Source: an optimization exercise on an open RTL-to-GDS flow (aim: a short achievable clock period and few clock cycles). Production flows keep margins and buffers that such runs may drop.
At most, simulation tests tie the RTL to the original design; equivalence was not proved.
Not every run is shown, and edits may drop behaviour that the tests do not exercise.
Only the layout flow was run in runs 2 to 4 and 6; the RTL was not checked for function there.
Power figures rest on the tool's default switching activity, not on a simulated workload.

**flow/config.mk**
```make
export PLATFORM = sky130hd
export DESIGN_NAME = cpu
export DESIGN_NICKNAME = cpu
export VERILOG_FILES = /design/flow/design.v
export SDC_FILE = /design/flow/constraint.sdc
export NUM_CORES = 4
export LEC_CHECK = 0
export CAP_MARGIN = 20
export CORE_MARGIN = 2
export CORE_UTILIZATION = 40
export SLEW_MARGIN = 20
```
**flow/run.sh**
```bash
#!/bin/bash
# synth_recipe.tcl (not shown) runs the flow's synth.tcl, then flattens the netlist and writes it again
# the make line also repeats each setting of config.mk as NAME=value (left out here)
make -C /OpenROAD-flow-scripts/flow DESIGN_CONFIG=/design/flow/config.mk WORK_HOME=/design/flow/orfs CLKGATE_MAP_FILE= SYNTH_SCRIPT=/design/flow/synth_recipe.tcl finish
```
**flow/constraint.sdc**
```tcl
create_clock -name core_clock -period 8.0 [get_ports {clock}]
set_input_delay 1.6000 -clock core_clock [delete_from_list [all_inputs] [get_ports {clock}]]
set_output_delay 1.6000 -clock core_clock [all_outputs]
set_load 0.01 [all_outputs]
```
**flow/design.v**
```verilog
module regfile(clock,raddr1,rout1,raddr2,rout2,wen,waddr,win);
    input clock;    
    input wen; 
    input [15:0] win;
    input [2:0] raddr1,raddr2;
    input [2:0] waddr;
    output [15:0] rout1,rout2;
    reg [15:0] ram[7:0];
    assign rout1 = ram[raddr1];
    assign rout2 = ram[raddr2];
    always @(posedge clock) 
    begin
        ram[0]<=16'b0;
        if (wen) 
        begin
            if(waddr!=0) ram[waddr]<= win;
        end
    end
endmodule
module fetch_module(clock,reset,brbus,inst,imem_addr,imem_data);
    input clock;
    input reset;
    input [17:0]brbus;
    output [11:0]imem_addr;  
    input [15:0]imem_data;   
    output [15:0]inst;  
    reg [15:0]inst;
    reg [15:0] pc;
    wire brbus_valid;  
    wire brbus_taken;  
    wire [15:0]brbus_offset;
    assign brbus_valid=brbus[17];
    assign brbus_taken=brbus[16];
    assign brbus_offset=brbus[15:0];
    wire [15:0]rom_out;
    assign imem_addr=pc[12:1];
    assign rom_out=imem_data;
    reg rom_en;
    always @(posedge clock) begin
        if(reset==1) begin
            rom_en<=0;
        end
        else begin
            rom_en<=1;
        end
    end
    always @(posedge clock) begin
        if(reset==1) begin
            pc<=0;
        end
        else if(brbus_taken==1) begin
            pc<=pc+brbus_offset;
        end
        else if(brbus_valid==1) begin
            pc<=pc+2;
        end
    end
    always @(posedge clock) begin
        if(reset==1) begin
            inst<=0;
        end
        else begin
            inst<=(rom_en==1)? rom_out:16'h0000;
        end
    end
endmodule  
module decode_module(clock,reset,inst,ex_dest,mem_dest,wb_dest,wbbus,brbus,idbus);
    input clock;
    input reset;
    input [15:0]inst;
    input [2:0] ex_dest,mem_dest,wb_dest;
    input [19:0]wbbus;
    output [55:0]idbus;
    reg [55:0] idbus;
    output [17:0]brbus;
    wire wbbus_valid;
    wire [2:0]wbbus_dest;
    wire [15:0]wbbus_value;
    reg idbus_valid;
    wire [3:0]idbus_op;
    wire [2:0]idbus_dest;
    wire [15:0]idbus_value1;
    wire [15:0]idbus_value2;
    wire [15:0]idbus_stvalue;
    reg brbus_valid;
    reg brbus_taken;
    reg [15:0]brbus_offset;
    assign wbbus_valid=wbbus[19];
    assign wbbus_dest=wbbus[18:16];
    assign wbbus_value=wbbus[15:0];
    reg [15:0] inst_save;
    reg inst_save_valid;
    always @(posedge clock) begin
        if(reset==1) begin
            inst_save<=0;
            inst_save_valid<=1'b0;
        end
        else begin
            if(brbus_valid==1) begin
                inst_save<=0;
                inst_save_valid<=1'b0;
            end
            else if(inst_save_valid==1'b0) begin
                inst_save<=inst;
                inst_save_valid<=1'b1;
            end
        end
    end
    reg [15:0] cur_inst;
    always @(*) begin
        if(inst_save_valid==0) begin
            cur_inst<=inst;
        end
        else begin
            cur_inst<=inst_save;
        end
    end
    reg [2:0]reg_rd_addr2;
    always @(*) begin
        if(cur_inst[15:12]==4'b1011) begin  
            reg_rd_addr2<=cur_inst[11:9];
        end
        else begin
            reg_rd_addr2<=cur_inst[5:3];
        end
    end
    regfile registers(.clock(clock),.raddr1(cur_inst[8:6]),.rout1(idbus_value1),.raddr2(reg_rd_addr2),
                .rout2(idbus_value2),.wen(wbbus_valid),.waddr(wbbus_dest),.win(wbbus_value));
    assign idbus_stvalue={{11{cur_inst[5]}},cur_inst[4:0]};
    assign idbus_op=cur_inst[15:12];
    assign idbus_dest=cur_inst[11:9];
    reg reset_over;
    always @(posedge clock) begin
        if(reset==1) begin
            reset_over<=0;
        end
        else begin
            reset_over<=1;
        end
    end
    always @(*) begin
        if(reset_over==1) begin
            brbus_valid<=1'b1;
        end
        else begin
            brbus_valid<=1'b0;
        end
        if((cur_inst[8:6]!=0)&&((cur_inst[8:6]==ex_dest)||(cur_inst[8:6]==mem_dest)||(cur_inst[8:6]==wb_dest))) begin
            brbus_valid<=1'b0;
        end
        if(cur_inst[15:14]!=4'b11) begin
            if((cur_inst[11:9]!=0)&&((cur_inst[11:9]==ex_dest)||(cur_inst[11:9]==mem_dest)||(cur_inst[11:9]==wb_dest))) begin
                brbus_valid<=1'b0;
            end
            if((cur_inst[15]==1'b0)||(cur_inst[15:12]==4'b1000)) begin
                if((cur_inst[5:3]!=0)&&((cur_inst[5:3]==ex_dest)||(cur_inst[5:3]==mem_dest)||(cur_inst[5:3]==wb_dest))) begin
                    brbus_valid<=1'b0;
                end
            end
        end
    end
    always @(*) begin
        brbus_taken<=1'b0;
        brbus_offset<=16'h0000;
        if(cur_inst[15:14]==2'b11) begin  
            if((cur_inst[8:6]==0)||((cur_inst[8:6]!=ex_dest)&&(cur_inst[8:6]!=mem_dest)&&(cur_inst[8:6]!=wb_dest))) begin
                case(cur_inst[10:9])
                    2'b00: begin  
                        if(idbus_value1==0) begin
                            brbus_taken<=1'b1;
                            brbus_offset<={{11{cur_inst[5]}},cur_inst[4:0]};
                        end
                    end
                    2'b01: begin  
                        if((idbus_value1[15]==0)&&(idbus_value1[14:0]!=0)) begin
                            brbus_taken<=1'b1;
                            brbus_offset<={{11{cur_inst[5]}},cur_inst[4:0]};
                        end
                    end
                    2'b10: begin  
                        if((idbus_value1[15]==1)||(idbus_value1==0)) begin
                            brbus_taken<=1'b1;
                            brbus_offset<={{11{cur_inst[5]}},cur_inst[4:0]};
                        end
                    end
                endcase
            end
        end
    end
    always @(posedge clock) begin
        if(reset==1) begin
            idbus_valid<=0;
        end
        else begin
            idbus_valid<=brbus_valid;
        end
    end
    assign brbus[17]=brbus_valid;
    assign brbus[16]=brbus_taken;
    assign brbus[15:0]=brbus_offset;
    always @(posedge clock) begin
        if(reset==1) begin
            idbus<=0;
        end
        else begin
            idbus[55]<=brbus_valid;
            idbus[54:51]<=idbus_op;
            idbus[50:48]<=idbus_dest;
            idbus[47:32]<=idbus_value1;
            idbus[31:16]<=idbus_value2;
            idbus[15:0]<=idbus_stvalue;
        end
    end
endmodule
module alu_module(clock,reset,idbus,exbus,ex_dest);
    input clock;
    input reset;
    input [55:0]idbus;
    output [39:0]exbus;
    reg [39:0]exbus;
    output [2:0]ex_dest;
    reg [2:0]ex_dest;
    wire idbus_valid;
    wire [3:0]idbus_op;
    wire [2:0]idbus_dest;
    wire [15:0]idbus_value1;
    wire [15:0]idbus_value2;
    wire [15:0]idbus_stvalue;
    reg exbus_valid;
    reg [3:0]exbus_op;
    reg [2:0]exbus_dest;
    reg [15:0]exbus_exresult;
    reg [15:0]exbus_stvalue;
    assign idbus_valid=idbus[55];
    assign idbus_op=idbus[54:51];
    assign idbus_dest=idbus[50:48];
    assign idbus_value1=idbus[47:32];
    assign idbus_value2=idbus[31:16];
    assign idbus_stvalue=idbus[15:0];
    always @(*) begin
        if(idbus_valid==1) begin
            ex_dest<=idbus_dest;
        end
        else begin
            ex_dest<=0;
        end
    end
    always @(*) begin
        exbus_valid<=0;
        exbus_op<=0;
        exbus_dest<=0;
        exbus_exresult<=16'h0000;
        exbus_stvalue<=16'h0000;
        if(idbus_valid==1'b1) begin
            exbus_valid<=1;
            exbus_op<=idbus_op;
            exbus_dest<=idbus_dest;
            case(idbus_op)
                4'b0001: begin  
                    exbus_exresult<=idbus_value1+idbus_value2;
                end
                4'b0010: begin  
                    exbus_exresult<=idbus_value1-idbus_value2;
                end
                4'b0011: begin  
                    exbus_exresult<=idbus_value1&idbus_value2;
                end
                4'b0100: begin  
                    exbus_exresult<=idbus_value1|idbus_value2;
                end
                4'b0101: begin  
                    exbus_exresult<=~idbus_value1;
                end
                4'b0110: begin  
                    exbus_exresult<=idbus_value1<<idbus_value2[3:0];
                end
                4'b0111: begin  
                    exbus_exresult<=(~(16'hffff>>idbus_value2[3:0]))|(idbus_value1>>idbus_value2[3:0]);
                end
                4'b1000: begin  
                    exbus_exresult<=idbus_value1>>idbus_value2[3:0];
                end
                4'b1001: begin  
                    exbus_exresult<=idbus_value1+idbus_stvalue;
                end
                4'b1010: begin  
                    exbus_exresult<=idbus_value1+idbus_stvalue;
                end
                4'b1011: begin  
                    exbus_exresult<=idbus_value1+idbus_stvalue;
                    exbus_stvalue<=idbus_value2;
                end
            endcase
        end
    end
    always @(posedge clock) begin
        if(reset==1) begin
            exbus<=0;
        end
        else begin
            exbus[39]<=exbus_valid;
            exbus[38:35]<=exbus_op;
            exbus[34:32]<=exbus_dest;
            exbus[31:16]<=exbus_exresult;
            exbus[15:0]<=exbus_stvalue;
        end
    end
endmodule 
module mem_module(clock,reset,exbus,membus,mem_dest,dmem_addr,dmem_we,dmem_wdata,dmem_rdata);
    input clock;
    input reset;
    output [11:0]dmem_addr;   
    output dmem_we;           
    output [15:0]dmem_wdata;  
    input [15:0]dmem_rdata;   
    input [39:0]exbus;
    output [39:0]membus;
    reg [39:0] membus;
    output [2:0]mem_dest;
    reg [2:0]mem_dest;
    wire exbus_valid;
    wire [3:0]exbus_op;
    wire [2:0]exbus_dest;
    wire [15:0]exbus_exresult;
    wire [15:0]exbus_stvalue;
    wire membus_valid;
    wire [3:0]membus_op;
    wire [2:0]membus_dest;
    wire [15:0]membus_exresult;
    wire [15:0]membus_memresult;
    assign exbus_valid=exbus[39];
    assign exbus_op=exbus[38:35];
    assign exbus_dest=exbus[34:32];
    assign exbus_exresult=exbus[31:16];
    assign exbus_stvalue=exbus[15:0];
    always @(*) begin
        if(exbus_valid==1) begin
            mem_dest<=exbus_dest;
        end
        else begin
            mem_dest<=0;
        end
end
    reg rd_wr;  
    always @(*) begin
        rd_wr<=0;
        if(exbus_op==4'b1011) begin  
            rd_wr<=1;
        end
    end
    assign membus_valid=exbus_valid;
    assign membus_op=exbus_op;
    assign membus_dest=exbus_dest;
    assign membus_exresult=exbus_exresult;
    assign dmem_addr=exbus_exresult[11:0];
    assign dmem_we=rd_wr;
    assign dmem_wdata=exbus_stvalue;
    assign membus_memresult=dmem_rdata;
    always @(posedge clock) begin
        if(reset==1) begin
            membus<=0;
        end
        else begin
            membus[39]<=membus_valid;
            membus[38:35]<=membus_op;
            membus[34:32]<=membus_dest;
            membus[31:16]<=membus_exresult;
            membus[15:0]<=membus_memresult;
        end
    end
endmodule 
module wb_module(clock,reset,membus,wbbus,wb_dest);
    input clock;
    input reset;
    input [39:0]membus;
    output [19:0]wbbus;
    reg [19:0]wbbus;
    output [2:0]wb_dest;
    reg [2:0]wb_dest;
    wire membus_valid;
    wire [3:0]membus_op;
    wire [2:0]membus_dest;
    wire [15:0]membus_exresult;
    wire [15:0]membus_memresult;
    reg wbbus_valid;
    reg [2:0]wbbus_dest;
    reg [15:0]wbbus_value;
    assign membus_valid=membus[39];
    assign membus_op=membus[38:35];
    assign membus_dest=membus[34:32];
    assign membus_exresult=membus[31:16];
    assign membus_memresult=membus[15:0];
    always @(*) begin
        if(membus_valid==1) begin
            wb_dest<=membus_dest;
        end
        else begin
            wb_dest<=0;
        end
    end
    always @(*) begin
        wbbus_valid<=0;
        wbbus_dest<=0;
        wbbus_value<=0;
        if(membus_valid==1) begin
            if((membus_op[3]==1'b0)||((membus_op[3:2]==2'b10)&&(membus_op[1:0]!=2'b11))) begin
                wbbus_valid<=1;
                wbbus_dest<=membus_dest;
                wbbus_value<=(membus_op[3:1]==3'b101)? membus_memresult:membus_exresult;
            end
        end
    end
    always @(*) begin
        wbbus[19]<=wbbus_valid;
        wbbus[18:16]<=wbbus_dest;
        wbbus[15:0]<=wbbus_value;
    end
endmodule
module cpu(clock,reset,imem_addr,imem_data,dmem_addr,dmem_we,dmem_wdata,dmem_rdata);
    input clock;
    input reset;
    output [11:0]imem_addr;
    input [15:0]imem_data;
    output [11:0]dmem_addr;
    output dmem_we;
    output [15:0]dmem_wdata;
    input [15:0]dmem_rdata;
    wire [17:0]brbus;
    wire [15:0]inst;
    wire [2:0] ex_dest,mem_dest,wb_dest;
    wire [19:0]wbbus;
    wire [55:0]idbus;
    wire [39:0]exbus;
    wire [39:0]membus;
    fetch_module fetch(.clock(clock),.reset(reset),.brbus(brbus),.inst(inst),.imem_addr(imem_addr),.imem_data(imem_data));
    decode_module decode(.clock(clock),.reset(reset),.inst(inst),.ex_dest(ex_dest),.mem_dest(mem_dest),
                        .wb_dest(wb_dest),.wbbus(wbbus),.brbus(brbus),.idbus(idbus));
    alu_module alu(.clock(clock),.reset(reset),.idbus(idbus),.exbus(exbus),.ex_dest(ex_dest));
    mem_module mem(.clock(clock),.reset(reset),.exbus(exbus),.membus(membus),.mem_dest(mem_dest),
                   .dmem_addr(dmem_addr),.dmem_we(dmem_we),.dmem_wdata(dmem_wdata),.dmem_rdata(dmem_rdata));
    wb_module wb(.clock(clock),.reset(reset),.membus(membus),.wbbus(wbbus),.wb_dest(wb_dest));
endmodule
```
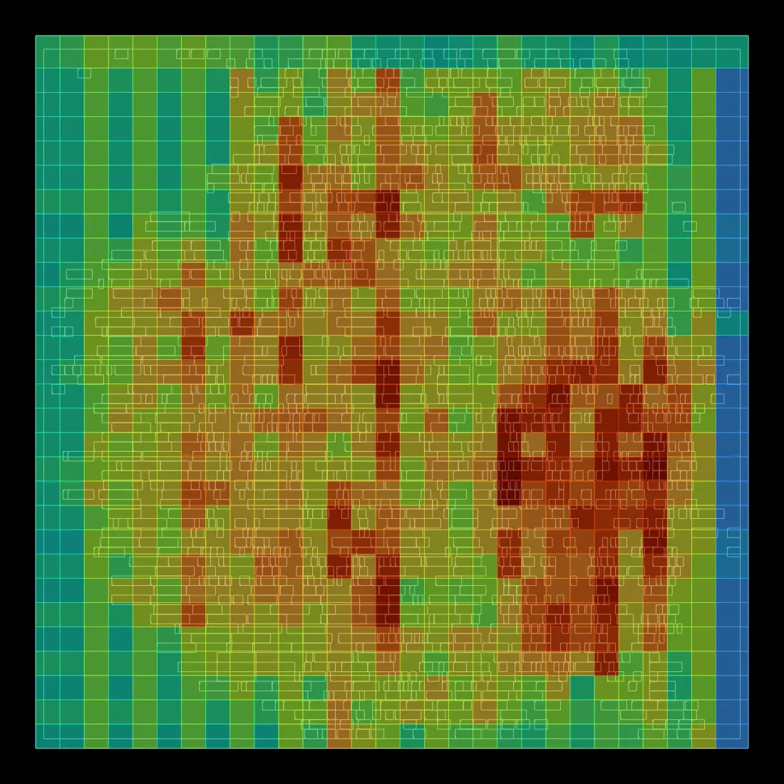
Run 1: track usage over the die
met1 Track Usage GR: 29.2%
Most Used Layer, Global Route: met2
met2 Use GR: 35.2%
GR Util met3: 4.19%

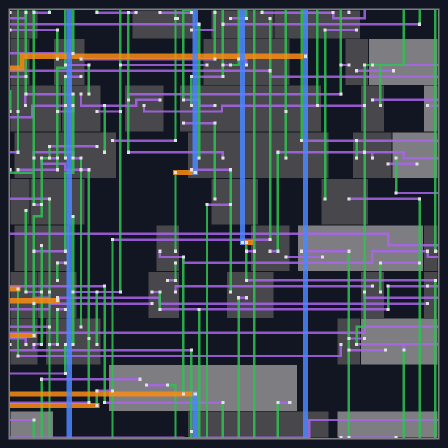
Run 1: close-up of the layout
Window x 89 to 114, y 129 to 154 µm. Cells in gray, sequential cells in the stronger gray; small squares are vias.
M3 -> orange
M2 -> green
M4 -> blue
M1 -> purple
most frequent = dfxtp_1 (4), buf_4 (4)
cells with their middle in the window = 38
sequential cells in the window = 5
netlist names of flops here include = `decode.idbus` (2), `decode.registers.ram` (2)

==> flow_metrics.env, run 1 <==
export IMPL_status="finished clean"
export IMPL_routedWlPerCell_um=21.2
export IMPL_rows=72
export IMPL_placed_cell_area_um2=16700
export IMPL_fp_dieW_um=202
export IMPL_holdPathStages=1
export IMPL_cp_required_ns=8.38
export IMPL_p_switching_mw=0.974
export IMPL_ys_ff_latch=301
export IMPL_cts_hold_fix_buffers=0
export IMPL_setup_slack_ns=0.973
export IMPL_maxCapViolations=0
export IMPL_p_clk_share_pct=42.9
export IMPL_clock_area_share_pct=6.54
export IMPL_post_route_period_util_pct=87.8
export IMPL_start_util_pct=40.6
export IMPL_met2_length_um=20900
export IMPL_worst_r2r_path_depth=20
export IMPL_nFlopsAndLatches=301
export IMPL_multi_input_area_um2=7950
export IMPL_timing_hold_worst_start="alu.exbus[29]"
export IMPL_synth_top_family_by_area="simple AND/OR/NAND/NOR gates"
export IMPL_grt_ovfl_total=0
export IMPL_sw_frac_of_total_pct=25.8
export IMPL_timing_rr_end="fetch.pc[12]"
export IMPL_worst_r2r_setup_slack_ns=0.97
export IMPL_synth_area_leaders="dfxtp_1 (24%), edfxtp_1 (21%), mux4_2 (6.2%)"
export IMPL_p_int_mw=2.80
export IMPL_maxSlewViolCount=0
export IMPL_total_power_mw=3.78
export IMPL_cts_max_level=2
export IMPL_inv_count=24
export IMPL_clk_pin_slew_ns=0.06
export IMPL_async_reset_ff_share_pct=0
export IMPL_syn_avg_cell_area_um2=9.92
export IMPL_taps=518
export IMPL_portBuffers=74
export IMPL_dr_wl_met3_um=2990
export IMPL_grt_max_degree=87
export IMPL_ys_top_cells_by_count="nor2_1 (196), dfxtp_1 (189), edfxtp_1 (112)"
export IMPL_min_path_type="reg -> reg"
export IMPL_worst_ep_arrival_time_ns=7.40
export IMPL_nNetsFinal=1669
export IMPL_powerClk_mw=1.62
export IMPL_startpoint="decode.inst_save[6]"
export IMPL_p_seq_share_pct=44.3
export IMPL_area_delta_synth_final_pct=13.9
export IMPL_hold_end="mem.membus[29]"
export IMPL_multi_input_area_share_pct=44.3
export IMPL_gp_congestion=0.936
export IMPL_n_all_buffers=99
export IMPL_timing_rr_start="decode.inst_save[6]"
export IMPL_synth_most_common_cell="nor2_1"
export IMPL_via_per_inst=5.72
export IMPL_synth_mux_area_fraction_pct=12.2
export IMPL_synth_xor_area_share_pct=2.89
export IMPL_hold_viol=0
export IMPL_placed_cells=2083
export IMPL_synth_edff_count=112
export IMPL_crit_path_cell_trace="mux2_4, mux4_2, mux2i_1, nand4_1, nor4_2, mux2i_1, buf_4, and2_1, nor2_1, ha_1, fa_1, a21oi_1, o21ai_0, and2_1, o41ai_1, o21ai_0, o41ai_1, xor2_1, a211o_1, o211ai_2"
export IMPL_yosys_area_share_simple_pct=16.1
export IMPL_crit_slowest_cell="mux2_4"
export IMPL_synthDistinctLibCells=76
export IMPL_cts_max_path_buffers=3
export IMPL_ys_flop_type="dfxtp_1"
export IMPL_yosysWarnings=6
export IMPL_critPathKind="reg -> reg"
export IMPL_grt_pass1_vias=12190
export IMPL_p_leak_nw=6.63
export IMPL_clock_latency_ns=0.52
export IMPL_synth_cells=1587
export IMPL_cp_num_buf_inv=1
export IMPL_clkbuf_count=46
export IMPL_fp_coreArea_um2=38700
export IMPL_synth_top_cell_by_area="dfxtp_1"
export IMPL_syn_area_um2=15700
export IMPL_relSlewSlack_pct=25.3
export IMPL_regMostFlops="decode.registers.ram"
export IMPL_timing_hold_ws_ns=0.451
export IMPL_drt_first_pass_iters=5
export IMPL_ys_seq_area_share_pct=45.4
export IMPL_grt_antenna_before_repair=0
export IMPL_worst_pin_slew_ns=1.09
export IMPL_p_per_area_nw_per_um2=211
export IMPL_post_cts_buffers=0
export IMPL_root_buffer="clkbuf_16"
Testbench counts for the RTL of run 1, summed over its fixed seeds: cycles 65,131.
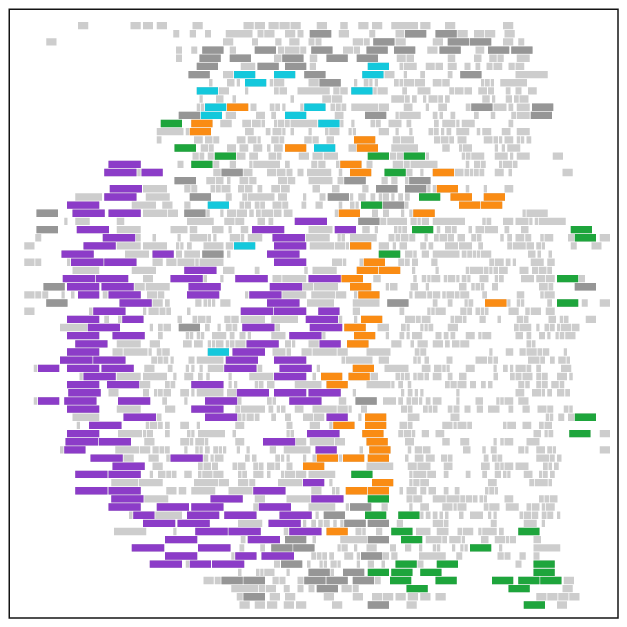
Run 1: sequential cells colored by netlist name
(3 px per µm) Other sequential cells in the stronger gray, the rest of the logic in the fainter gray.
`alu.exbus` -> green  # placed flops 40
`decode.registers.ram` -> purple  # placed flops 128
`decode.inst_save` -> cyan  # placed flops 16, where north
`decode.idbus` -> orange  # placed flops 46
not colored = 71
Flop+latch power: 1.67 mW
Seq area share: 39.9%
register area: 7150 µm²
Core Util, Final: 46.3%

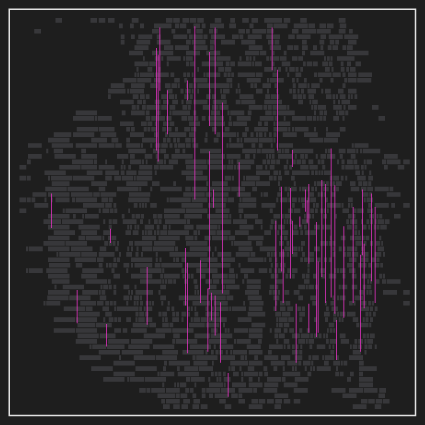
Run 1: the metal 4 layer
(2 px per µm) Cells faint in the background.
share of all routed wire = 4.0%
nets with wire on the layer = 40
Via Count: 12257
Routed WL: 45500 µm

Run 1, pin placement:
(2 px per µm) Pins as bars across the die edge, other pins in gray.
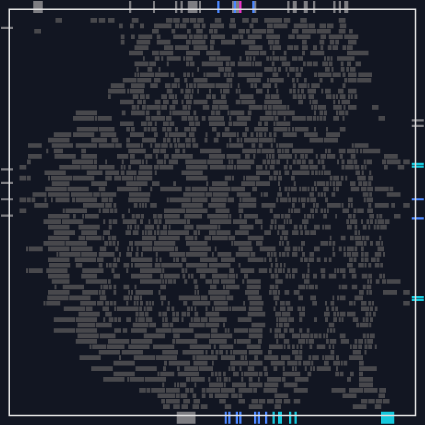

## Run 2: files that changed since run 1, shown whole
==> flow/design.v <==
module cpu(clock,reset,imem_addr,imem_data,dmem_addr,dmem_we,dmem_wdata,dmem_rdata);
    input clock;
    input reset;
    output [11:0]imem_addr;
    input [15:0]imem_data;
    output [11:0]dmem_addr;
    output dmem_we;
    output [15:0]dmem_wdata;
    input [15:0]dmem_rdata;
    reg [15:0] pc;
    reg [15:0] ir;
    reg        ir_v;
    assign imem_addr = pc[12:1];
    reg [15:0] held;         
    reg        held_v;
    reg        hold;
    reg        e_v;          
    reg [2:0]  e_rd;
    reg        e_ld;         
    reg        e_st;         
    reg [15:0] e_a, e_b, e_sd;
    reg [8:0]  e_sel;        
    reg        m_v;
    reg [2:0]  m_rd;
    reg        m_ld;
    reg        m_st;
    reg [15:0] m_res;
    reg [11:0] m_addr;
    reg [15:0] m_sd;
    reg        w_v;
    reg [2:0]  w_rd;
    reg [15:0] w_val;
    reg [15:0] r1, r2, r3, r4, r5, r6, r7;
    function [15:0] rfread(input [2:0] a, input [15:0] x1, input [15:0] x2, input [15:0] x3,
                           input [15:0] x4, input [15:0] x5, input [15:0] x6, input [15:0] x7);
        case (a)
            3'd1: rfread = x1;
            3'd2: rfread = x2;
            3'd3: rfread = x3;
            3'd4: rfread = x4;
            3'd5: rfread = x5;
            3'd6: rfread = x6;
            3'd7: rfread = x7;
            default: rfread = 16'd0;
        endcase
    endfunction
    assign dmem_addr  = m_addr;
    assign dmem_we    = m_st;
    assign dmem_wdata = m_sd;
    wire [15:0] di = hold ? held : ir;
    wire        dv = hold ? held_v : ir_v;
    wire [3:0]  op  = di[15:12];
    wire [2:0]  rd  = di[11:9];
    wire [2:0]  rs1 = di[8:6];
    wire [2:0]  rs2 = di[5:3];
    wire [15:0] imm = {{10{di[5]}}, di[5:0]};
    wire        is_br  = op[3] & op[2];
    wire        is_st  = (op == 4'b1011);
    wire        is_ld  = (op == 4'b1010);
    wire        use1   = (op != 4'b0000);
    wire        use2   = (op == 4'd1) | (op == 4'd2) | (op == 4'd3) | (op == 4'd4) |
                         (op == 4'd6) | (op == 4'd7) | (op == 4'd8);
    wire        wen    = ~op[3] | (op == 4'd8) | (op == 4'd9) | (op == 4'd10);
    wire [2:0]  rb     = is_st ? rd : rs2;    
    wire [15:0] rf1 = rfread(rs1, r1, r2, r3, r4, r5, r6, r7);
    wire [15:0] rfb = rfread(rb,  r1, r2, r3, r4, r5, r6, r7);
    wire e1 = e_v & (e_rd == rs1) & (rs1 != 3'd0);
    wire m1 = m_v & (m_rd == rs1) & (rs1 != 3'd0);
    wire w1 = w_v & (w_rd == rs1) & (rs1 != 3'd0);
    wire eb = e_v & (e_rd == rb) & (rb != 3'd0);
    wire mb = m_v & (m_rd == rb) & (rb != 3'd0);
    wire wb = w_v & (w_rd == rb) & (rb != 3'd0);
    wire [15:0] mval = m_ld ? dmem_rdata : m_res;
    wire [15:0] v1_noe = m1 ? mval : w1 ? w_val : rf1;
    wire [15:0] vb_noe = mb ? mval : wb ? w_val : rfb;
    wire ld_use = e_v & e_ld & ((use1 & e1) | (use2 & eb));
    wire br_ld  = is_br & ((e1 & e_ld) | (m1 & m_ld));
    wire stall  = dv & (ld_use | br_ld);
    wire [15:0] sum  = e_a + e_b;
    wire [15:0] diff = e_a - e_b;
    wire [15:0] shl  = e_a << e_b[3:0];
    wire [15:0] shr  = e_a >> e_b[3:0];
    wire [15:0] sra1 = ~(16'hffff >> e_b[3:0]) | shr;
    wire [15:0] res =
        ({16{e_sel[0]}} & sum)  | ({16{e_sel[1]}} & diff) |
        ({16{e_sel[2]}} & (e_a & e_b)) | ({16{e_sel[3]}} & (e_a | e_b)) |
        ({16{e_sel[4]}} & ~e_a) | ({16{e_sel[5]}} & shl) |
        ({16{e_sel[6]}} & sra1) | ({16{e_sel[7]}} & shr);
    wire e_zero =
        (e_sel[0] & ((e_a ^ e_b) == {e_a[14:0] | e_b[14:0], 1'b0})) |
        (e_sel[1] & (e_a == e_b)) |
        (e_sel[2] & ((e_a & e_b) == 16'd0)) |
        (e_sel[3] & ((e_a | e_b) == 16'd0)) |
        (e_sel[4] & (e_a == 16'hffff)) |
        (e_sel[5] & (shl == 16'd0)) |
        (e_sel[6] & (sra1 == 16'd0)) |
        (e_sel[7] & (shr == 16'd0)) |
        e_sel[8];
    wire e_sign =
        (e_sel[0] & sum[15]) | (e_sel[1] & diff[15]) |
        (e_sel[2] & e_a[15] & e_b[15]) | (e_sel[3] & (e_a[15] | e_b[15])) |
        (e_sel[4] & ~e_a[15]) | (e_sel[5] & shl[15]) |
        (e_sel[6] & sra1[15]) | (e_sel[7] & shr[15]);
    wire zero1 = e1 ? e_zero : (v1_noe == 16'd0);
    wire sign1 = e1 ? e_sign : v1_noe[15];
    reg  cond;
    always @(*) begin
        case (di[10:9])
            2'b00: cond = zero1;
            2'b01: cond = ~sign1 & ~zero1;
            2'b10: cond = sign1 | zero1;
            default: cond = 1'b0;
        endcase
    end
    wire taken = dv & is_br & cond & ~stall;
    wire [15:0] pc_seq = pc + 16'd2;
    wire [15:0] pc_br  = pc + imm;
    always @(posedge clock) begin
        if (reset) begin
            pc   <= 16'd0;
            ir_v <= 1'b0;
            hold <= 1'b0;
        end else begin
            if (!stall) pc <= taken ? pc_br : pc_seq;
            ir_v <= 1'b1;
            hold <= stall;
        end
        ir     <= imem_data;
        held   <= di;
        held_v <= dv;
    end
    wire [8:0] sel;
    assign sel[0] = (op == 4'd1) | (op == 4'd9) | (op == 4'd10) | (op == 4'd11);
    assign sel[1] = (op == 4'd2);
    assign sel[2] = (op == 4'd3);
    assign sel[3] = (op == 4'd4);
    assign sel[4] = (op == 4'd5);
    assign sel[5] = (op == 4'd6);
    assign sel[6] = (op == 4'd7);
    assign sel[7] = (op == 4'd8);
    assign sel[8] = (op == 4'd0);
    wire use_imm = op[3] & (op[1] | op[0]);    
    always @(posedge clock) begin
        if (reset) begin
            e_v  <= 1'b0;
            e_ld <= 1'b0;
            e_st <= 1'b0;
        end else begin
            e_v  <= dv & ~stall & wen & (rd != 3'd0);
            e_ld <= dv & ~stall & is_ld;
            e_st <= dv & ~stall & is_st;
        end
        e_rd  <= rd;
        e_sel <= sel;
        e_a   <= e1 ? res : v1_noe;
        e_b   <= use_imm ? imm : (eb ? res : vb_noe);
        e_sd  <= eb ? res : vb_noe;
    end
    reg [2:0] e_sdr;
    always @(posedge clock) e_sdr <= rb;
    wire sd_m = m_v & m_ld & (m_rd == e_sdr) & (e_sdr != 3'd0);
    always @(posedge clock) begin
        if (reset) begin
            m_v  <= 1'b0;
            m_ld <= 1'b0;
            m_st <= 1'b0;
        end else begin
            m_v  <= e_v;
            m_ld <= e_ld;
            m_st <= e_st;
        end
        m_rd   <= e_rd;
        m_res  <= res;
        m_addr <= sum[11:0];
        m_sd   <= sd_m ? dmem_rdata : e_sd;
    end
    always @(posedge clock) begin
        if (reset) begin
            w_v <= 1'b0;
        end else begin
            w_v <= m_v;
        end
        w_rd  <= m_rd;
        w_val <= mval;
    end
    always @(posedge clock) begin
        if (w_v & (w_rd == 3'd1)) r1 <= w_val;
        if (w_v & (w_rd == 3'd2)) r2 <= w_val;
        if (w_v & (w_rd == 3'd3)) r3 <= w_val;
        if (w_v & (w_rd == 3'd4)) r4 <= w_val;
        if (w_v & (w_rd == 3'd5)) r5 <= w_val;
        if (w_v & (w_rd == 3'd6)) r6 <= w_val;
        if (w_v & (w_rd == 3'd7)) r7 <= w_val;
    end
endmodule
==> flow/config.mk <==
export PLATFORM = sky130hd
export DESIGN_NAME = cpu
export DESIGN_NICKNAME = cpu
export VERILOG_FILES = /design/flow/design.v
export SDC_FILE = /design/flow/constraint.sdc
export NUM_CORES = 4
export LEC_CHECK = 0
export CAP_MARGIN = 20
export CORE_MARGIN = 2
export CORE_UTILIZATION = 40
export SETUP_SLACK_MARGIN = 5
export SLEW_MARGIN = 20
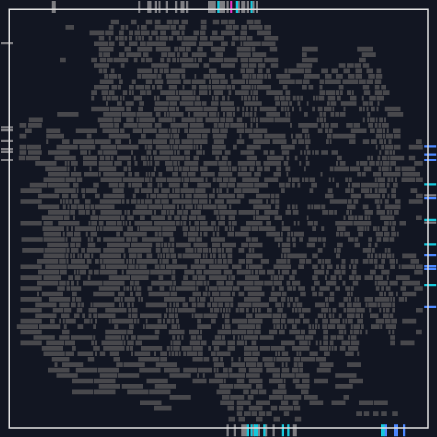
Run 2: pin placement
(2 px per µm) Pins as bars across the die edge, other pins in gray.
`dmem_wdata` -> cyan  # pins 16, direction output, edge 9 south, 4 east, 3 north
`dmem_addr` -> blue  # pins 12, direction output, edge 8 east, 4 south
`reset` -> magenta  # pins 1, direction input, edge north
all pins by edge = 30 north, 24 south, 14 east, 7 west
Die X: 209 µm
Die Height: 209 µm
# port buffers: 74

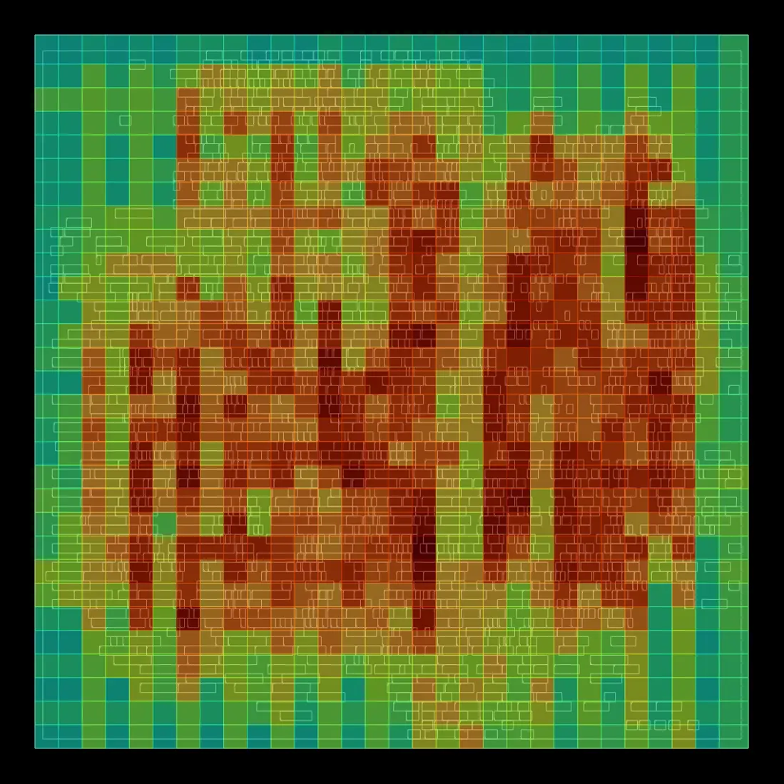
Run 2: track usage over the die
met2 Use GR: 46.7%
gr usage total: 27.4%

==> run 2 against run 1 <==
Still clean on timing, DRC and antenna. Utilization increased by 7.2 points. Setup slack better by 2.9 ns. Via count up 23%. Power is 30% higher. Die area up 6.2%. Synthesized cell count is 8.9% higher. Routed wire length grew 38%. Global-route usage grew 5.4 points. Sequential power increased by 14%. Hold slack worse by 0.014 ns. Combinational power grew to 2.9 times the previous value. Critical path type is now in -> reg. Critical endpoint is now pc[3]. Largest cell class unchanged. Largest power group unchanged.
==> flow_metrics.env, run 2 <==
export IMPL_p_seq_share_pct=38.7
export IMPL_grt_max_degree=47
export IMPL_cts_made_buffers=34
export IMPL_clock_latency_ns=0.56
export IMPL_total_power_mw=4.91
export IMPL_synthDistinctLibCells=87
export IMPL_min_path_type="reg -> reg"
export IMPL_taps=532
export IMPL_hold_end="m_rd[2]"
export IMPL_cts_hold_fix_buffers=0
export IMPL_status="finished clean"
export IMPL_placed_cell_area_um2=18100
export IMPL_timing_hold_worst_start="held[11]"
export IMPL_clock_area_share_pct=5.17
export IMPL_inv_count=101
export IMPL_critPathKind="in -> reg"
export IMPL_ys_flop_type="dfxtp_1"
export IMPL_cp_num_buf_inv=3
export IMPL_ys_ff_latch=293
export IMPL_sw_frac_of_total_pct=33.0
export IMPL_timing_rr_end="pc[3]"
export IMPL_yosys_area_share_simple_pct=12.6
export IMPL_fp_coreArea_um2=41100
export IMPL_cts_max_path_buffers=3
export IMPL_synth_top_cell_by_area="dfxtp_1"
export IMPL_grt_ovfl_total=0
export IMPL_grt_pass1_vias=14828
export IMPL_p_clk_share_pct=32.3
export IMPL_clkbuf_count=45
export IMPL_p_int_mw=3.29
export IMPL_synth_fa_ha_area_share_pct=5.14
export IMPL_worst_ep_arrival_time_ns=4.55
export IMPL_async_reset_ff_share_pct=0
export IMPL_syn_area_um2=16700
export IMPL_post_cts_buffers=102
export IMPL_relSlewSlack_pct=32.1
export IMPL_maxCapViolations=0
export IMPL_synth_mux_area_fraction_pct=13.5
export IMPL_nNetsFinal=2003
export IMPL_multi_input_area_share_pct=45.4
export IMPL_use_met3_pct=4.64
export IMPL_p_per_area_nw_per_um2=223
export IMPL_holdPathStages=0
export IMPL_timing_rr_start="hold"
export IMPL_clk_pin_slew_ns=0.06
export IMPL_synth_cells=1729
export IMPL_powerClk_mw=1.59
export IMPL_post_route_period_util_pct=51.0
export IMPL_p_switching_mw=1.62
export IMPL_start_util_pct=40.7
export IMPL_drt_first_pass_iters=6
export IMPL_n_all_buffers=254
export IMPL_fmax_mhz=245
export IMPL_area_delta_synth_final_pct=31.4
export IMPL_seq_area_um2=7060
export IMPL_seq_share_pct=32.1
export IMPL_synth_top_family_by_area="compound AO/OA/AOI/OAI gates"
export IMPL_yosysWarnings=1
export IMPL_ys_top_cells_by_count="dfxtp_1 (181), nand2_1 (181), edfxtp_1 (112)"
export IMPL_synth_xor_area_share_pct=2.82
export IMPL_timing_hold_ws_ns=0.437
export IMPL_startpoint="dmem_rdata[6]"
export IMPL_grt_antenna_before_repair=0
export IMPL_hold_viol=0
export IMPL_worst_r2r_path_depth=16
export IMPL_gp_congestion=0.962
export IMPL_via_per_inst=6.14
export IMPL_syn_avg_cell_area_um2=9.69
export IMPL_p_leak_nw=8.81
export IMPL_worst_r2r_setup_slack_ns=3.94
export IMPL_grt_util_met1_pct=33.7
export IMPL_maxSlewViolCount=0
export IMPL_busiest_layer="met2"
export IMPL_crit_path_cell_trace="clkdlybuf4s50_1, mux2i_1, nand4_1, o21ai_0, nand4_1, o21ai_2, nor4_2, o31a_1, buf_6, clkbuf_16, o31ai_2, o2bb2ai_1"
export IMPL_placed_cells=2238
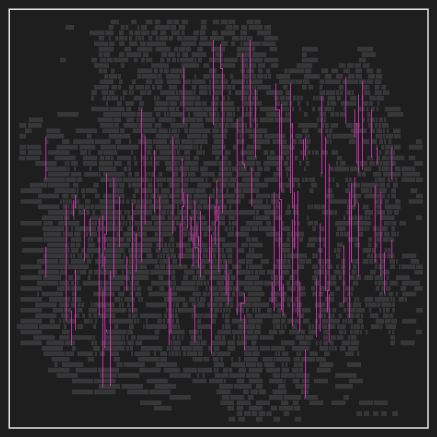
Run 2: the metal 4 layer
(2 px per µm) Cells faint in the background.
Routed WL: 62700 µm
Via Count: 15113

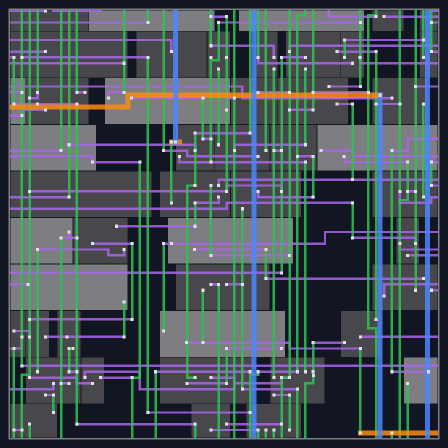
Run 2: close-up of the layout
Window x 92 to 117, y 134 to 159 µm. Cells in gray, sequential cells in the stronger gray; small squares are vias.
M1 -> purple
M2 -> green
M3 -> orange
M4 -> blue
netlist names of flops here include = `e_sd` (2)
sequential cells in the window = 7
cells with their middle in the window = 40
most frequent = dfxtp_1 (7), nor2_1 (4), nand2_1 (4)

Run 2, I/O nets highlighted:
(2 px per µm)
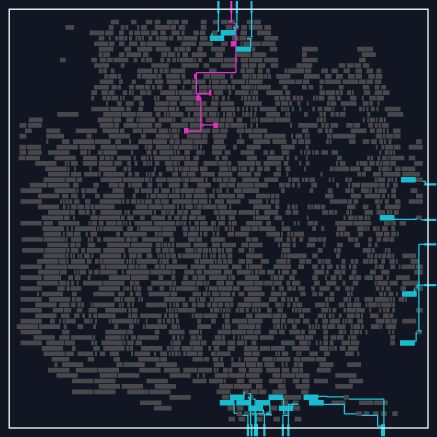

--- run 3 (changed files replaced; the others as in run 2) ---
==> flow/design.v <==
module cpu(clock,reset,imem_addr,imem_data,dmem_addr,dmem_we,dmem_wdata,dmem_rdata);
    input clock;
    input reset;
    output [11:0]imem_addr;
    input [15:0]imem_data;
    output [11:0]dmem_addr;
    output dmem_we;
    output [15:0]dmem_wdata;
    input [15:0]dmem_rdata;
    reg [15:0] pc;
    reg [15:0] ir;
    reg        ir_v;
    assign imem_addr = pc[12:1];
    reg        e_v;          
    reg [2:0]  e_rd;
    reg        e_ld;         
    reg        e_st;         
    reg [15:0] e_a, e_b;
    reg [11:0] e_addr;
    reg [15:0] e_sd;
    reg [8:0]  e_sel;        
    reg        e_shift;      
    reg [15:0] e_sa;         
    reg [3:0]  e_sh;         
    reg        w_v;
    reg [2:0]  w_rd;
    reg [15:0] w_val;
    reg [15:0] r1, r2, r3, r4, r5, r6, r7;
    reg [7:1]  rz;           
    function [15:0] rfread(input [2:0] a, input [15:0] x1, input [15:0] x2, input [15:0] x3,
                           input [15:0] x4, input [15:0] x5, input [15:0] x6, input [15:0] x7);
        case (a)
            3'd1: rfread = x1;
            3'd2: rfread = x2;
            3'd3: rfread = x3;
            3'd4: rfread = x4;
            3'd5: rfread = x5;
            3'd6: rfread = x6;
            3'd7: rfread = x7;
            default: rfread = 16'd0;
        endcase
    endfunction
    assign dmem_addr  = e_addr;
    assign dmem_we    = e_st;
    assign dmem_wdata = e_sd;
    wire [15:0] di = ir;
    wire        dv = ir_v;
    wire [3:0]  op  = di[15:12];
    wire [2:0]  rd  = di[11:9];
    wire [2:0]  rs1 = di[8:6];
    wire [2:0]  rs2 = di[5:3];
    wire [15:0] imm = {{10{di[5]}}, di[5:0]};
    wire        is_br  = op[3] & op[2];
    wire        is_st  = (op == 4'b1011);
    wire        is_ld  = (op == 4'b1010);
    wire        is_mem = is_st | is_ld;
    wire        wen    = ~op[3] | (op == 4'd8) | (op == 4'd9) | (op == 4'd10);
    wire [15:0] rf1 = rfread(rs1, r1, r2, r3, r4, r5, r6, r7);
    wire [15:0] rf2 = rfread(rs2, r1, r2, r3, r4, r5, r6, r7);
    wire [15:0] rfd = rfread(rd,  r1, r2, r3, r4, r5, r6, r7);
    wire e1 = e_v & (e_rd == rs1) & (rs1 != 3'd0);
    wire w1 = w_v & (w_rd == rs1) & (rs1 != 3'd0);
    wire e2 = e_v & (e_rd == rs2) & (rs2 != 3'd0);
    wire w2 = w_v & (w_rd == rs2) & (rs2 != 3'd0);
    wire ed = e_v & (e_rd == rd)  & (rd  != 3'd0);
    wire wd = w_v & (w_rd == rd)  & (rd  != 3'd0);
    wire [15:0] v1_noe = w1 ? w_val : rf1;
    wire [15:0] v2_noe = w2 ? w_val : rf2;
    wire [15:0] vd_noe = wd ? w_val : rfd;
    wire stall = dv & ((is_mem & e1) | (is_br & e1 & (e_ld | e_shift)));
    wire [15:0] sum  = e_a + e_b;
    wire [15:0] diff = e_a - e_b;
    wire [15:0] shl  = e_sa << e_sh;
    wire [15:0] shr  = e_sa >> e_sh;
    wire [15:0] sra1 = ~(16'hffff >> e_sh) | shr;
    wire [15:0] res =
        ({16{e_sel[0]}} & sum)  | ({16{e_sel[1]}} & diff) |
        ({16{e_sel[2]}} & (e_a & e_b)) | ({16{e_sel[3]}} & (e_a | e_b)) |
        ({16{e_sel[4]}} & ~e_a) | ({16{e_sel[5]}} & shl) |
        ({16{e_sel[6]}} & sra1) | ({16{e_sel[7]}} & shr);
    wire [15:0] eval = e_ld ? dmem_rdata : res;
    wire e_zero =
        (e_sel[0] & ((e_a ^ e_b) == {e_a[14:0] | e_b[14:0], 1'b0})) |
        (e_sel[1] & (e_a == e_b)) |
        (e_sel[2] & ((e_a & e_b) == 16'd0)) |
        (e_sel[3] & ((e_a | e_b) == 16'd0)) |
        (e_sel[4] & (e_a == 16'hffff)) |
        e_sel[8];
    wire e_sign =
        (e_sel[0] & sum[15]) | (e_sel[1] & diff[15]) |
        (e_sel[2] & e_a[15] & e_b[15]) | (e_sel[3] & (e_a[15] | e_b[15])) |
        (e_sel[4] & ~e_a[15]);
    wire rz1   = (rs1 == 3'd0) | rz[rs1];
    wire zero1 = e1 ? e_zero : w1 ? (w_val == 16'd0) : rz1;
    wire sign1 = e1 ? e_sign : v1_noe[15];
    reg  cond;
    always @(*) begin
        case (di[10:9])
            2'b00: cond = zero1;
            2'b01: cond = ~sign1 & ~zero1;
            2'b10: cond = sign1 | zero1;
            default: cond = 1'b0;
        endcase
    end
    wire taken = dv & is_br & cond & ~stall;
    wire [15:0] pc_seq = pc + 16'd2;
    wire [15:0] pc_br  = pc + imm;
    always @(posedge clock) begin
        if (reset) begin
            pc   <= 16'd0;
            ir_v <= 1'b0;
        end else if (!stall) begin
            pc   <= taken ? pc_br : pc_seq;
            ir_v <= 1'b1;
        end
        if (!stall) ir <= imem_data;
    end
    wire [8:0] sel;
    assign sel[0] = (op == 4'd1) | (op == 4'd9);
    assign sel[1] = (op == 4'd2);
    assign sel[2] = (op == 4'd3);
    assign sel[3] = (op == 4'd4);
    assign sel[4] = (op == 4'd5);
    assign sel[5] = (op == 4'd6);
    assign sel[6] = (op == 4'd7);
    assign sel[7] = (op == 4'd8);
    assign sel[8] = (op == 4'd0);
    wire use_imm = (op == 4'd9);
    wire [15:0] addr = v1_noe + imm;
    always @(posedge clock) begin
        if (reset) begin
            e_v  <= 1'b0;
            e_ld <= 1'b0;
            e_st <= 1'b0;
        end else begin
            e_v  <= dv & ~stall & wen & (rd != 3'd0);
            e_ld <= dv & ~stall & is_ld;
            e_st <= dv & ~stall & is_st;
        end
        e_shift <= dv & ~stall & (sel[5] | sel[6] | sel[7]);
        e_sa   <= (sel[5] | sel[6] | sel[7]) ? (e1 ? eval : v1_noe) : 16'd0;
        e_sh   <= (sel[5] | sel[6] | sel[7]) ? (e2 ? eval[3:0] : v2_noe[3:0]) : 4'd0;
        e_rd   <= rd;
        e_sel  <= sel;
        e_a    <= e1 ? eval : v1_noe;
        e_b    <= use_imm ? imm : (e2 ? eval : v2_noe);
        e_sd   <= ed ? eval : vd_noe;
        e_addr <= addr[11:0];
    end
    always @(posedge clock) begin
        if (reset) begin
            w_v <= 1'b0;
        end else begin
            w_v <= e_v;
        end
        w_rd  <= e_rd;
        w_val <= eval;
    end
    always @(posedge clock) begin
        if (w_v) rz[w_rd] <= (w_val == 16'd0);
        if (w_v & (w_rd == 3'd1)) r1 <= w_val;
        if (w_v & (w_rd == 3'd2)) r2 <= w_val;
        if (w_v & (w_rd == 3'd3)) r3 <= w_val;
        if (w_v & (w_rd == 3'd4)) r4 <= w_val;
        if (w_v & (w_rd == 3'd5)) r5 <= w_val;
        if (w_v & (w_rd == 3'd6)) r6 <= w_val;
        if (w_v & (w_rd == 3'd7)) r7 <= w_val;
    end
endmodule
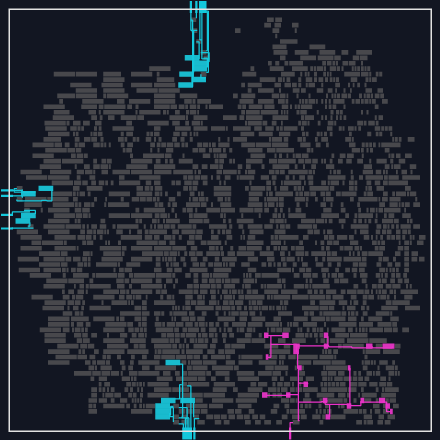
Run 3: I/O nets highlighted
(2 px per µm)
`reset` -> magenta  # direction input, edge south, end cells 21, wire 239 µm
`dmem_wdata` -> cyan  # direction output, edge 6 south, 6 north, 4 west, end cells 16, wire 419 µm
# IOs: 75

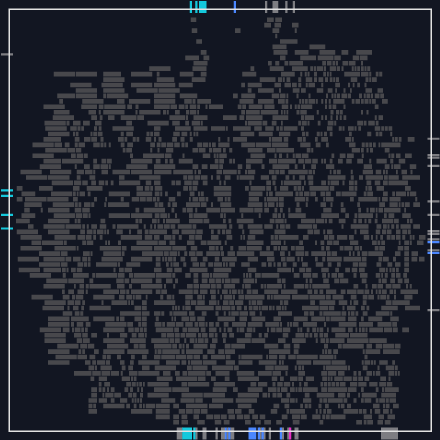
Run 3: pin placement
(2 px per µm) Pins as bars across the die edge, other pins in gray.
`reset` -> magenta  # pins 1, direction input, edge south
`dmem_wdata` -> cyan  # pins 16, direction output, edge 6 south, 6 north, 4 west
`dmem_addr` -> blue  # pins 12, direction output, edge 9 south, 2 east, 1 north
Die X: 210 µm
Die Height: 210 µm

==> run 3 against run 2 <==
Area after synthesis is 1.6% higher. Power is 16% lower. Setup slack better by 0.60 ns. Die area is 1.5% higher. Utilization is 2.8 points lower. Highest routed layer is now met5.
==> flow_metrics.env, run 3 <==
export IMPL_crit_path_cell_trace="buf_6, buf_6, inv_8, ha_4, buf_12, buf_4, buf_4, a22o_1, o21ai_0, o21ai_0, a22o_1, ha_1, a21boi_2, o21ai_2, a21boi_2, o21ai_1, nand2b_1, a21o_1, a21oi_2, xnor2_1"
export IMPL_post_route_period_util_pct=43.5
export IMPL_nNetsFinal=2058
export IMPL_total_power_mw=4.10
export IMPL_synth_fa_ha_area_share_pct=6.87
export IMPL_synth_cells=1809
export IMPL_ys_seq_area_share_pct=39.1
export IMPL_taps=539
export IMPL_cp_top_family="compound AO/OA/AOI/OAI gates"
export IMPL_placed_cells=2308
export IMPL_area_delta_synth_final_pct=25.0
export IMPL_maxSlewViolCount=0
export IMPL_cp_required_ns=8.50
export IMPL_critical_path_max_stage_delay_ns=0.39
export IMPL_grt_ovfl_total=0
export IMPL_timing_hold_ws_ns=0.433
export IMPL_met2_length_um=28700
export IMPL_fmax_mhz=287
export IMPL_maxCapViolations=0
export IMPL_synth_top_family_by_area="compound AO/OA/AOI/OAI gates"
export IMPL_p_int_mw=2.81
export IMPL_clk_pin_slew_ns=0.07
export IMPL_min_path_type="reg -> reg"
export IMPL_worst_r2r_setup_slack_ns=4.52
export IMPL_use_met2_pct=44.6
export IMPL_dpl_hpwl_um=42500
export IMPL_postCtsResizedCells=207
export IMPL_p_seq_share_pct=40.0
export IMPL_signal_buffer_area_fraction_pct=9.68
export IMPL_start_util_pct=40.6
export IMPL_via_per_inst=6.20
export IMPL_timing_rr_start="ir[6]"
export IMPL_p_clk_share_pct=33.5
export IMPL_portBuffers=74
export IMPL_worst_r2r_path_depth=20
export IMPL_n_all_buffers=227
export IMPL_inv_count=98
export IMPL_grt_pass1_vias=14647
export IMPL_drc_errors=0
export IMPL_cp_num_buf_inv=6
export IMPL_yosys_area_share_simple_pct=13.7
export IMPL_worst_ep_arrival_time_ns=3.98
export IMPL_startpoint="ir[6]"
export IMPL_grt_util_met1_pct=37.1
export IMPL_synth_mux_area_fraction_pct=9.89
export IMPL_ys_ff_latch=265
export IMPL_ys_top_cells_by_count="o21ai_0 (149), nand2_1 (144), edfxtp_1 (135)"
export IMPL_gp_congestion=0.992
export IMPL_p_leak_nw=8.17
export IMPL_cts_max_path_buffers=3
export IMPL_timing_rr_end="e_addr[10]"
export IMPL_routed_top_layer="met5"
export IMPL_synth_area_leaders="edfxtp_1 (24%), dfxtp_1 (15%), ha_1 (6.4%)"
export IMPL_holdPathStages=0
export IMPL_synth_xor_area_share_pct=3.30
export IMPL_p_switching_mw=1.30
export IMPL_critPathKind="reg -> reg"
export IMPL_hold_end="w_rd[0]"
export IMPL_grt_antenna_before_repair=4
export IMPL_seq_area_um2=6750
export IMPL_synth_top_cell_area_share_pct=23.8
export IMPL_grt_usage_pct=27.5
export IMPL_status="finished clean"
export IMPL_synthDistinctLibCells=78
export IMPL_synth_top_cell_by_area="edfxtp_1"
export IMPL_timing_hold_worst_start="e_rd[0]"
export IMPL_syn_avg_cell_area_um2=9.40
export IMPL_p_per_area_nw_per_um2=193
export IMPL_syn_area_um2=17000
export IMPL_sw_frac_of_total_pct=31.6
export IMPL_ys_flop_type="edfxtp_1"
export IMPL_drt_first_pass_iters=7
export IMPL_relSlewSlack_pct=23.7
export IMPL_cts_made_buffers=29
export IMPL_placed_cell_area_um2=18200
export IMPL_hold_viol=0
export IMPL_post_cts_buffers=82
export IMPL_wl_met1_um=25100
export IMPL_clock_latency_ns=0.57
export IMPL_grt_max_degree=57
export IMPL_async_reset_ff_share_pct=0
export IMPL_seq_share_pct=31.7
export IMPL_fp_coreArea_um2=41900
export IMPL_clock_area_share_pct=4.62
export IMPL_cts_hold_fix_buffers=0
export IMPL_multi_input_area_share_pct=48.8
export IMPL_use_met3_pct=3.67
export IMPL_powerClk_mw=1.38
export IMPL_clkbuf_count=39
export IMPL_multi_input_gates=1312
export IMPL_rows=75
export IMPL_yosysWarnings=1
export IMPL_busiest_layer="met2"
export IMPL_layout_common_cells="nand2_1 (143), edfxtp_1 (135), o21ai_0 (120)"
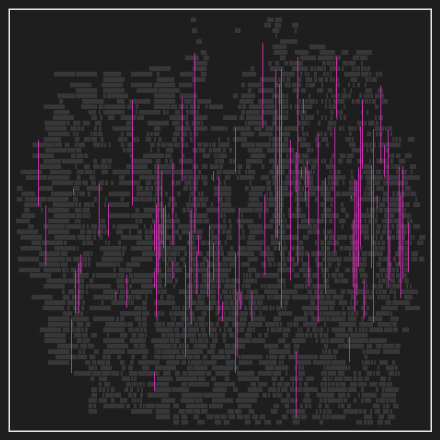
Run 3: the metal 4 layer
(2 px per µm) Cells faint in the background.
wire length on this layer = 2990 µm
share of all routed wire = 4.8%
nets with wire on the layer = 67
Via Count: 15472
Routed WL: 62200 µm

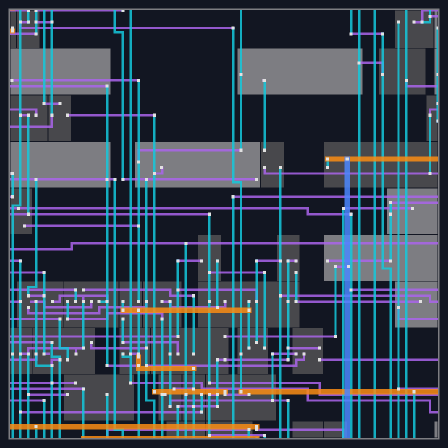
Run 3: close-up of the layout
Window x 93 to 118, y 135 to 160 µm. Cells in gray, sequential cells in the stronger gray; small squares are vias.
M2 -> cyan
M1 -> purple
M4 -> blue
M3 -> orange
cells with their middle in the window = 29
sequential cells in the window = 5
most frequent = dfxtp_1 (5), nand2_1 (4), nor2_1 (4)
netlist names of flops here include = `w_val` (3)

Run 3, track usage over the die:
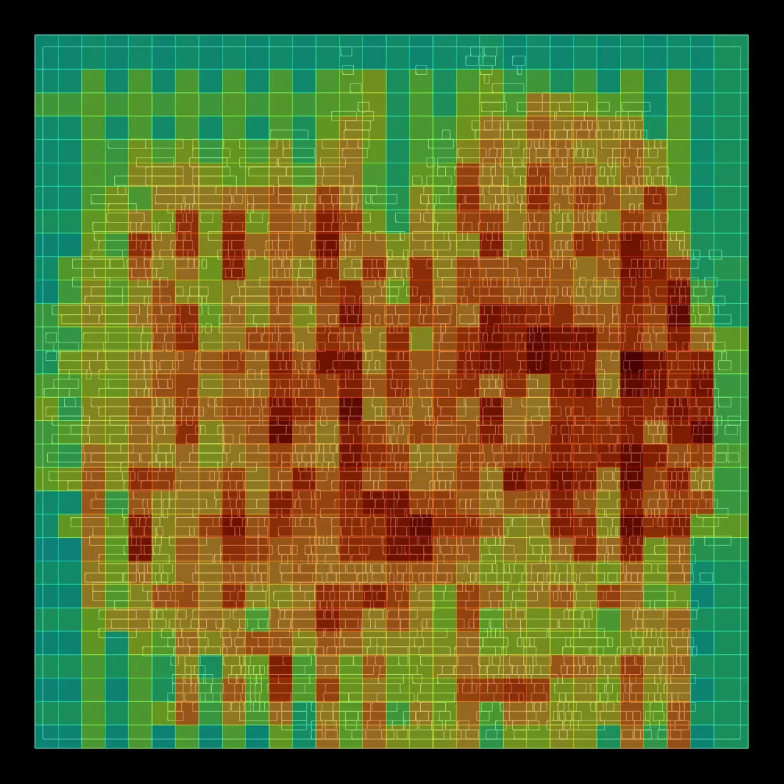

## Run 4: files that changed since run 3, shown whole
==> flow/design.v <==
module cpu(clock,reset,imem_addr,imem_data,dmem_addr,dmem_we,dmem_wdata,dmem_rdata);
    input clock;
    input reset;
    output [11:0]imem_addr;
    input [15:0]imem_data;
    output [11:0]dmem_addr;
    output dmem_we;
    output [15:0]dmem_wdata;
    input [15:0]dmem_rdata;
    function [15:0] ksadd(input [15:0] a, input [15:0] b, input ci);
        reg [15:0] g, p, g1, p1, g2, p2, g3, p3, g4;
        integer i;
        begin
            g = a & b;
            p = a ^ b;
            g[0] = g[0] | (p[0] & ci);
            for (i = 0; i < 16; i = i + 1) begin
                g1[i] = (i >= 1) ? (g[i]  | (p[i]  & g[i-1]))  : g[i];
                p1[i] = (i >= 1) ? (p[i]  & p[i-1])            : p[i];
            end
            for (i = 0; i < 16; i = i + 1) begin
                g2[i] = (i >= 2) ? (g1[i] | (p1[i] & g1[i-2])) : g1[i];
                p2[i] = (i >= 2) ? (p1[i] & p1[i-2])           : p1[i];
            end
            for (i = 0; i < 16; i = i + 1) begin
                g3[i] = (i >= 4) ? (g2[i] | (p2[i] & g2[i-4])) : g2[i];
                p3[i] = (i >= 4) ? (p2[i] & p2[i-4])           : p2[i];
            end
            for (i = 0; i < 16; i = i + 1)
                g4[i] = (i >= 8) ? (g3[i] | (p3[i] & g3[i-8])) : g3[i];
            ksadd = (a ^ b) ^ {g4[14:0], ci};
        end
    endfunction
    function [7:0] onehot(input [2:0] a);
        onehot = 8'd1 << a;
    endfunction
    function [15:0] rfsel(input [7:0] s, input [15:0] x1, input [15:0] x2, input [15:0] x3,
                          input [15:0] x4, input [15:0] x5, input [15:0] x6, input [15:0] x7);
        rfsel = ({16{s[1]}} & x1) | ({16{s[2]}} & x2) | ({16{s[3]}} & x3) |
                ({16{s[4]}} & x4) | ({16{s[5]}} & x5) | ({16{s[6]}} & x6) |
                ({16{s[7]}} & x7);
    endfunction
    reg [15:0] pc;
    reg [15:0] ir;
    reg        ir_v;
    reg [7:0]  ir_s1, ir_s2, ir_sd;    
    reg        e_v;          
    reg [7:0]  e_rd;         
    reg        e_ld;
    reg        e_st;
    reg        e_shift;
    reg [15:0] e_a, e_b;
    reg [15:0] e_sa;         
    reg [3:0]  e_sh;         
    reg [11:0] e_addr;
    reg [15:0] e_sd;
    reg [8:0]  e_sel;        
    reg        w_v;
    reg [7:0]  w_rd;         
    reg [15:0] w_val;
    reg [15:0] r1, r2, r3, r4, r5, r6, r7;
    reg [7:1]  rz;           
    assign imem_addr  = pc[12:1];
    assign dmem_addr  = e_addr;
    assign dmem_we    = e_st;
    assign dmem_wdata = e_sd;
    wire [3:0]  op  = ir[15:12];
    wire [15:0] imm = {{10{ir[5]}}, ir[5:0]};
    wire        dv  = ir_v;
    wire        is_br  = op[3] & op[2];
    wire        is_st  = (op == 4'd11);
    wire        is_ld  = (op == 4'd10);
    wire        is_mem = is_st | is_ld;
    wire        wen    = ~op[3] | (op == 4'd8) | (op == 4'd9) | (op == 4'd10);
    wire        rd_nz  = ir[11:9] != 3'd0;
    wire [15:0] rf1 = rfsel(ir_s1, r1, r2, r3, r4, r5, r6, r7);
    wire [15:0] rf2 = rfsel(ir_s2, r1, r2, r3, r4, r5, r6, r7);
    wire [15:0] rfd = rfsel(ir_sd, r1, r2, r3, r4, r5, r6, r7);
    wire        rz1 = ir_s1[0] | (|(ir_s1[7:1] & rz));
    wire e1 = e_v & (|(e_rd & ir_s1));
    wire e2 = e_v & (|(e_rd & ir_s2));
    wire ed = e_v & (|(e_rd & ir_sd));
    wire w1 = w_v & (|(w_rd & ir_s1));
    wire w2 = w_v & (|(w_rd & ir_s2));
    wire wd = w_v & (|(w_rd & ir_sd));
    wire [15:0] v1_noe = w1 ? w_val : rf1;
    wire [15:0] v2_noe = w2 ? w_val : rf2;
    wire [15:0] vd_noe = wd ? w_val : rfd;
    wire stall = dv & e1 & (is_mem | (is_br & (e_ld | e_shift)));
    wire [15:0] sum  = ksadd(e_a, e_b, 1'b0);
    wire [15:0] diff = ksadd(e_a, ~e_b, 1'b1);
    wire [15:0] shl  = e_sa << e_sh;
    wire [15:0] shr  = e_sa >> e_sh;
    wire [15:0] sra1 = ~(16'hffff >> e_sh) | shr;
    wire [15:0] res_fast =
        ({16{e_sel[2]}} & (e_a & e_b)) | ({16{e_sel[3]}} & (e_a | e_b)) |
        ({16{e_sel[4]}} & ~e_a) | ({16{e_sel[5]}} & shl) |
        ({16{e_sel[6]}} & sra1) | ({16{e_sel[7]}} & shr);
    wire [15:0] res = ({16{e_sel[0]}} & sum) | ({16{e_sel[1]}} & diff) | res_fast;
    wire [15:0] eval = e_ld ? dmem_rdata : res;
    wire e_zero =
        (e_sel[0] & ((e_a ^ e_b) == {e_a[14:0] | e_b[14:0], 1'b0})) |
        (e_sel[1] & (e_a == e_b)) |
        (e_sel[2] & ((e_a & e_b) == 16'd0)) |
        (e_sel[3] & ((e_a | e_b) == 16'd0)) |
        (e_sel[4] & (e_a == 16'hffff)) |
        e_sel[8];
    wire e_sign =
        (e_sel[0] & sum[15]) | (e_sel[1] & diff[15]) |
        (e_sel[2] & e_a[15] & e_b[15]) | (e_sel[3] & (e_a[15] | e_b[15])) |
        (e_sel[4] & ~e_a[15]);
    wire zero1 = e1 ? e_zero : w1 ? (w_val == 16'd0) : rz1;
    wire sign1 = e1 ? e_sign : v1_noe[15];
    reg  cond;
    always @(*) begin
        case (ir[10:9])
            2'b00: cond = zero1;
            2'b01: cond = ~sign1 & ~zero1;
            2'b10: cond = sign1 | zero1;
            default: cond = 1'b0;
        endcase
    end
    wire taken = dv & is_br & cond & ~stall;
    wire [15:0] pc_seq = pc + 16'd2;
    wire [15:0] pc_br  = pc + imm;
    always @(posedge clock) begin
        if (reset) begin
            pc   <= 16'd0;
            ir_v <= 1'b0;
        end else if (!stall) begin
            pc   <= taken ? pc_br : pc_seq;
            ir_v <= 1'b1;
        end
        if (!stall) begin
            ir    <= imem_data;
            ir_s1 <= onehot(imem_data[8:6]);
            ir_s2 <= onehot(imem_data[5:3]);
            ir_sd <= onehot(imem_data[11:9]);
        end
    end
    wire [8:0] sel;
    assign sel[0] = (op == 4'd1) | (op == 4'd9);
    assign sel[1] = (op == 4'd2);
    assign sel[2] = (op == 4'd3);
    assign sel[3] = (op == 4'd4);
    assign sel[4] = (op == 4'd5);
    assign sel[5] = (op == 4'd6);
    assign sel[6] = (op == 4'd7);
    assign sel[7] = (op == 4'd8);
    assign sel[8] = (op == 4'd0);
    wire is_shift = sel[5] | sel[6] | sel[7];
    wire use_imm  = (op == 4'd9);
    wire [15:0] addr = ksadd(v1_noe, imm, 1'b0);
    always @(posedge clock) begin
        if (reset) begin
            e_v     <= 1'b0;
            e_ld    <= 1'b0;
            e_st    <= 1'b0;
            e_shift <= 1'b0;
        end else begin
            e_v     <= dv & ~stall & wen & rd_nz;
            e_ld    <= dv & ~stall & is_ld;
            e_st    <= dv & ~stall & is_st;
            e_shift <= dv & ~stall & is_shift;
        end
        e_rd   <= ir_sd & {7'h7f, 1'b0};
        e_sel  <= sel;
        e_a    <= e1 ? eval : v1_noe;
        e_b    <= use_imm ? imm : (e2 ? eval : v2_noe);
        e_sa   <= is_shift ? (e1 ? eval : v1_noe) : 16'd0;
        e_sh   <= is_shift ? (e2 ? eval[3:0] : v2_noe[3:0]) : 4'd0;
        e_sd   <= ed ? eval : vd_noe;
        e_addr <= addr[11:0];
    end
    always @(posedge clock) begin
        if (reset) begin
            w_v <= 1'b0;
        end else begin
            w_v <= e_v;
        end
        w_rd  <= e_rd;
        w_val <= eval;
    end
    wire w_zero = (w_val == 16'd0);
    always @(posedge clock) begin
        if (w_v & w_rd[1]) begin r1 <= w_val; rz[1] <= w_zero; end
        if (w_v & w_rd[2]) begin r2 <= w_val; rz[2] <= w_zero; end
        if (w_v & w_rd[3]) begin r3 <= w_val; rz[3] <= w_zero; end
        if (w_v & w_rd[4]) begin r4 <= w_val; rz[4] <= w_zero; end
        if (w_v & w_rd[5]) begin r5 <= w_val; rz[5] <= w_zero; end
        if (w_v & w_rd[6]) begin r6 <= w_val; rz[6] <= w_zero; end
        if (w_v & w_rd[7]) begin r7 <= w_val; rz[7] <= w_zero; end
    end
endmodule
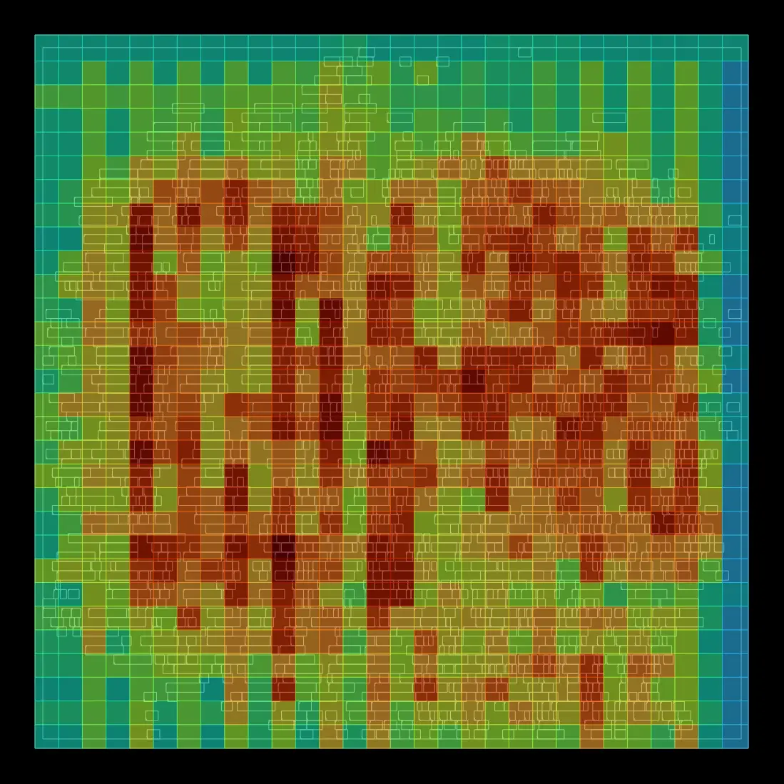
Run 4: track usage over the die
met2 Use GR: 42.7%
Core Util, Final: 51.1%
met1 Track Usage GR: 36.8%

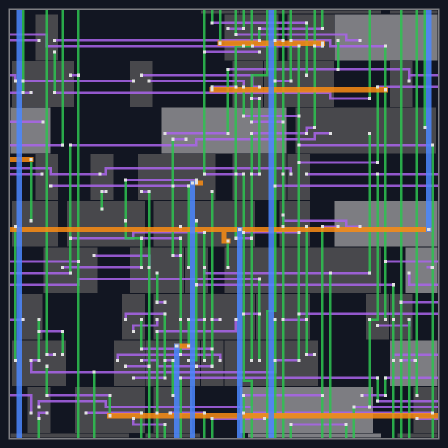
Run 4: close-up of the layout
Window x 91 to 116, y 133 to 158 µm. Cells in gray, sequential cells in the stronger gray; small squares are vias.

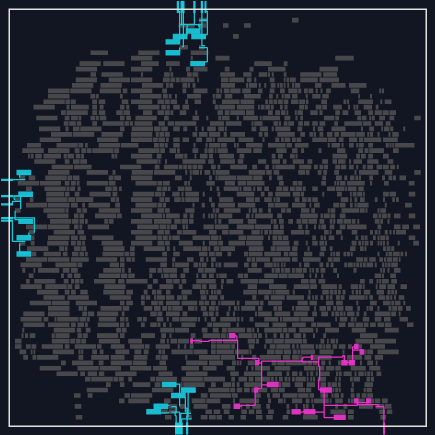
Run 4: I/O nets highlighted
(2 px per µm)
`dmem_wdata` -> cyan  # direction output, edge 6 north, 5 west, 5 south, end cells 16, wire 322 µm
`reset` -> magenta  # direction input, edge south, end cells 17, wire 261 µm

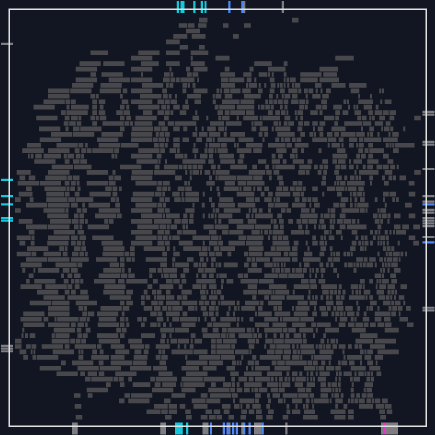
Run 4: pin placement
(2 px per µm) Pins as bars across the die edge, other pins in gray.
`dmem_addr` -> blue  # pins 12, direction output, edge 8 south, 2 north, 2 east
`reset` -> magenta  # pins 1, direction input, edge south
`dmem_wdata` -> cyan  # pins 16, direction output, edge 6 north, 5 west, 5 south
all pins by edge = 38 south, 18 east, 10 north, 9 west
Die X: 208 µm
Die Height: 208 µm

==> run 4 against run 3 <==
Global-route usage about the same. Hold slack got worse by 0.051 ns. Clock power increased by 22%. Sequential power increased by 13%. Combinational power increased by 6%. Die area decreased by 2.4%. Critical path depth decreased by 2. Non-clock buffer count decreased by 25. Sequential share of layout area increased by 4.0 points. Final cell count decreased by 5.8%. Utilization increased by 0.40 points.
==> flow_metrics.env, run 4 <==
export IMPL_status="finished clean"
export IMPL_synth_cells=1680
export IMPL_ys_top_cells_by_count="edfxtp_1 (154), dfxtp_1 (138), a22oi_1 (115)"
export IMPL_start_kind="flip-flop"
export IMPL_relSlewSlack_pct=23.7
export IMPL_p_clk_share_pct=36.0
export IMPL_worst_r2r_setup_slack_ns=4.44
export IMPL_worst_pin_slew_ns=1.14
export IMPL_grt_ovfl_total=0
export IMPL_grt_usage_pct=27.5
export IMPL_cts_max_level=2
export IMPL_p_leak_nw=7.87
export IMPL_post_route_period_util_pct=44.5
export IMPL_synth_compound_area_share_pct=22.1
export IMPL_yosys_area_share_simple_pct=12.8
export IMPL_clock_area_share_pct=5.87
export IMPL_vias=15030
export IMPL_p_per_area_nw_per_um2=224
export IMPL_synth_area_leaders="edfxtp_1 (28%), dfxtp_1 (17%), ha_1 (5.5%)"
export IMPL_async_reset_ff_share_pct=0
export IMPL_clock_latency_ns=0.55
export IMPL_layout_common_cells="edfxtp_1 (154), a22oi_1 (113), buf_4 (104)"
export IMPL_cts_made_buffers=34
export IMPL_root_buffer="clkbuf_16"
export IMPL_placed_cells=2187
export IMPL_gp_congestion=0.936
export IMPL_ir_drop_mv=0.130
export IMPL_worstSetupEndpoint="e_addr[10]"
export IMPL_setup_slack_ns=4.44
export IMPL_drc_errors=0
export IMPL_routedWlPerCell_um=26.0
export IMPL_ys_seq_area_share_pct=44.5
export IMPL_multi_input_gates=1170
export IMPL_synth_edff_count=154
export IMPL_ys_ff_latch=292
export IMPL_multi_input_area_um2=9360
export IMPL_synth_top_cell_by_area="edfxtp_1"
export IMPL_area_delta_synth_final_pct=26.0
export IMPL_n_all_buffers=202
export IMPL_maxCapViolations=0
export IMPL_nFillCells=3672
export IMPL_use_met3_pct=4.92
export IMPL_p_comb_mw=1.15
export IMPL_cp_num_buf_inv=3
export IMPL_final_setup_tns_ns=0
export IMPL_clkbuf_count=50
export IMPL_critical_path_max_stage_delay_ns=0.41
export IMPL_crit_slowest_cell="edfxtp_1"
export IMPL_p_seq_mw=1.86
export IMPL_fin_crit_ns=3.56
export IMPL_dpl_worst_slack_ns=3.69
export IMPL_synth_fa_ha_area_share_pct=5.99
export IMPL_fp_coreArea_um2=40900
export IMPL_postCtsResizedCells=187
export IMPL_syn_avg_cell_area_um2=9.88
export IMPL_final_cell_area_um2=20900
export IMPL_seq_share_pct=35.7
export IMPL_layout_commonest_cell="edfxtp_1"
export IMPL_yosysWarnings=1
export IMPL_cp_top_family="compound AO/OA/AOI/OAI gates"
export IMPL_grt_antenna_before_repair=0
export IMPL_inv_count=94
export IMPL_power_leader="registers"
export IMPL_synth_top_cell_area_share_pct=27.9
export IMPL_post_cts_buffers=77
export IMPL_grt_max_degree=50
export IMPL_p_switching_mw=1.41
export IMPL_stdcell_count=2351
export IMPL_signal_buffer_area_fraction_pct=8.73
export IMPL_timing_hold_worst_start="e_rd[7]"
export IMPL_p_seq_share_pct=39.6
export IMPL_drive_gt1_share_pct=22.2
export IMPL_synthDistinctLibCells=78
export IMPL_synth_most_common_cell="edfxtp_1"
export IMPL_cts_hold_fix_buffers=0
export IMPL_p_int_mw=3.28
export IMPL_powerClk_mw=1.69
export IMPL_drt_first_pass_iters=13
export IMPL_grt_pass1_vias=14566
export IMPL_antennaDiodeCount=0
export IMPL_worst_ep_arrival_time_ns=4.02
export IMPL_hold_end="w_rd[7]"
export IMPL_routed_wl_um=61100
export IMPL_end_kind="flip-flop"
export IMPL_cp_common_cell="a21oi_2"
export IMPL_min_path_type="reg -> reg"
export IMPL_fmax_mhz=281
export IMPL_cts_max_path_buffers=3
export IMPL_portBuffers=74
export IMPL_ioPinCount=75
export IMPL_synth_top_family_by_area="compound AO/OA/AOI/OAI gates"
export IMPL_via_per_inst=6.39
export IMPL_maxSlewViolCount=0
export IMPL_nNetsFinal=1905
export IMPL_total_power_mw=4.69
export IMPL_ant_nets=0
export IMPL_placed_cell_area_um2=17800
export IMPL_ys_flop_type="edfxtp_1"
export IMPL_timing_rr_end="e_addr[10]"
export IMPL_timing_rr_start="ir_s1[5]"
export IMPL_syn_area_um2=16600
export IMPL_start_util_pct=40.6
export IMPL_dpl_hpwl_um=40400
export IMPL_timing_hold_ws_ns=0.382
export IMPL_finalSetupViolations=0
export IMPL_rows=74
export IMPL_combinationalPowerShare_pct=24.5
export IMPL_synth_mux_area_fraction_pct=6.75
export IMPL_grt_pass1_wl_um=91000
export IMPL_busiest_layer="met2"
export IMPL_cp_num_cells=18
export IMPL_critPathKind="reg -> reg"
export IMPL_clk_pin_slew_ns=0.06
export IMPL_taps=532
export IMPL_path_max_fanout=4
export IMPL_startpoint="ir_s1[5]"
export IMPL_routed_top_layer="met4"
export IMPL_die_area_um2=43100
export IMPL_wl_met1_um=24700
export IMPL_cp_required_ns=8.46
export IMPL_nFlopsAndLatches=292
export IMPL_met2_length_um=27300
export IMPL_holdPathStages=0
export IMPL_sw_frac_of_total_pct=30.1
export IMPL_multi_input_area_share_pct=44.8
export IMPL_rsz0062_at_grt="yes"
export IMPL_cts_tree="done"
export IMPL_drt_iter0_markers=2059
export IMPL_hold_viol=0
export IMPL_crit_path_cell_trace="buf_12, a222oi_1, a31oi_2, buf_8, mux2i_2, inv_2, ha_4, fa_2, a21o_1, a21oi_2, o21bai_1, a21oi_2, nor2b_1, o21a_1, o21ai_2, nand2b_1, a21oi_2, xnor2_2"
export IMPL_dr_wl_met3_um=6090
export IMPL_cts_sinks=292
export IMPL_dominant_cells="multi-input combinational cells"
export IMPL_fin_skew_ns=0.0200
export IMPL_synth_xor_area_share_pct=2.59
export IMPL_seq_area_um2=7460
export IMPL_worst_r2r_path_depth=18
Run 4, the metal 4 layer:
(2 px per µm) Cells faint in the background.
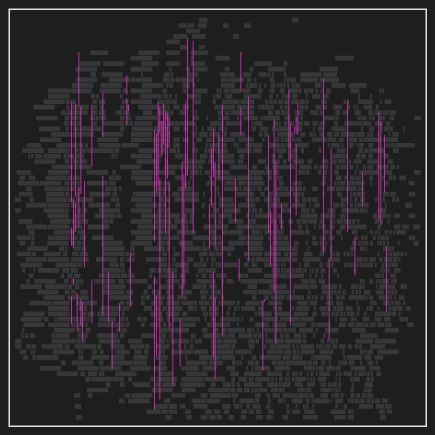

--- run 5 (changed files replaced; the others as in run 4) ---
==> flow/design.v <==
module cpu(clock,reset,imem_addr,imem_data,dmem_addr,dmem_we,dmem_wdata,dmem_rdata);
    input clock;
    input reset;
    output [11:0]imem_addr;
    input [15:0]imem_data;
    output [11:0]dmem_addr;
    output dmem_we;
    output [15:0]dmem_wdata;
    input [15:0]dmem_rdata;
    function [15:0] ksadd(input [15:0] a, input [15:0] b, input ci);
        reg [15:0] g, p, g1, p1, g2, p2, g3, p3, g4;
        integer i;
        begin
            g = a & b;
            p = a ^ b;
            g[0] = g[0] | (p[0] & ci);
            for (i = 0; i < 16; i = i + 1) begin
                g1[i] = (i >= 1) ? (g[i]  | (p[i]  & g[i-1]))  : g[i];
                p1[i] = (i >= 1) ? (p[i]  & p[i-1])            : p[i];
            end
            for (i = 0; i < 16; i = i + 1) begin
                g2[i] = (i >= 2) ? (g1[i] | (p1[i] & g1[i-2])) : g1[i];
                p2[i] = (i >= 2) ? (p1[i] & p1[i-2])           : p1[i];
            end
            for (i = 0; i < 16; i = i + 1) begin
                g3[i] = (i >= 4) ? (g2[i] | (p2[i] & g2[i-4])) : g2[i];
                p3[i] = (i >= 4) ? (p2[i] & p2[i-4])           : p2[i];
            end
            for (i = 0; i < 16; i = i + 1)
                g4[i] = (i >= 8) ? (g3[i] | (p3[i] & g3[i-8])) : g3[i];
            ksadd = (a ^ b) ^ {g4[14:0], ci};
        end
    endfunction
    function [7:0] onehot(input [2:0] a);
        onehot = 8'd1 << a;
    endfunction
    function [15:0] rfsel(input [7:0] s, input [15:0] x1, input [15:0] x2, input [15:0] x3,
                          input [15:0] x4, input [15:0] x5, input [15:0] x6, input [15:0] x7);
        rfsel = ({16{s[1]}} & x1) | ({16{s[2]}} & x2) | ({16{s[3]}} & x3) |
                ({16{s[4]}} & x4) | ({16{s[5]}} & x5) | ({16{s[6]}} & x6) |
                ({16{s[7]}} & x7);
    endfunction
    reg [15:0] pc;
    reg [15:0] ir;
    reg        ir_v;
    reg [7:0]  d_s1, d_s2, d_sd;     
    reg [7:0]  d_rd;                 
    reg        d_br, d_ld, d_st, d_shift, d_imm;
    reg [8:0]  d_sel;                
    reg        d_e1, d_e2, d_ed;     
    reg        d_w1, d_w2, d_wd;     
    reg        stall;
    reg        e_v;          
    reg [7:0]  e_rd;         
    reg        e_ld;
    reg        e_st;
    reg        e_shift;
    reg [15:0] e_a, e_b;
    reg [15:0] e_sa;         
    reg [3:0]  e_sh;         
    reg [11:0] e_addr;
    reg [15:0] e_sd;
    reg [8:0]  e_sel;
    reg        w_v;
    reg [7:0]  w_rd;
    reg [15:0] w_val;
    reg [15:0] r1, r2, r3, r4, r5, r6, r7;
    reg [7:1]  rz;           
    assign imem_addr  = pc[12:1];
    assign dmem_addr  = e_addr;
    assign dmem_we    = e_st;
    assign dmem_wdata = e_sd;
    wire [15:0] imm = {{10{ir[5]}}, ir[5:0]};
    wire        dgo = ir_v & ~stall;        
    wire [15:0] rf1 = rfsel(d_s1, r1, r2, r3, r4, r5, r6, r7);
    wire [15:0] rf2 = rfsel(d_s2, r1, r2, r3, r4, r5, r6, r7);
    wire [15:0] rfd = rfsel(d_sd, r1, r2, r3, r4, r5, r6, r7);
    wire        rz1 = d_s1[0] | (|(d_s1[7:1] & rz));
    wire [15:0] v1_noe = d_w1 ? w_val : rf1;
    wire [15:0] v2_noe = d_w2 ? w_val : rf2;
    wire [15:0] vd_noe = d_wd ? w_val : rfd;
    wire [15:0] sum  = ksadd(e_a, e_b, 1'b0);
    wire [15:0] diff = ksadd(e_a, ~e_b, 1'b1);
    wire [15:0] shl  = e_sa << e_sh;
    wire [15:0] shr  = e_sa >> e_sh;
    wire [15:0] sra1 = ~(16'hffff >> e_sh) | shr;
    wire [15:0] res_fast =
        ({16{e_sel[2]}} & (e_a & e_b)) | ({16{e_sel[3]}} & (e_a | e_b)) |
        ({16{e_sel[4]}} & ~e_a) | ({16{e_sel[5]}} & shl) |
        ({16{e_sel[6]}} & sra1) | ({16{e_sel[7]}} & shr);
    wire [15:0] res = ({16{e_sel[0]}} & sum) | ({16{e_sel[1]}} & diff) | res_fast;
    wire [15:0] eval = e_ld ? dmem_rdata : res;
    wire e_zero =
        (e_sel[0] & ((e_a ^ e_b) == {e_a[14:0] | e_b[14:0], 1'b0})) |
        (e_sel[1] & (e_a == e_b)) |
        (e_sel[2] & ((e_a & e_b) == 16'd0)) |
        (e_sel[3] & ((e_a | e_b) == 16'd0)) |
        (e_sel[4] & (e_a == 16'hffff)) |
        e_sel[8];
    wire e_sign =
        (e_sel[0] & sum[15]) | (e_sel[1] & diff[15]) |
        (e_sel[2] & e_a[15] & e_b[15]) | (e_sel[3] & (e_a[15] | e_b[15])) |
        (e_sel[4] & ~e_a[15]);
    wire zero1 = d_e1 ? e_zero : d_w1 ? (w_val == 16'd0) : rz1;
    wire sign1 = d_e1 ? e_sign : v1_noe[15];
    reg  cond;
    always @(*) begin
        case (ir[10:9])
            2'b00: cond = zero1;
            2'b01: cond = ~sign1 & ~zero1;
            2'b10: cond = sign1 | zero1;
            default: cond = 1'b0;
        endcase
    end
    wire taken = dgo & d_br & cond;
    wire [15:0] pc_seq = pc + 16'd2;
    wire [15:0] pc_br  = pc + imm;
    wire [3:0] n_op  = imem_data[15:12];
    wire [7:0] n_s1  = onehot(imem_data[8:6]);
    wire [7:0] n_s2  = onehot(imem_data[5:3]);
    wire [7:0] n_sd  = onehot(imem_data[11:9]);
    wire       n_wen = ~n_op[3] | (n_op == 4'd8) | (n_op == 4'd9) | (n_op == 4'd10);
    wire       n_mem = (n_op == 4'd10) | (n_op == 4'd11);
    wire       n_br  = n_op[3] & n_op[2];
    wire [8:0] n_sel;
    assign n_sel[0] = (n_op == 4'd1) | (n_op == 4'd9);
    assign n_sel[1] = (n_op == 4'd2);
    assign n_sel[2] = (n_op == 4'd3);
    assign n_sel[3] = (n_op == 4'd4);
    assign n_sel[4] = (n_op == 4'd5);
    assign n_sel[5] = (n_op == 4'd6);
    assign n_sel[6] = (n_op == 4'd7);
    assign n_sel[7] = (n_op == 4'd8);
    assign n_sel[8] = (n_op == 4'd0);
    wire [7:0] d_rdgo = d_rd & {8{ir_v}};
    wire       n_e1   = |(n_s1 & d_rdgo);
    always @(posedge clock) begin
        if (reset) begin
            pc    <= 16'd0;
            ir_v  <= 1'b0;
            stall <= 1'b0;
        end else if (!stall) begin
            pc    <= taken ? pc_br : pc_seq;
            ir_v  <= 1'b1;
            stall <= n_e1 & (n_mem | (n_br & (d_ld | d_shift)));
        end else begin
            stall <= 1'b0;
        end
        if (!stall) begin
            ir      <= imem_data;
            d_s1    <= n_s1;
            d_s2    <= n_s2;
            d_sd    <= n_sd;
            d_rd    <= n_sd & {{7{n_wen}}, 1'b0};
            d_br    <= n_br;
            d_ld    <= (n_op == 4'd10);
            d_st    <= (n_op == 4'd11);
            d_shift <= n_sel[5] | n_sel[6] | n_sel[7];
            d_imm   <= (n_op == 4'd9);
            d_sel   <= n_sel;
            d_e1    <= n_e1;
            d_e2    <= |(n_s2 & d_rdgo);
            d_ed    <= |(n_sd & d_rdgo);
            d_w1    <= e_v & (|(n_s1 & e_rd));
            d_w2    <= e_v & (|(n_s2 & e_rd));
            d_wd    <= e_v & (|(n_sd & e_rd));
        end else begin
            d_e1    <= 1'b0;
            d_e2    <= 1'b0;
            d_ed    <= 1'b0;
            d_w1    <= e_v & (|(d_s1 & e_rd));
            d_w2    <= e_v & (|(d_s2 & e_rd));
            d_wd    <= e_v & (|(d_sd & e_rd));
        end
    end
    wire [15:0] addr = ksadd(v1_noe, imm, 1'b0);
    always @(posedge clock) begin
        if (reset) begin
            e_v     <= 1'b0;
            e_ld    <= 1'b0;
            e_st    <= 1'b0;
            e_shift <= 1'b0;
        end else begin
            e_v     <= dgo & (|d_rd);
            e_ld    <= dgo & d_ld;
            e_st    <= dgo & d_st;
            e_shift <= dgo & d_shift;
        end
        e_rd   <= d_rd;
        e_sel  <= d_sel;
        e_a    <= d_e1 ? eval : v1_noe;
        e_b    <= d_imm ? imm : (d_e2 ? eval : v2_noe);
        e_sa   <= d_shift ? (d_e1 ? eval : v1_noe) : 16'd0;
        e_sh   <= d_shift ? (d_e2 ? eval[3:0] : v2_noe[3:0]) : 4'd0;
        e_sd   <= d_ed ? eval : vd_noe;
        e_addr <= addr[11:0];
    end
    always @(posedge clock) begin
        if (reset) begin
            w_v <= 1'b0;
        end else begin
            w_v <= e_v;
        end
        w_rd  <= e_rd;
        w_val <= eval;
    end
    wire w_zero = (w_val == 16'd0);
    always @(posedge clock) begin
        if (w_v & w_rd[1]) begin r1 <= w_val; rz[1] <= w_zero; end
        if (w_v & w_rd[2]) begin r2 <= w_val; rz[2] <= w_zero; end
        if (w_v & w_rd[3]) begin r3 <= w_val; rz[3] <= w_zero; end
        if (w_v & w_rd[4]) begin r4 <= w_val; rz[4] <= w_zero; end
        if (w_v & w_rd[5]) begin r5 <= w_val; rz[5] <= w_zero; end
        if (w_v & w_rd[6]) begin r6 <= w_val; rz[6] <= w_zero; end
        if (w_v & w_rd[7]) begin r7 <= w_val; rz[7] <= w_zero; end
    end
endmodule
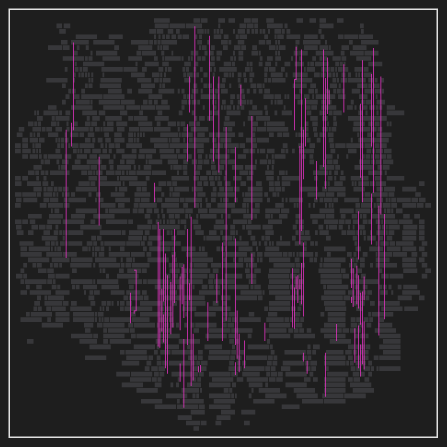
Run 5: the metal 4 layer
(2 px per µm) Cells faint in the background.
main direction = vertical
share of all routed wire = 4.4%
nets with wire on the layer = 69
wire length on this layer = 2810 µm
Via Count: 15779
Routed WL: 64300 µm

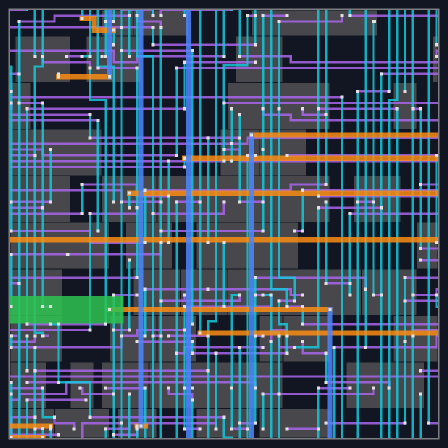
Run 5: close-up of the layout
Window x 94 to 119, y 137 to 162 µm. Cells in gray, sequential cells in the stronger gray; small squares are vias.

==> run 5 against run 4 <==
Still clean on timing, DRC and antenna. Fmax up 7.9%. Critical path depth down 5. Via count up 5.0%. First-iteration DRC count up 18%. Utilization down 1.1 points. Setup slack better by 0.26 ns. Non-clock buffer count down 7. Final cell count up 4.5%. Clock-buffer cell count up 3. Critical path type unchanged. Largest power group unchanged.
==> flow_metrics.env, run 5 <==
export IMPL_grt_ovfl_total=0
export IMPL_min_path_type="reg -> reg"
export IMPL_relSlewSlack_pct=23.8
export IMPL_cp_num_buf_inv=2
export IMPL_routed_top_layer="met5"
export IMPL_rsz0062_at_grt="yes"
export IMPL_grt_antenna_before_repair=1
export IMPL_dpl_worst_slack_ns=3.86
export IMPL_total_power_mw=5.06
export IMPL_signal_buffer_area_fraction_pct=7.83
export IMPL_synth_fa_ha_area_share_pct=5.67
export IMPL_root_buffer="clkbuf_16"
export IMPL_worstSetupEndpoint="pc[2]"
export IMPL_timing_hold_ws_ns=0.339
export IMPL_syn_avg_cell_area_um2=10.1
export IMPL_synth_most_common_cell="edfxtp_1"
export IMPL_fin_crit_ns=3.30
export IMPL_via_per_inst=6.42
export IMPL_grt_util_met1_pct=39.0
export IMPL_post_route_period_util_pct=41.2
export IMPL_cts_max_level=2
export IMPL_clk_pin_slew_ns=0.06
export IMPL_cts_sinks=314
export IMPL_placed_cells=2292
export IMPL_dr_wl_met3_um=7060
export IMPL_timing_rr_start="e_a[1]"
export IMPL_crit_slowest_cell="dfxtp_4"
export IMPL_yosysWarnings=1
export IMPL_critPathKind="reg -> reg"
export IMPL_ant_nets=0
export IMPL_cp_num_cells=13
export IMPL_synth_top_cell_by_area="edfxtp_1"
export IMPL_cts_made_buffers=37
export IMPL_ys_top_cells_by_count="edfxtp_1 (170), dfxtp_1 (144), a22oi_1 (106)"
export IMPL_multi_input_gates=1204
export IMPL_p_seq_share_pct=39.9
export IMPL_n_all_buffers=195
export IMPL_p_comb_mw=1.38
export IMPL_p_clk_share_pct=32.8
export IMPL_rows=76
export IMPL_timing_rr_end="pc[2]"
export IMPL_start_kind="flip-flop"
export IMPL_path_max_fanout=6
export IMPL_cp_top_family="compound AO/OA/AOI/OAI gates"
export IMPL_post_cts_buffers=60
export IMPL_stdcell_count=2457
export IMPL_hold_end="e_sel[2]"
export IMPL_status="finished clean"
export IMPL_multi_input_area_share_pct=44.3
export IMPL_drive_gt1_share_pct=21.9
export IMPL_final_util_pct=50.0
export IMPL_combinationalPowerShare_pct=27.3
export IMPL_taps=585
export IMPL_p_int_mw=3.44
export IMPL_setup_slack_ns=4.70
export IMPL_powerClk_mw=1.66
export IMPL_maxSlewViolCount=0
export IMPL_grt_pass1_vias=15116
export IMPL_p_seq_mw=2.02
export IMPL_clock_latency_ns=0.57
export IMPL_ys_ff_latch=314
export IMPL_fin_skew_ns=0.0253
export IMPL_p_leak_nw=7.97
export IMPL_worst_ep_arrival_time_ns=3.70
export IMPL_synth_xor_area_share_pct=2.20
export IMPL_layout_commonest_cell="edfxtp_1"
export IMPL_start_util_pct=40.6
export IMPL_syn_area_um2=17500
export IMPL_fmax_mhz=303
export IMPL_clkbuf_count=53
export IMPL_synthDistinctLibCells=85
export IMPL_p_per_area_nw_per_um2=235
export IMPL_cts_hold_fix_buffers=0
export IMPL_p_switching_mw=1.62
export IMPL_fp_coreArea_um2=43200
export IMPL_power_leader="registers"
export IMPL_antennaDiodeCount=0
export IMPL_cts_max_path_buffers=3
export IMPL_cp_required_ns=8.40
export IMPL_startpoint="e_a[1]"
export IMPL_end_kind="flip-flop"
export IMPL_synth_edff_count=170
export IMPL_final_setup_tns_ns=0
export IMPL_layout_common_cells="edfxtp_1 (170), dfxtp_1 (113), buf_4 (107)"
export IMPL_worst_pin_slew_ns=1.14
export IMPL_final_cell_area_um2=21600
export IMPL_critical_path_max_stage_delay_ns=0.39
export IMPL_drt_iter0_markers=2426
export IMPL_worst_r2r_setup_slack_ns=4.70
export IMPL_area_delta_synth_final_pct=23.2
export IMPL_grt_pass1_wl_um=94500
export IMPL_placed_cell_area_um2=18600
export IMPL_timing_hold_worst_start="d_sel[2]"
export IMPL_use_met3_pct=6.18
export IMPL_cts_tree="done"
export IMPL_synth_mux_area_fraction_pct=5.24
export IMPL_postCtsResizedCells=226
export IMPL_drc_errors=0
export IMPL_gp_congestion=0.962
export IMPL_nFlopsAndLatches=314
export IMPL_inv_count=91
Testbench counts for the RTL of run 5, summed over its fixed seeds: cycles 32,938.
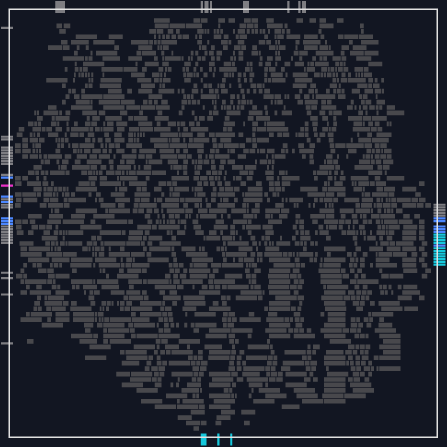
Run 5: pin placement
(2 px per µm) Pins as bars across the die edge, other pins in gray.
`dmem_addr` -> blue  # pins 12, direction output, edge 6 west, 6 east
`reset` -> magenta  # pins 1, direction input, edge west
`dmem_wdata` -> cyan  # pins 16, direction output, edge 11 east, 5 south
all pins by edge = 32 west, 22 east, 16 north, 5 south
Die Height: 213 µm
Die X: 213 µm

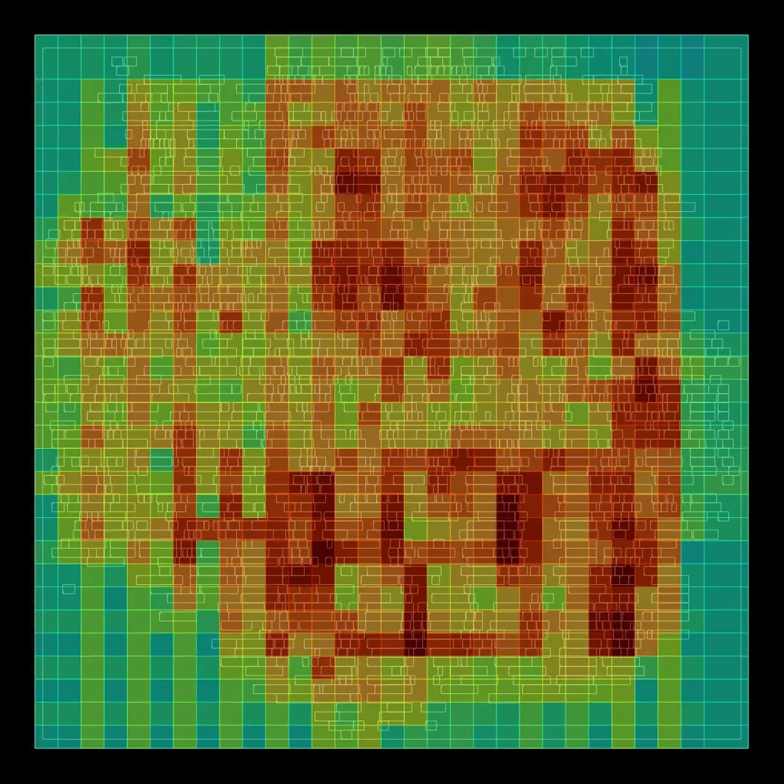
Run 5: track usage over the die
met2 Use GR: 42.0%
wire length per cell: 26.2 µm
gr usage total: 27.9%

Run 5, I/O nets highlighted:
(2 px per µm)
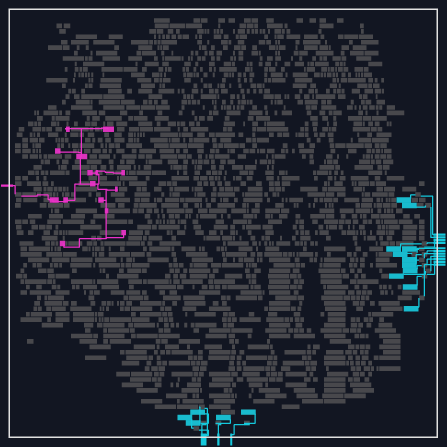

--- run 6 (changed files replaced; the others as in run 5) ---
removed: flow/run.sh
==> flow/design.v <==
module cpu(clock,reset,imem_addr,imem_data,dmem_addr,dmem_we,dmem_wdata,dmem_rdata);
    input clock;
    input reset;
    output [11:0]imem_addr;
    input [15:0]imem_data;
    output [11:0]dmem_addr;
    output dmem_we;
    output [15:0]dmem_wdata;
    input [15:0]dmem_rdata;
    function [7:0] onehot(input [2:0] a);
        onehot = 8'd1 << a;
    endfunction
    reg [15:0] pc;
    reg [15:0] ir;
    reg        ir_v;
    reg [7:0]  d_s1, d_s2, d_sd;     
    reg [7:0]  d_rd;                 
    reg        d_br, d_ld, d_st, d_shift, d_imm;
    reg [8:0]  d_sel;                
    reg        d_e1, d_e2, d_ed;     
    reg        d_w1, d_w2, d_wd;     
    reg        stall;
    reg        e_v;          
    reg [7:0]  e_rd;         
    reg        e_ld;
    reg        e_st;
    reg [15:0] e_a, e_b;
    reg [15:0] e_sa;         
    reg [3:0]  e_sh;         
    reg [11:0] e_addr;
    reg [15:0] e_sd;
    reg [8:0]  e_sel;
    reg        e_br;         
    reg        e_cz, e_cg, e_cl, e_pred;
    reg [15:0] e_alt;        
    reg        w_v;
    reg [7:0]  w_rd;
    reg [15:0] w_val;
    reg [15:0] r1, r2, r3, r4, r5, r6, r7;
    reg [7:1]  rz;           
    assign imem_addr  = pc[12:1];
    assign dmem_addr  = e_addr;
    assign dmem_we    = e_st;
    assign dmem_wdata = e_sd;
    wire [15:0] imm = {{10{ir[5]}}, ir[5:0]};
    wire        dgo = ir_v & ~stall;        
    wire [15:0] v1_noe, v2_noe, vd_noe;
    wire [11:0] addr;
    rdu rdu (.s1(d_s1), .s2(d_s2), .sd(d_sd), .w1(d_w1), .w2(d_w2), .wd(d_wd), .w_val(w_val),
             .r1(r1), .r2(r2), .r3(r3), .r4(r4), .r5(r5), .r6(r6), .r7(r7), .imm(imm),
             .v1(v1_noe), .v2(v2_noe), .vd(vd_noe), .addr(addr));
    wire        rz1 = d_s1[0] | (|(d_s1[7:1] & rz));
    wire [15:0] eval;
    wire [15:0] n_ea, n_eb, n_esa, n_esd;
    wire [3:0]  n_esh;
    exu exu (.e_a(e_a), .e_b(e_b), .e_sa(e_sa), .e_sh(e_sh), .e_sel(e_sel), .e_ld(e_ld),
             .rdata(dmem_rdata), .v1(v1_noe), .v2(v2_noe), .vd(vd_noe), .imm(imm),
             .f1(d_e1), .f2(d_e2), .fd(d_ed), .use_imm(d_imm), .shift(d_shift),
             .eval(eval), .n_a(n_ea), .n_b(n_eb), .n_sa(n_esa), .n_sh(n_esh), .n_sd(n_esd));
    wire ez   = (e_a == 16'd0);
    wire es   = e_a[15];
    wire eact = (e_cz & ez) | (e_cg & ~es & ~ez) | (e_cl & (es | ez));
    wire miss = e_br & (eact ^ e_pred);
    wire zero1 = d_w1 ? (w_val == 16'd0) : rz1;
    wire sign1 = v1_noe[15];
    reg  cond;
    always @(*) begin
        case (ir[10:9])
            2'b00: cond = zero1;
            2'b01: cond = ~sign1 & ~zero1;
            2'b10: cond = sign1 | zero1;
            default: cond = 1'b0;
        endcase
    end
    wire pred  = imm[15];                           
    wire go_br = dgo & d_br & (d_e1 ? pred : cond);
    wire [15:0] pc_seq, pc_br;
    ks16 add_seq (.a(pc), .b(16'd2), .ci(1'b0), .s(pc_seq));
    ks16 add_br  (.a(pc), .b(imm),   .ci(1'b0), .s(pc_br));
    wire [3:0] n_op  = imem_data[15:12];
    wire [7:0] n_s1  = onehot(imem_data[8:6]);
    wire [7:0] n_s2  = onehot(imem_data[5:3]);
    wire [7:0] n_sd  = onehot(imem_data[11:9]);
    wire       n_wen = ~n_op[3] | (n_op == 4'd8) | (n_op == 4'd9) | (n_op == 4'd10);
    wire       n_mem = (n_op == 4'd10) | (n_op == 4'd11);
    wire [8:0] n_sel;
    assign n_sel[0] = (n_op == 4'd1) | (n_op == 4'd9);
    assign n_sel[1] = (n_op == 4'd2);
    assign n_sel[2] = (n_op == 4'd3);
    assign n_sel[3] = (n_op == 4'd4);
    assign n_sel[4] = (n_op == 4'd5);
    assign n_sel[5] = (n_op == 4'd6);
    assign n_sel[6] = (n_op == 4'd7);
    assign n_sel[7] = (n_op == 4'd8);
    assign n_sel[8] = (n_op == 4'd0);
    wire [7:0] d_rdgo = d_rd & {8{ir_v}};
    wire       n_e1   = |(n_s1 & d_rdgo);
    always @(posedge clock) begin
        if (reset) begin
            pc    <= 16'd0;
            ir_v  <= 1'b0;
            stall <= 1'b0;
        end else if (miss) begin
            pc    <= e_alt;
            ir_v  <= 1'b0;
            stall <= 1'b0;
        end else if (!stall) begin
            pc    <= go_br ? pc_br : pc_seq;
            ir_v  <= 1'b1;
            stall <= n_e1 & n_mem;
        end else begin
            stall <= 1'b0;
        end
        if (!stall) begin
            ir      <= imem_data;
            d_s1    <= n_s1;
            d_s2    <= n_s2;
            d_sd    <= n_sd;
            d_rd    <= n_sd & {{7{n_wen}}, 1'b0};
            d_br    <= n_op[3] & n_op[2];
            d_ld    <= (n_op == 4'd10);
            d_st    <= (n_op == 4'd11);
            d_shift <= n_sel[5] | n_sel[6] | n_sel[7];
            d_imm   <= (n_op == 4'd9);
            d_sel   <= n_sel;
            d_e1    <= n_e1;
            d_e2    <= |(n_s2 & d_rdgo);
            d_ed    <= |(n_sd & d_rdgo);
            d_w1    <= e_v & (|(n_s1 & e_rd));
            d_w2    <= e_v & (|(n_s2 & e_rd));
            d_wd    <= e_v & (|(n_sd & e_rd));
        end else begin
            d_e1    <= 1'b0;
            d_e2    <= 1'b0;
            d_ed    <= 1'b0;
            d_w1    <= e_v & (|(d_s1 & e_rd));
            d_w2    <= e_v & (|(d_s2 & e_rd));
            d_wd    <= e_v & (|(d_sd & e_rd));
        end
    end
    always @(posedge clock) begin
        if (reset) begin
            e_v  <= 1'b0;
            e_ld <= 1'b0;
            e_st <= 1'b0;
            e_br <= 1'b0;
        end else begin
            e_v  <= dgo & (|d_rd);
            e_ld <= dgo & d_ld;
            e_st <= dgo & d_st;
            e_br <= dgo & d_br & d_e1;
        end
        e_rd   <= d_rd;
        e_sel  <= d_sel;
        e_a    <= n_ea;
        e_b    <= n_eb;
        e_sa   <= n_esa;
        e_sh   <= n_esh;
        e_sd   <= n_esd;
        e_addr <= addr;
        e_cz   <= (ir[10:9] == 2'b00);
        e_cg   <= (ir[10:9] == 2'b01);
        e_cl   <= (ir[10:9] == 2'b10);
        e_pred <= pred;
        e_alt  <= pred ? pc_seq : pc_br;
    end
    always @(posedge clock) begin
        if (reset) begin
            w_v <= 1'b0;
        end else begin
            w_v <= e_v;
        end
        w_rd  <= e_rd;
        w_val <= eval;
    end
    wire w_zero = (w_val == 16'd0);
    always @(posedge clock) begin
        if (w_v & w_rd[1]) begin r1 <= w_val; rz[1] <= w_zero; end
        if (w_v & w_rd[2]) begin r2 <= w_val; rz[2] <= w_zero; end
        if (w_v & w_rd[3]) begin r3 <= w_val; rz[3] <= w_zero; end
        if (w_v & w_rd[4]) begin r4 <= w_val; rz[4] <= w_zero; end
        if (w_v & w_rd[5]) begin r5 <= w_val; rz[5] <= w_zero; end
        if (w_v & w_rd[6]) begin r6 <= w_val; rz[6] <= w_zero; end
        if (w_v & w_rd[7]) begin r7 <= w_val; rz[7] <= w_zero; end
    end
endmodule
module exu(e_a, e_b, e_sa, e_sh, e_sel, e_ld, rdata, v1, v2, vd, imm, f1, f2, fd, use_imm,
           shift, eval, n_a, n_b, n_sa, n_sh, n_sd);
    input [15:0] e_a, e_b, e_sa;
    input [3:0]  e_sh;
    input [8:0]  e_sel;
    input        e_ld;
    input [15:0] rdata, v1, v2, vd, imm;
    input        f1, f2, fd, use_imm, shift;
    output [15:0] eval, n_a, n_b, n_sa, n_sd;
    output [3:0]  n_sh;
    function [15:0] ksadd(input [15:0] a, input [15:0] b, input ci);
        reg [15:0] g, p, g1, p1, g2, p2, g3, p3, g4;
        integer i;
        begin
            g = a & b;
            p = a ^ b;
            g[0] = g[0] | (p[0] & ci);
            for (i = 0; i < 16; i = i + 1) begin
                g1[i] = (i >= 1) ? (g[i]  | (p[i]  & g[i-1]))  : g[i];
                p1[i] = (i >= 1) ? (p[i]  & p[i-1])            : p[i];
            end
            for (i = 0; i < 16; i = i + 1) begin
                g2[i] = (i >= 2) ? (g1[i] | (p1[i] & g1[i-2])) : g1[i];
                p2[i] = (i >= 2) ? (p1[i] & p1[i-2])           : p1[i];
            end
            for (i = 0; i < 16; i = i + 1) begin
                g3[i] = (i >= 4) ? (g2[i] | (p2[i] & g2[i-4])) : g2[i];
                p3[i] = (i >= 4) ? (p2[i] & p2[i-4])           : p2[i];
            end
            for (i = 0; i < 16; i = i + 1)
                g4[i] = (i >= 8) ? (g3[i] | (p3[i] & g3[i-8])) : g3[i];
            ksadd = (a ^ b) ^ {g4[14:0], ci};
        end
    endfunction
    wire [15:0] sum  = ksadd(e_a, e_b, 1'b0);
    wire [15:0] diff = ksadd(e_a, ~e_b, 1'b1);
    wire [15:0] shl  = e_sa << e_sh;
    wire [15:0] shr  = e_sa >> e_sh;
    wire [15:0] sra1 = ~(16'hffff >> e_sh) | shr;
    wire [15:0] res =
        ({16{e_sel[0]}} & sum)  | ({16{e_sel[1]}} & diff) |
        ({16{e_sel[2]}} & (e_a & e_b)) | ({16{e_sel[3]}} & (e_a | e_b)) |
        ({16{e_sel[4]}} & ~e_a) | ({16{e_sel[5]}} & shl) |
        ({16{e_sel[6]}} & sra1) | ({16{e_sel[7]}} & shr);
    assign eval = e_ld ? rdata : res;
    assign n_a  = f1 ? eval : v1;
    assign n_b  = use_imm ? imm : (f2 ? eval : v2);
    assign n_sa = shift ? (f1 ? eval : v1) : 16'd0;
    assign n_sh = shift ? (f2 ? eval[3:0] : v2[3:0]) : 4'd0;
    assign n_sd = fd ? eval : vd;
endmodule
module rdu(s1, s2, sd, w1, w2, wd, w_val, r1, r2, r3, r4, r5, r6, r7, imm, v1, v2, vd, addr);
    input [7:0]  s1, s2, sd;
    input        w1, w2, wd;
    input [15:0] w_val, r1, r2, r3, r4, r5, r6, r7, imm;
    output [15:0] v1, v2, vd;
    output [11:0] addr;
    function [15:0] rfsel(input [7:0] s, input [15:0] x1, input [15:0] x2, input [15:0] x3,
                          input [15:0] x4, input [15:0] x5, input [15:0] x6, input [15:0] x7);
        rfsel = ({16{s[1]}} & x1) | ({16{s[2]}} & x2) | ({16{s[3]}} & x3) |
                ({16{s[4]}} & x4) | ({16{s[5]}} & x5) | ({16{s[6]}} & x6) |
                ({16{s[7]}} & x7);
    endfunction
    function [15:0] ksadd(input [15:0] a, input [15:0] b, input ci);
        reg [15:0] g, p, g1, p1, g2, p2, g3, p3, g4;
        integer i;
        begin
            g = a & b;
            p = a ^ b;
            g[0] = g[0] | (p[0] & ci);
            for (i = 0; i < 16; i = i + 1) begin
                g1[i] = (i >= 1) ? (g[i]  | (p[i]  & g[i-1]))  : g[i];
                p1[i] = (i >= 1) ? (p[i]  & p[i-1])            : p[i];
            end
            for (i = 0; i < 16; i = i + 1) begin
                g2[i] = (i >= 2) ? (g1[i] | (p1[i] & g1[i-2])) : g1[i];
                p2[i] = (i >= 2) ? (p1[i] & p1[i-2])           : p1[i];
            end
            for (i = 0; i < 16; i = i + 1) begin
                g3[i] = (i >= 4) ? (g2[i] | (p2[i] & g2[i-4])) : g2[i];
                p3[i] = (i >= 4) ? (p2[i] & p2[i-4])           : p2[i];
            end
            for (i = 0; i < 16; i = i + 1)
                g4[i] = (i >= 8) ? (g3[i] | (p3[i] & g3[i-8])) : g3[i];
            ksadd = (a ^ b) ^ {g4[14:0], ci};
        end
    endfunction
    assign v1 = w1 ? w_val : rfsel(s1, r1, r2, r3, r4, r5, r6, r7);
    assign v2 = w2 ? w_val : rfsel(s2, r1, r2, r3, r4, r5, r6, r7);
    assign vd = wd ? w_val : rfsel(sd, r1, r2, r3, r4, r5, r6, r7);
    wire [15:0] a = ksadd(v1, imm, 1'b0);
    assign addr = a[11:0];
endmodule
module ks16(a, b, ci, s);
    input [15:0] a, b;
    input ci;
    output [15:0] s;
    function [15:0] ksadd(input [15:0] a, input [15:0] b, input ci);
        reg [15:0] g, p, g1, p1, g2, p2, g3, p3, g4;
        integer i;
        begin
            g = a & b;
            p = a ^ b;
            g[0] = g[0] | (p[0] & ci);
            for (i = 0; i < 16; i = i + 1) begin
                g1[i] = (i >= 1) ? (g[i]  | (p[i]  & g[i-1]))  : g[i];
                p1[i] = (i >= 1) ? (p[i]  & p[i-1])            : p[i];
            end
            for (i = 0; i < 16; i = i + 1) begin
                g2[i] = (i >= 2) ? (g1[i] | (p1[i] & g1[i-2])) : g1[i];
                p2[i] = (i >= 2) ? (p1[i] & p1[i-2])           : p1[i];
            end
            for (i = 0; i < 16; i = i + 1) begin
                g3[i] = (i >= 4) ? (g2[i] | (p2[i] & g2[i-4])) : g2[i];
                p3[i] = (i >= 4) ? (p2[i] & p2[i-4])           : p2[i];
            end
            for (i = 0; i < 16; i = i + 1)
                g4[i] = (i >= 8) ? (g3[i] | (p3[i] & g3[i-8])) : g3[i];
            ksadd = (a ^ b) ^ {g4[14:0], ci};
        end
    endfunction
    assign s = ksadd(a, b, ci);
endmodule
==> flow/flow/run.sh <==
#!/bin/bash
set -o pipefail
bash standard.sh ADDER_MAP_FILE= SETUP_SLACK_MARGIN=6 finish > standard.log 2>&1
==> flow/standard.sh <==
#!/bin/bash
# synth_recipe.tcl (not shown) runs the flow's synth.tcl, then flattens the netlist and writes it again
# the make line also repeats each setting of config.mk as NAME=value (left out here)
make -C /OpenROAD-flow-scripts/flow DESIGN_CONFIG=/design/flow/config.mk WORK_HOME=/design/flow/orfs CLKGATE_MAP_FILE= SYNTH_SCRIPT=/design/flow/synth_recipe.tcl "${@:-finish}"
==> flow/config.mk <==
export PLATFORM = sky130hd
export DESIGN_NAME = cpu
export DESIGN_NICKNAME = cpu
export VERILOG_FILES = /design/flow/design.v
export SDC_FILE = /design/flow/constraint.sdc
export NUM_CORES = 4
export LEC_CHECK = 0
export CAP_MARGIN = 20
export CORE_MARGIN = 2
export CORE_UTILIZATION = 40
export SETUP_SLACK_MARGIN = 5
export SLEW_MARGIN = 20
export SYNTH_HIERARCHICAL = 1
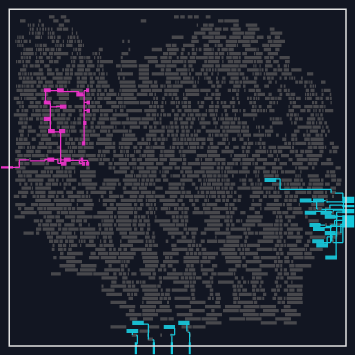
Run 6: I/O nets highlighted
(1.5 px per µm)
`reset` -> magenta  # direction input, edge west, end cells 19, wire 212 µm
`dmem_wdata` -> cyan  # direction output, edge 12 east, 4 south, end cells 16, wire 338 µm

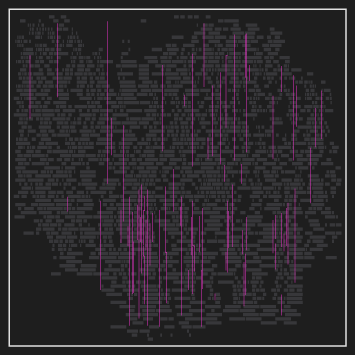
Run 6: the metal 4 layer
(1.5 px per µm) Cells faint in the background.
Via Count: 17113
Routed WL: 68800 µm

==> run 6 against run 5 <==
Utilization up 3.8 points. First-iteration DRC count decreased by 2.1%. Final cell count grew 11%. Clock-buffer cell count stayed put. Largest power group unchanged. Critical path type unchanged. Clock skew is 0.0042 ns lower. Setup slack better by 0.46 ns. Critical endpoint is now e_addr[8]. Via count grew 8.5%.
==> flow_metrics.env, run 6 <==
export IMPL_crit_path_cell_trace="buf_4, a222oi_1, nand3_1, o21ai_2, maj3_2, o21ai_4, o31ai_4, a31oi_4, maj3_2, xnor2_1"
export IMPL_fp_coreArea_um2=47600
export IMPL_dpl_hpwl_um=43700
export IMPL_multi_input_area_share_pct=47.8
export IMPL_timing_hold_ws_ns=0.339
export IMPL_area_delta_synth_final_pct=32.9
export IMPL_die_h_um=224
export IMPL_fin_skew_ns=0.0211
export IMPL_placed_cell_area_um2=21000
export IMPL_nNetsFinal=2106
export IMPL_dr_wl_met3_um=6760
export IMPL_post_cts_buffers=111
export IMPL_timing_hold_worst_start="d_sel[4]"
export IMPL_hold_end="e_sel[4]"
export IMPL_total_power_mw=6.26
export IMPL_sw_frac_of_total_pct=33.2
export IMPL_layout_common_cells="edfxtp_1 (169), buf_4 (128), a22oi_1 (108)"
export IMPL_n_all_buffers=266
export IMPL_busiest_layer="met2"
export IMPL_layout_commonest_cell="edfxtp_1"
export IMPL_ant_nets=0
export IMPL_use_met2_pct=41.9
export IMPL_cts_max_level=2
export IMPL_cts_hold_fix_buffers=0
export IMPL_grt_antenna_before_repair=0
export IMPL_wl_met1_um=27700
export IMPL_dominant_cells="multi-input combinational cells"
export IMPL_holdPathStages=0
export IMPL_start_kind="flip-flop"
export IMPL_clock_area_share_pct=5.25
export IMPL_cts_max_path_buffers=3
export IMPL_cts_tree="done"
export IMPL_final_setup_tns_ns=0
export IMPL_cp_common_cell="maj3_2"
export IMPL_worst_r2r_setup_slack_ns=5.16
export IMPL_p_switching_mw=2.08
export IMPL_cp_required_ns=8.41
export IMPL_status="finished clean"
export IMPL_root_buffer="clkbuf_16"
export IMPL_rows=80
export IMPL_multi_input_gates=1390
export IMPL_stdcell_count=2716
export IMPL_nFillCells=4056
export IMPL_p_int_mw=4.18
export IMPL_clock_latency_ns=0.54
export IMPL_worst_ep_arrival_time_ns=3.25
export IMPL_seq_area_um2=8440
export IMPL_syn_area_um2=19300
export IMPL_drc_errors=0
export IMPL_synth_cells=1860
export IMPL_final_cell_area_um2=25600
export IMPL_gp_congestion=0.951
export IMPL_grt_ovfl_total=0
export IMPL_maxCapViolations=0
export IMPL_fin_crit_ns=2.84
export IMPL_ioPinCount=75
export IMPL_maxSlewViolCount=0
export IMPL_timing_rr_end="e_addr[8]"
export IMPL_clk_pin_slew_ns=0.06
export IMPL_antennaDiodeCount=0
export IMPL_cp_num_buf_inv=1
export IMPL_hold_viol=0
export IMPL_setup_slack_ns=5.16
export IMPL_rsz0062_at_grt="yes"
export IMPL_p_seq_share_pct=36.2
export IMPL_clkbuf_count=53
export IMPL_finalSetupViolations=0
export IMPL_critical_path_max_stage_delay_ns=0.51
export IMPL_powerClk_mw=1.85
export IMPL_portBuffers=74
export IMPL_crit_slowest_cell="edfxtp_1"
export IMPL_relSlewSlack_pct=22.8
export IMPL_nFlopsAndLatches=330
export IMPL_ir_drop_mv=0.239
export IMPL_fmax_mhz=352
export IMPL_worst_pin_slew_ns=1.16
export IMPL_start_util_pct=40.5
export IMPL_met2_length_um=31600
export IMPL_drt_iter0_markers=2375
export IMPL_p_comb_mw=2.15
export IMPL_placed_cells=2478
export IMPL_path_max_fanout=5
export IMPL_startpoint="d_s1[6]"
export IMPL_grt_max_degree=53
export IMPL_routedWlPerCell_um=25.3
export IMPL_postCtsResizedCells=530
export IMPL_min_path_type="reg -> reg"
export IMPL_power_leader="registers"
export IMPL_worst_r2r_path_depth=10
export IMPL_timing_rr_start="d_s1[6]"
export IMPL_dpl_worst_slack_ns=4.47
export IMPL_drive_gt1_share_pct=38.2
export IMPL_worstSetupEndpoint="e_addr[8]"
export IMPL_fp_dieW_um=224
export IMPL_seq_share_pct=32.9
export IMPL_cts_made_buffers=37
export IMPL_die_area_um2=50000
export IMPL_p_seq_mw=2.26
export IMPL_cp_top_family="compound AO/OA/AOI/OAI gates"
export IMPL_critPathKind="reg -> reg"
export IMPL_via_per_inst=6.30
export IMPL_post_route_period_util_pct=35.5
export IMPL_cp_num_cells=10
export IMPL_taps=615
export IMPL_inv_count=47
export IMPL_syn_avg_cell_area_um2=10.4
export IMPL_end_kind="flip-flop"
export IMPL_multi_input_area_um2=12200
export IMPL_yosysWarnings=10
export IMPL_grt_pass1_wl_um=102000
export IMPL_signal_buffer_area_fraction_pct=10.3
export IMPL_grt_pass1_vias=16596
export IMPL_cts_sinks=330
export IMPL_p_leak_nw=9.46
export IMPL_drt_first_pass_iters=9
export IMPL_p_clk_share_pct=29.6
export IMPL_combinationalPowerShare_pct=34.3
export IMPL_routed_top_layer="met4"
export IMPL_p_per_area_nw_per_um2=244
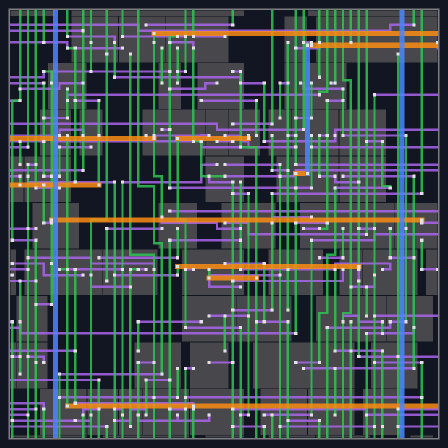
Run 6: close-up of the layout
Window x 99 to 124, y 144 to 169 µm. Cells in gray, sequential cells in the stronger gray; small squares are vias.
M3 -> orange
M1 -> purple
M2 -> green
M4 -> blue
most frequent = buf_4 (7), nand2_1 (6), xnor2_1 (4)
sequential cells in the window = 0
cells with their middle in the window = 51

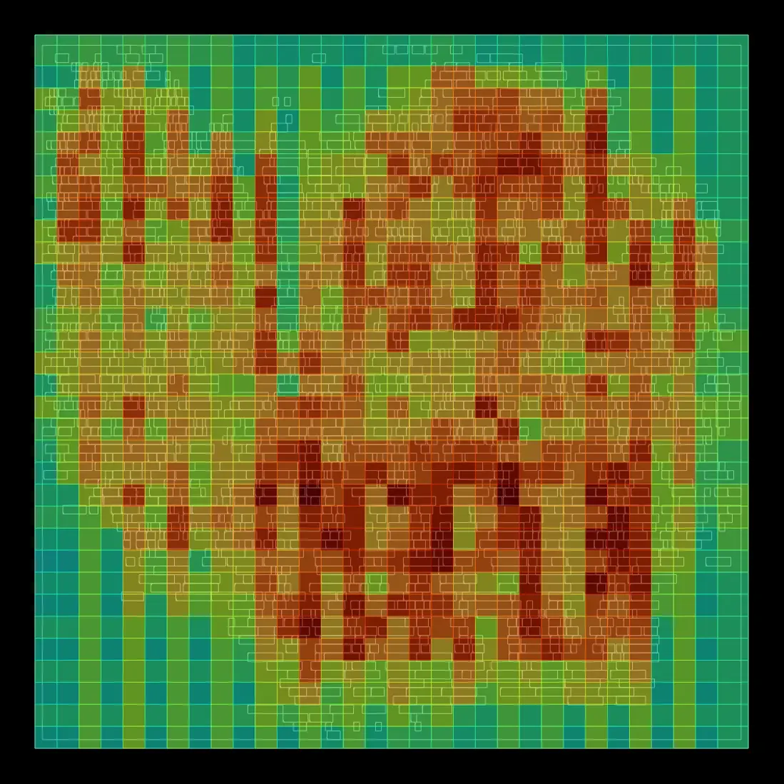
Run 6: track usage over the die
Core Util, Final: 53.8%
GR Util met3: 5.19%
met1 Track Usage GR: 36.0%
gr usage total: 26.6%

what the ideal ports hide:
In the flow no input, the clock included, has a driving cell. The finished layouts below were timed again as built, in two steps. Step 1 assumes that a clkbuf_16 drives the clock port and a buf_2 every other input. Step 2 moves the port delays by t, midway between the first and last clock arrival at a register: inputs arrive t later, outputs are due t later. That takes back most of the time a late clock gives input paths. a / b / c = ideal / step 1 / step 2; a / b = the first two.
| run | t, ns | setup WS [ns] | worst setup path at the end |
|---|---|---|---|
| run 1 | 0.566 | 0.973 / 0.973 / 0.973 | register to register |
| run 2 | 0.599 | 3.919 / 3.937 / 3.354 | input to register |
| run 3 | 0.613 | 4.518 / 4.518 / 4.465 | input to register |
| run 4 | 0.590 | 4.443 / 4.443 / 4.443 | register to register |
| run 5 | 0.617 | 4.703 / 4.703 / 4.309 | input to register |
| run 6 | 0.590 | 5.162 / 5.162 / 4.914 | input to register |
After both steps setup and hold are still met in every run listed. The setup slack of run 2, which loses most, moves by +0.018 ns with the drivers and by -0.565 ns with both steps.
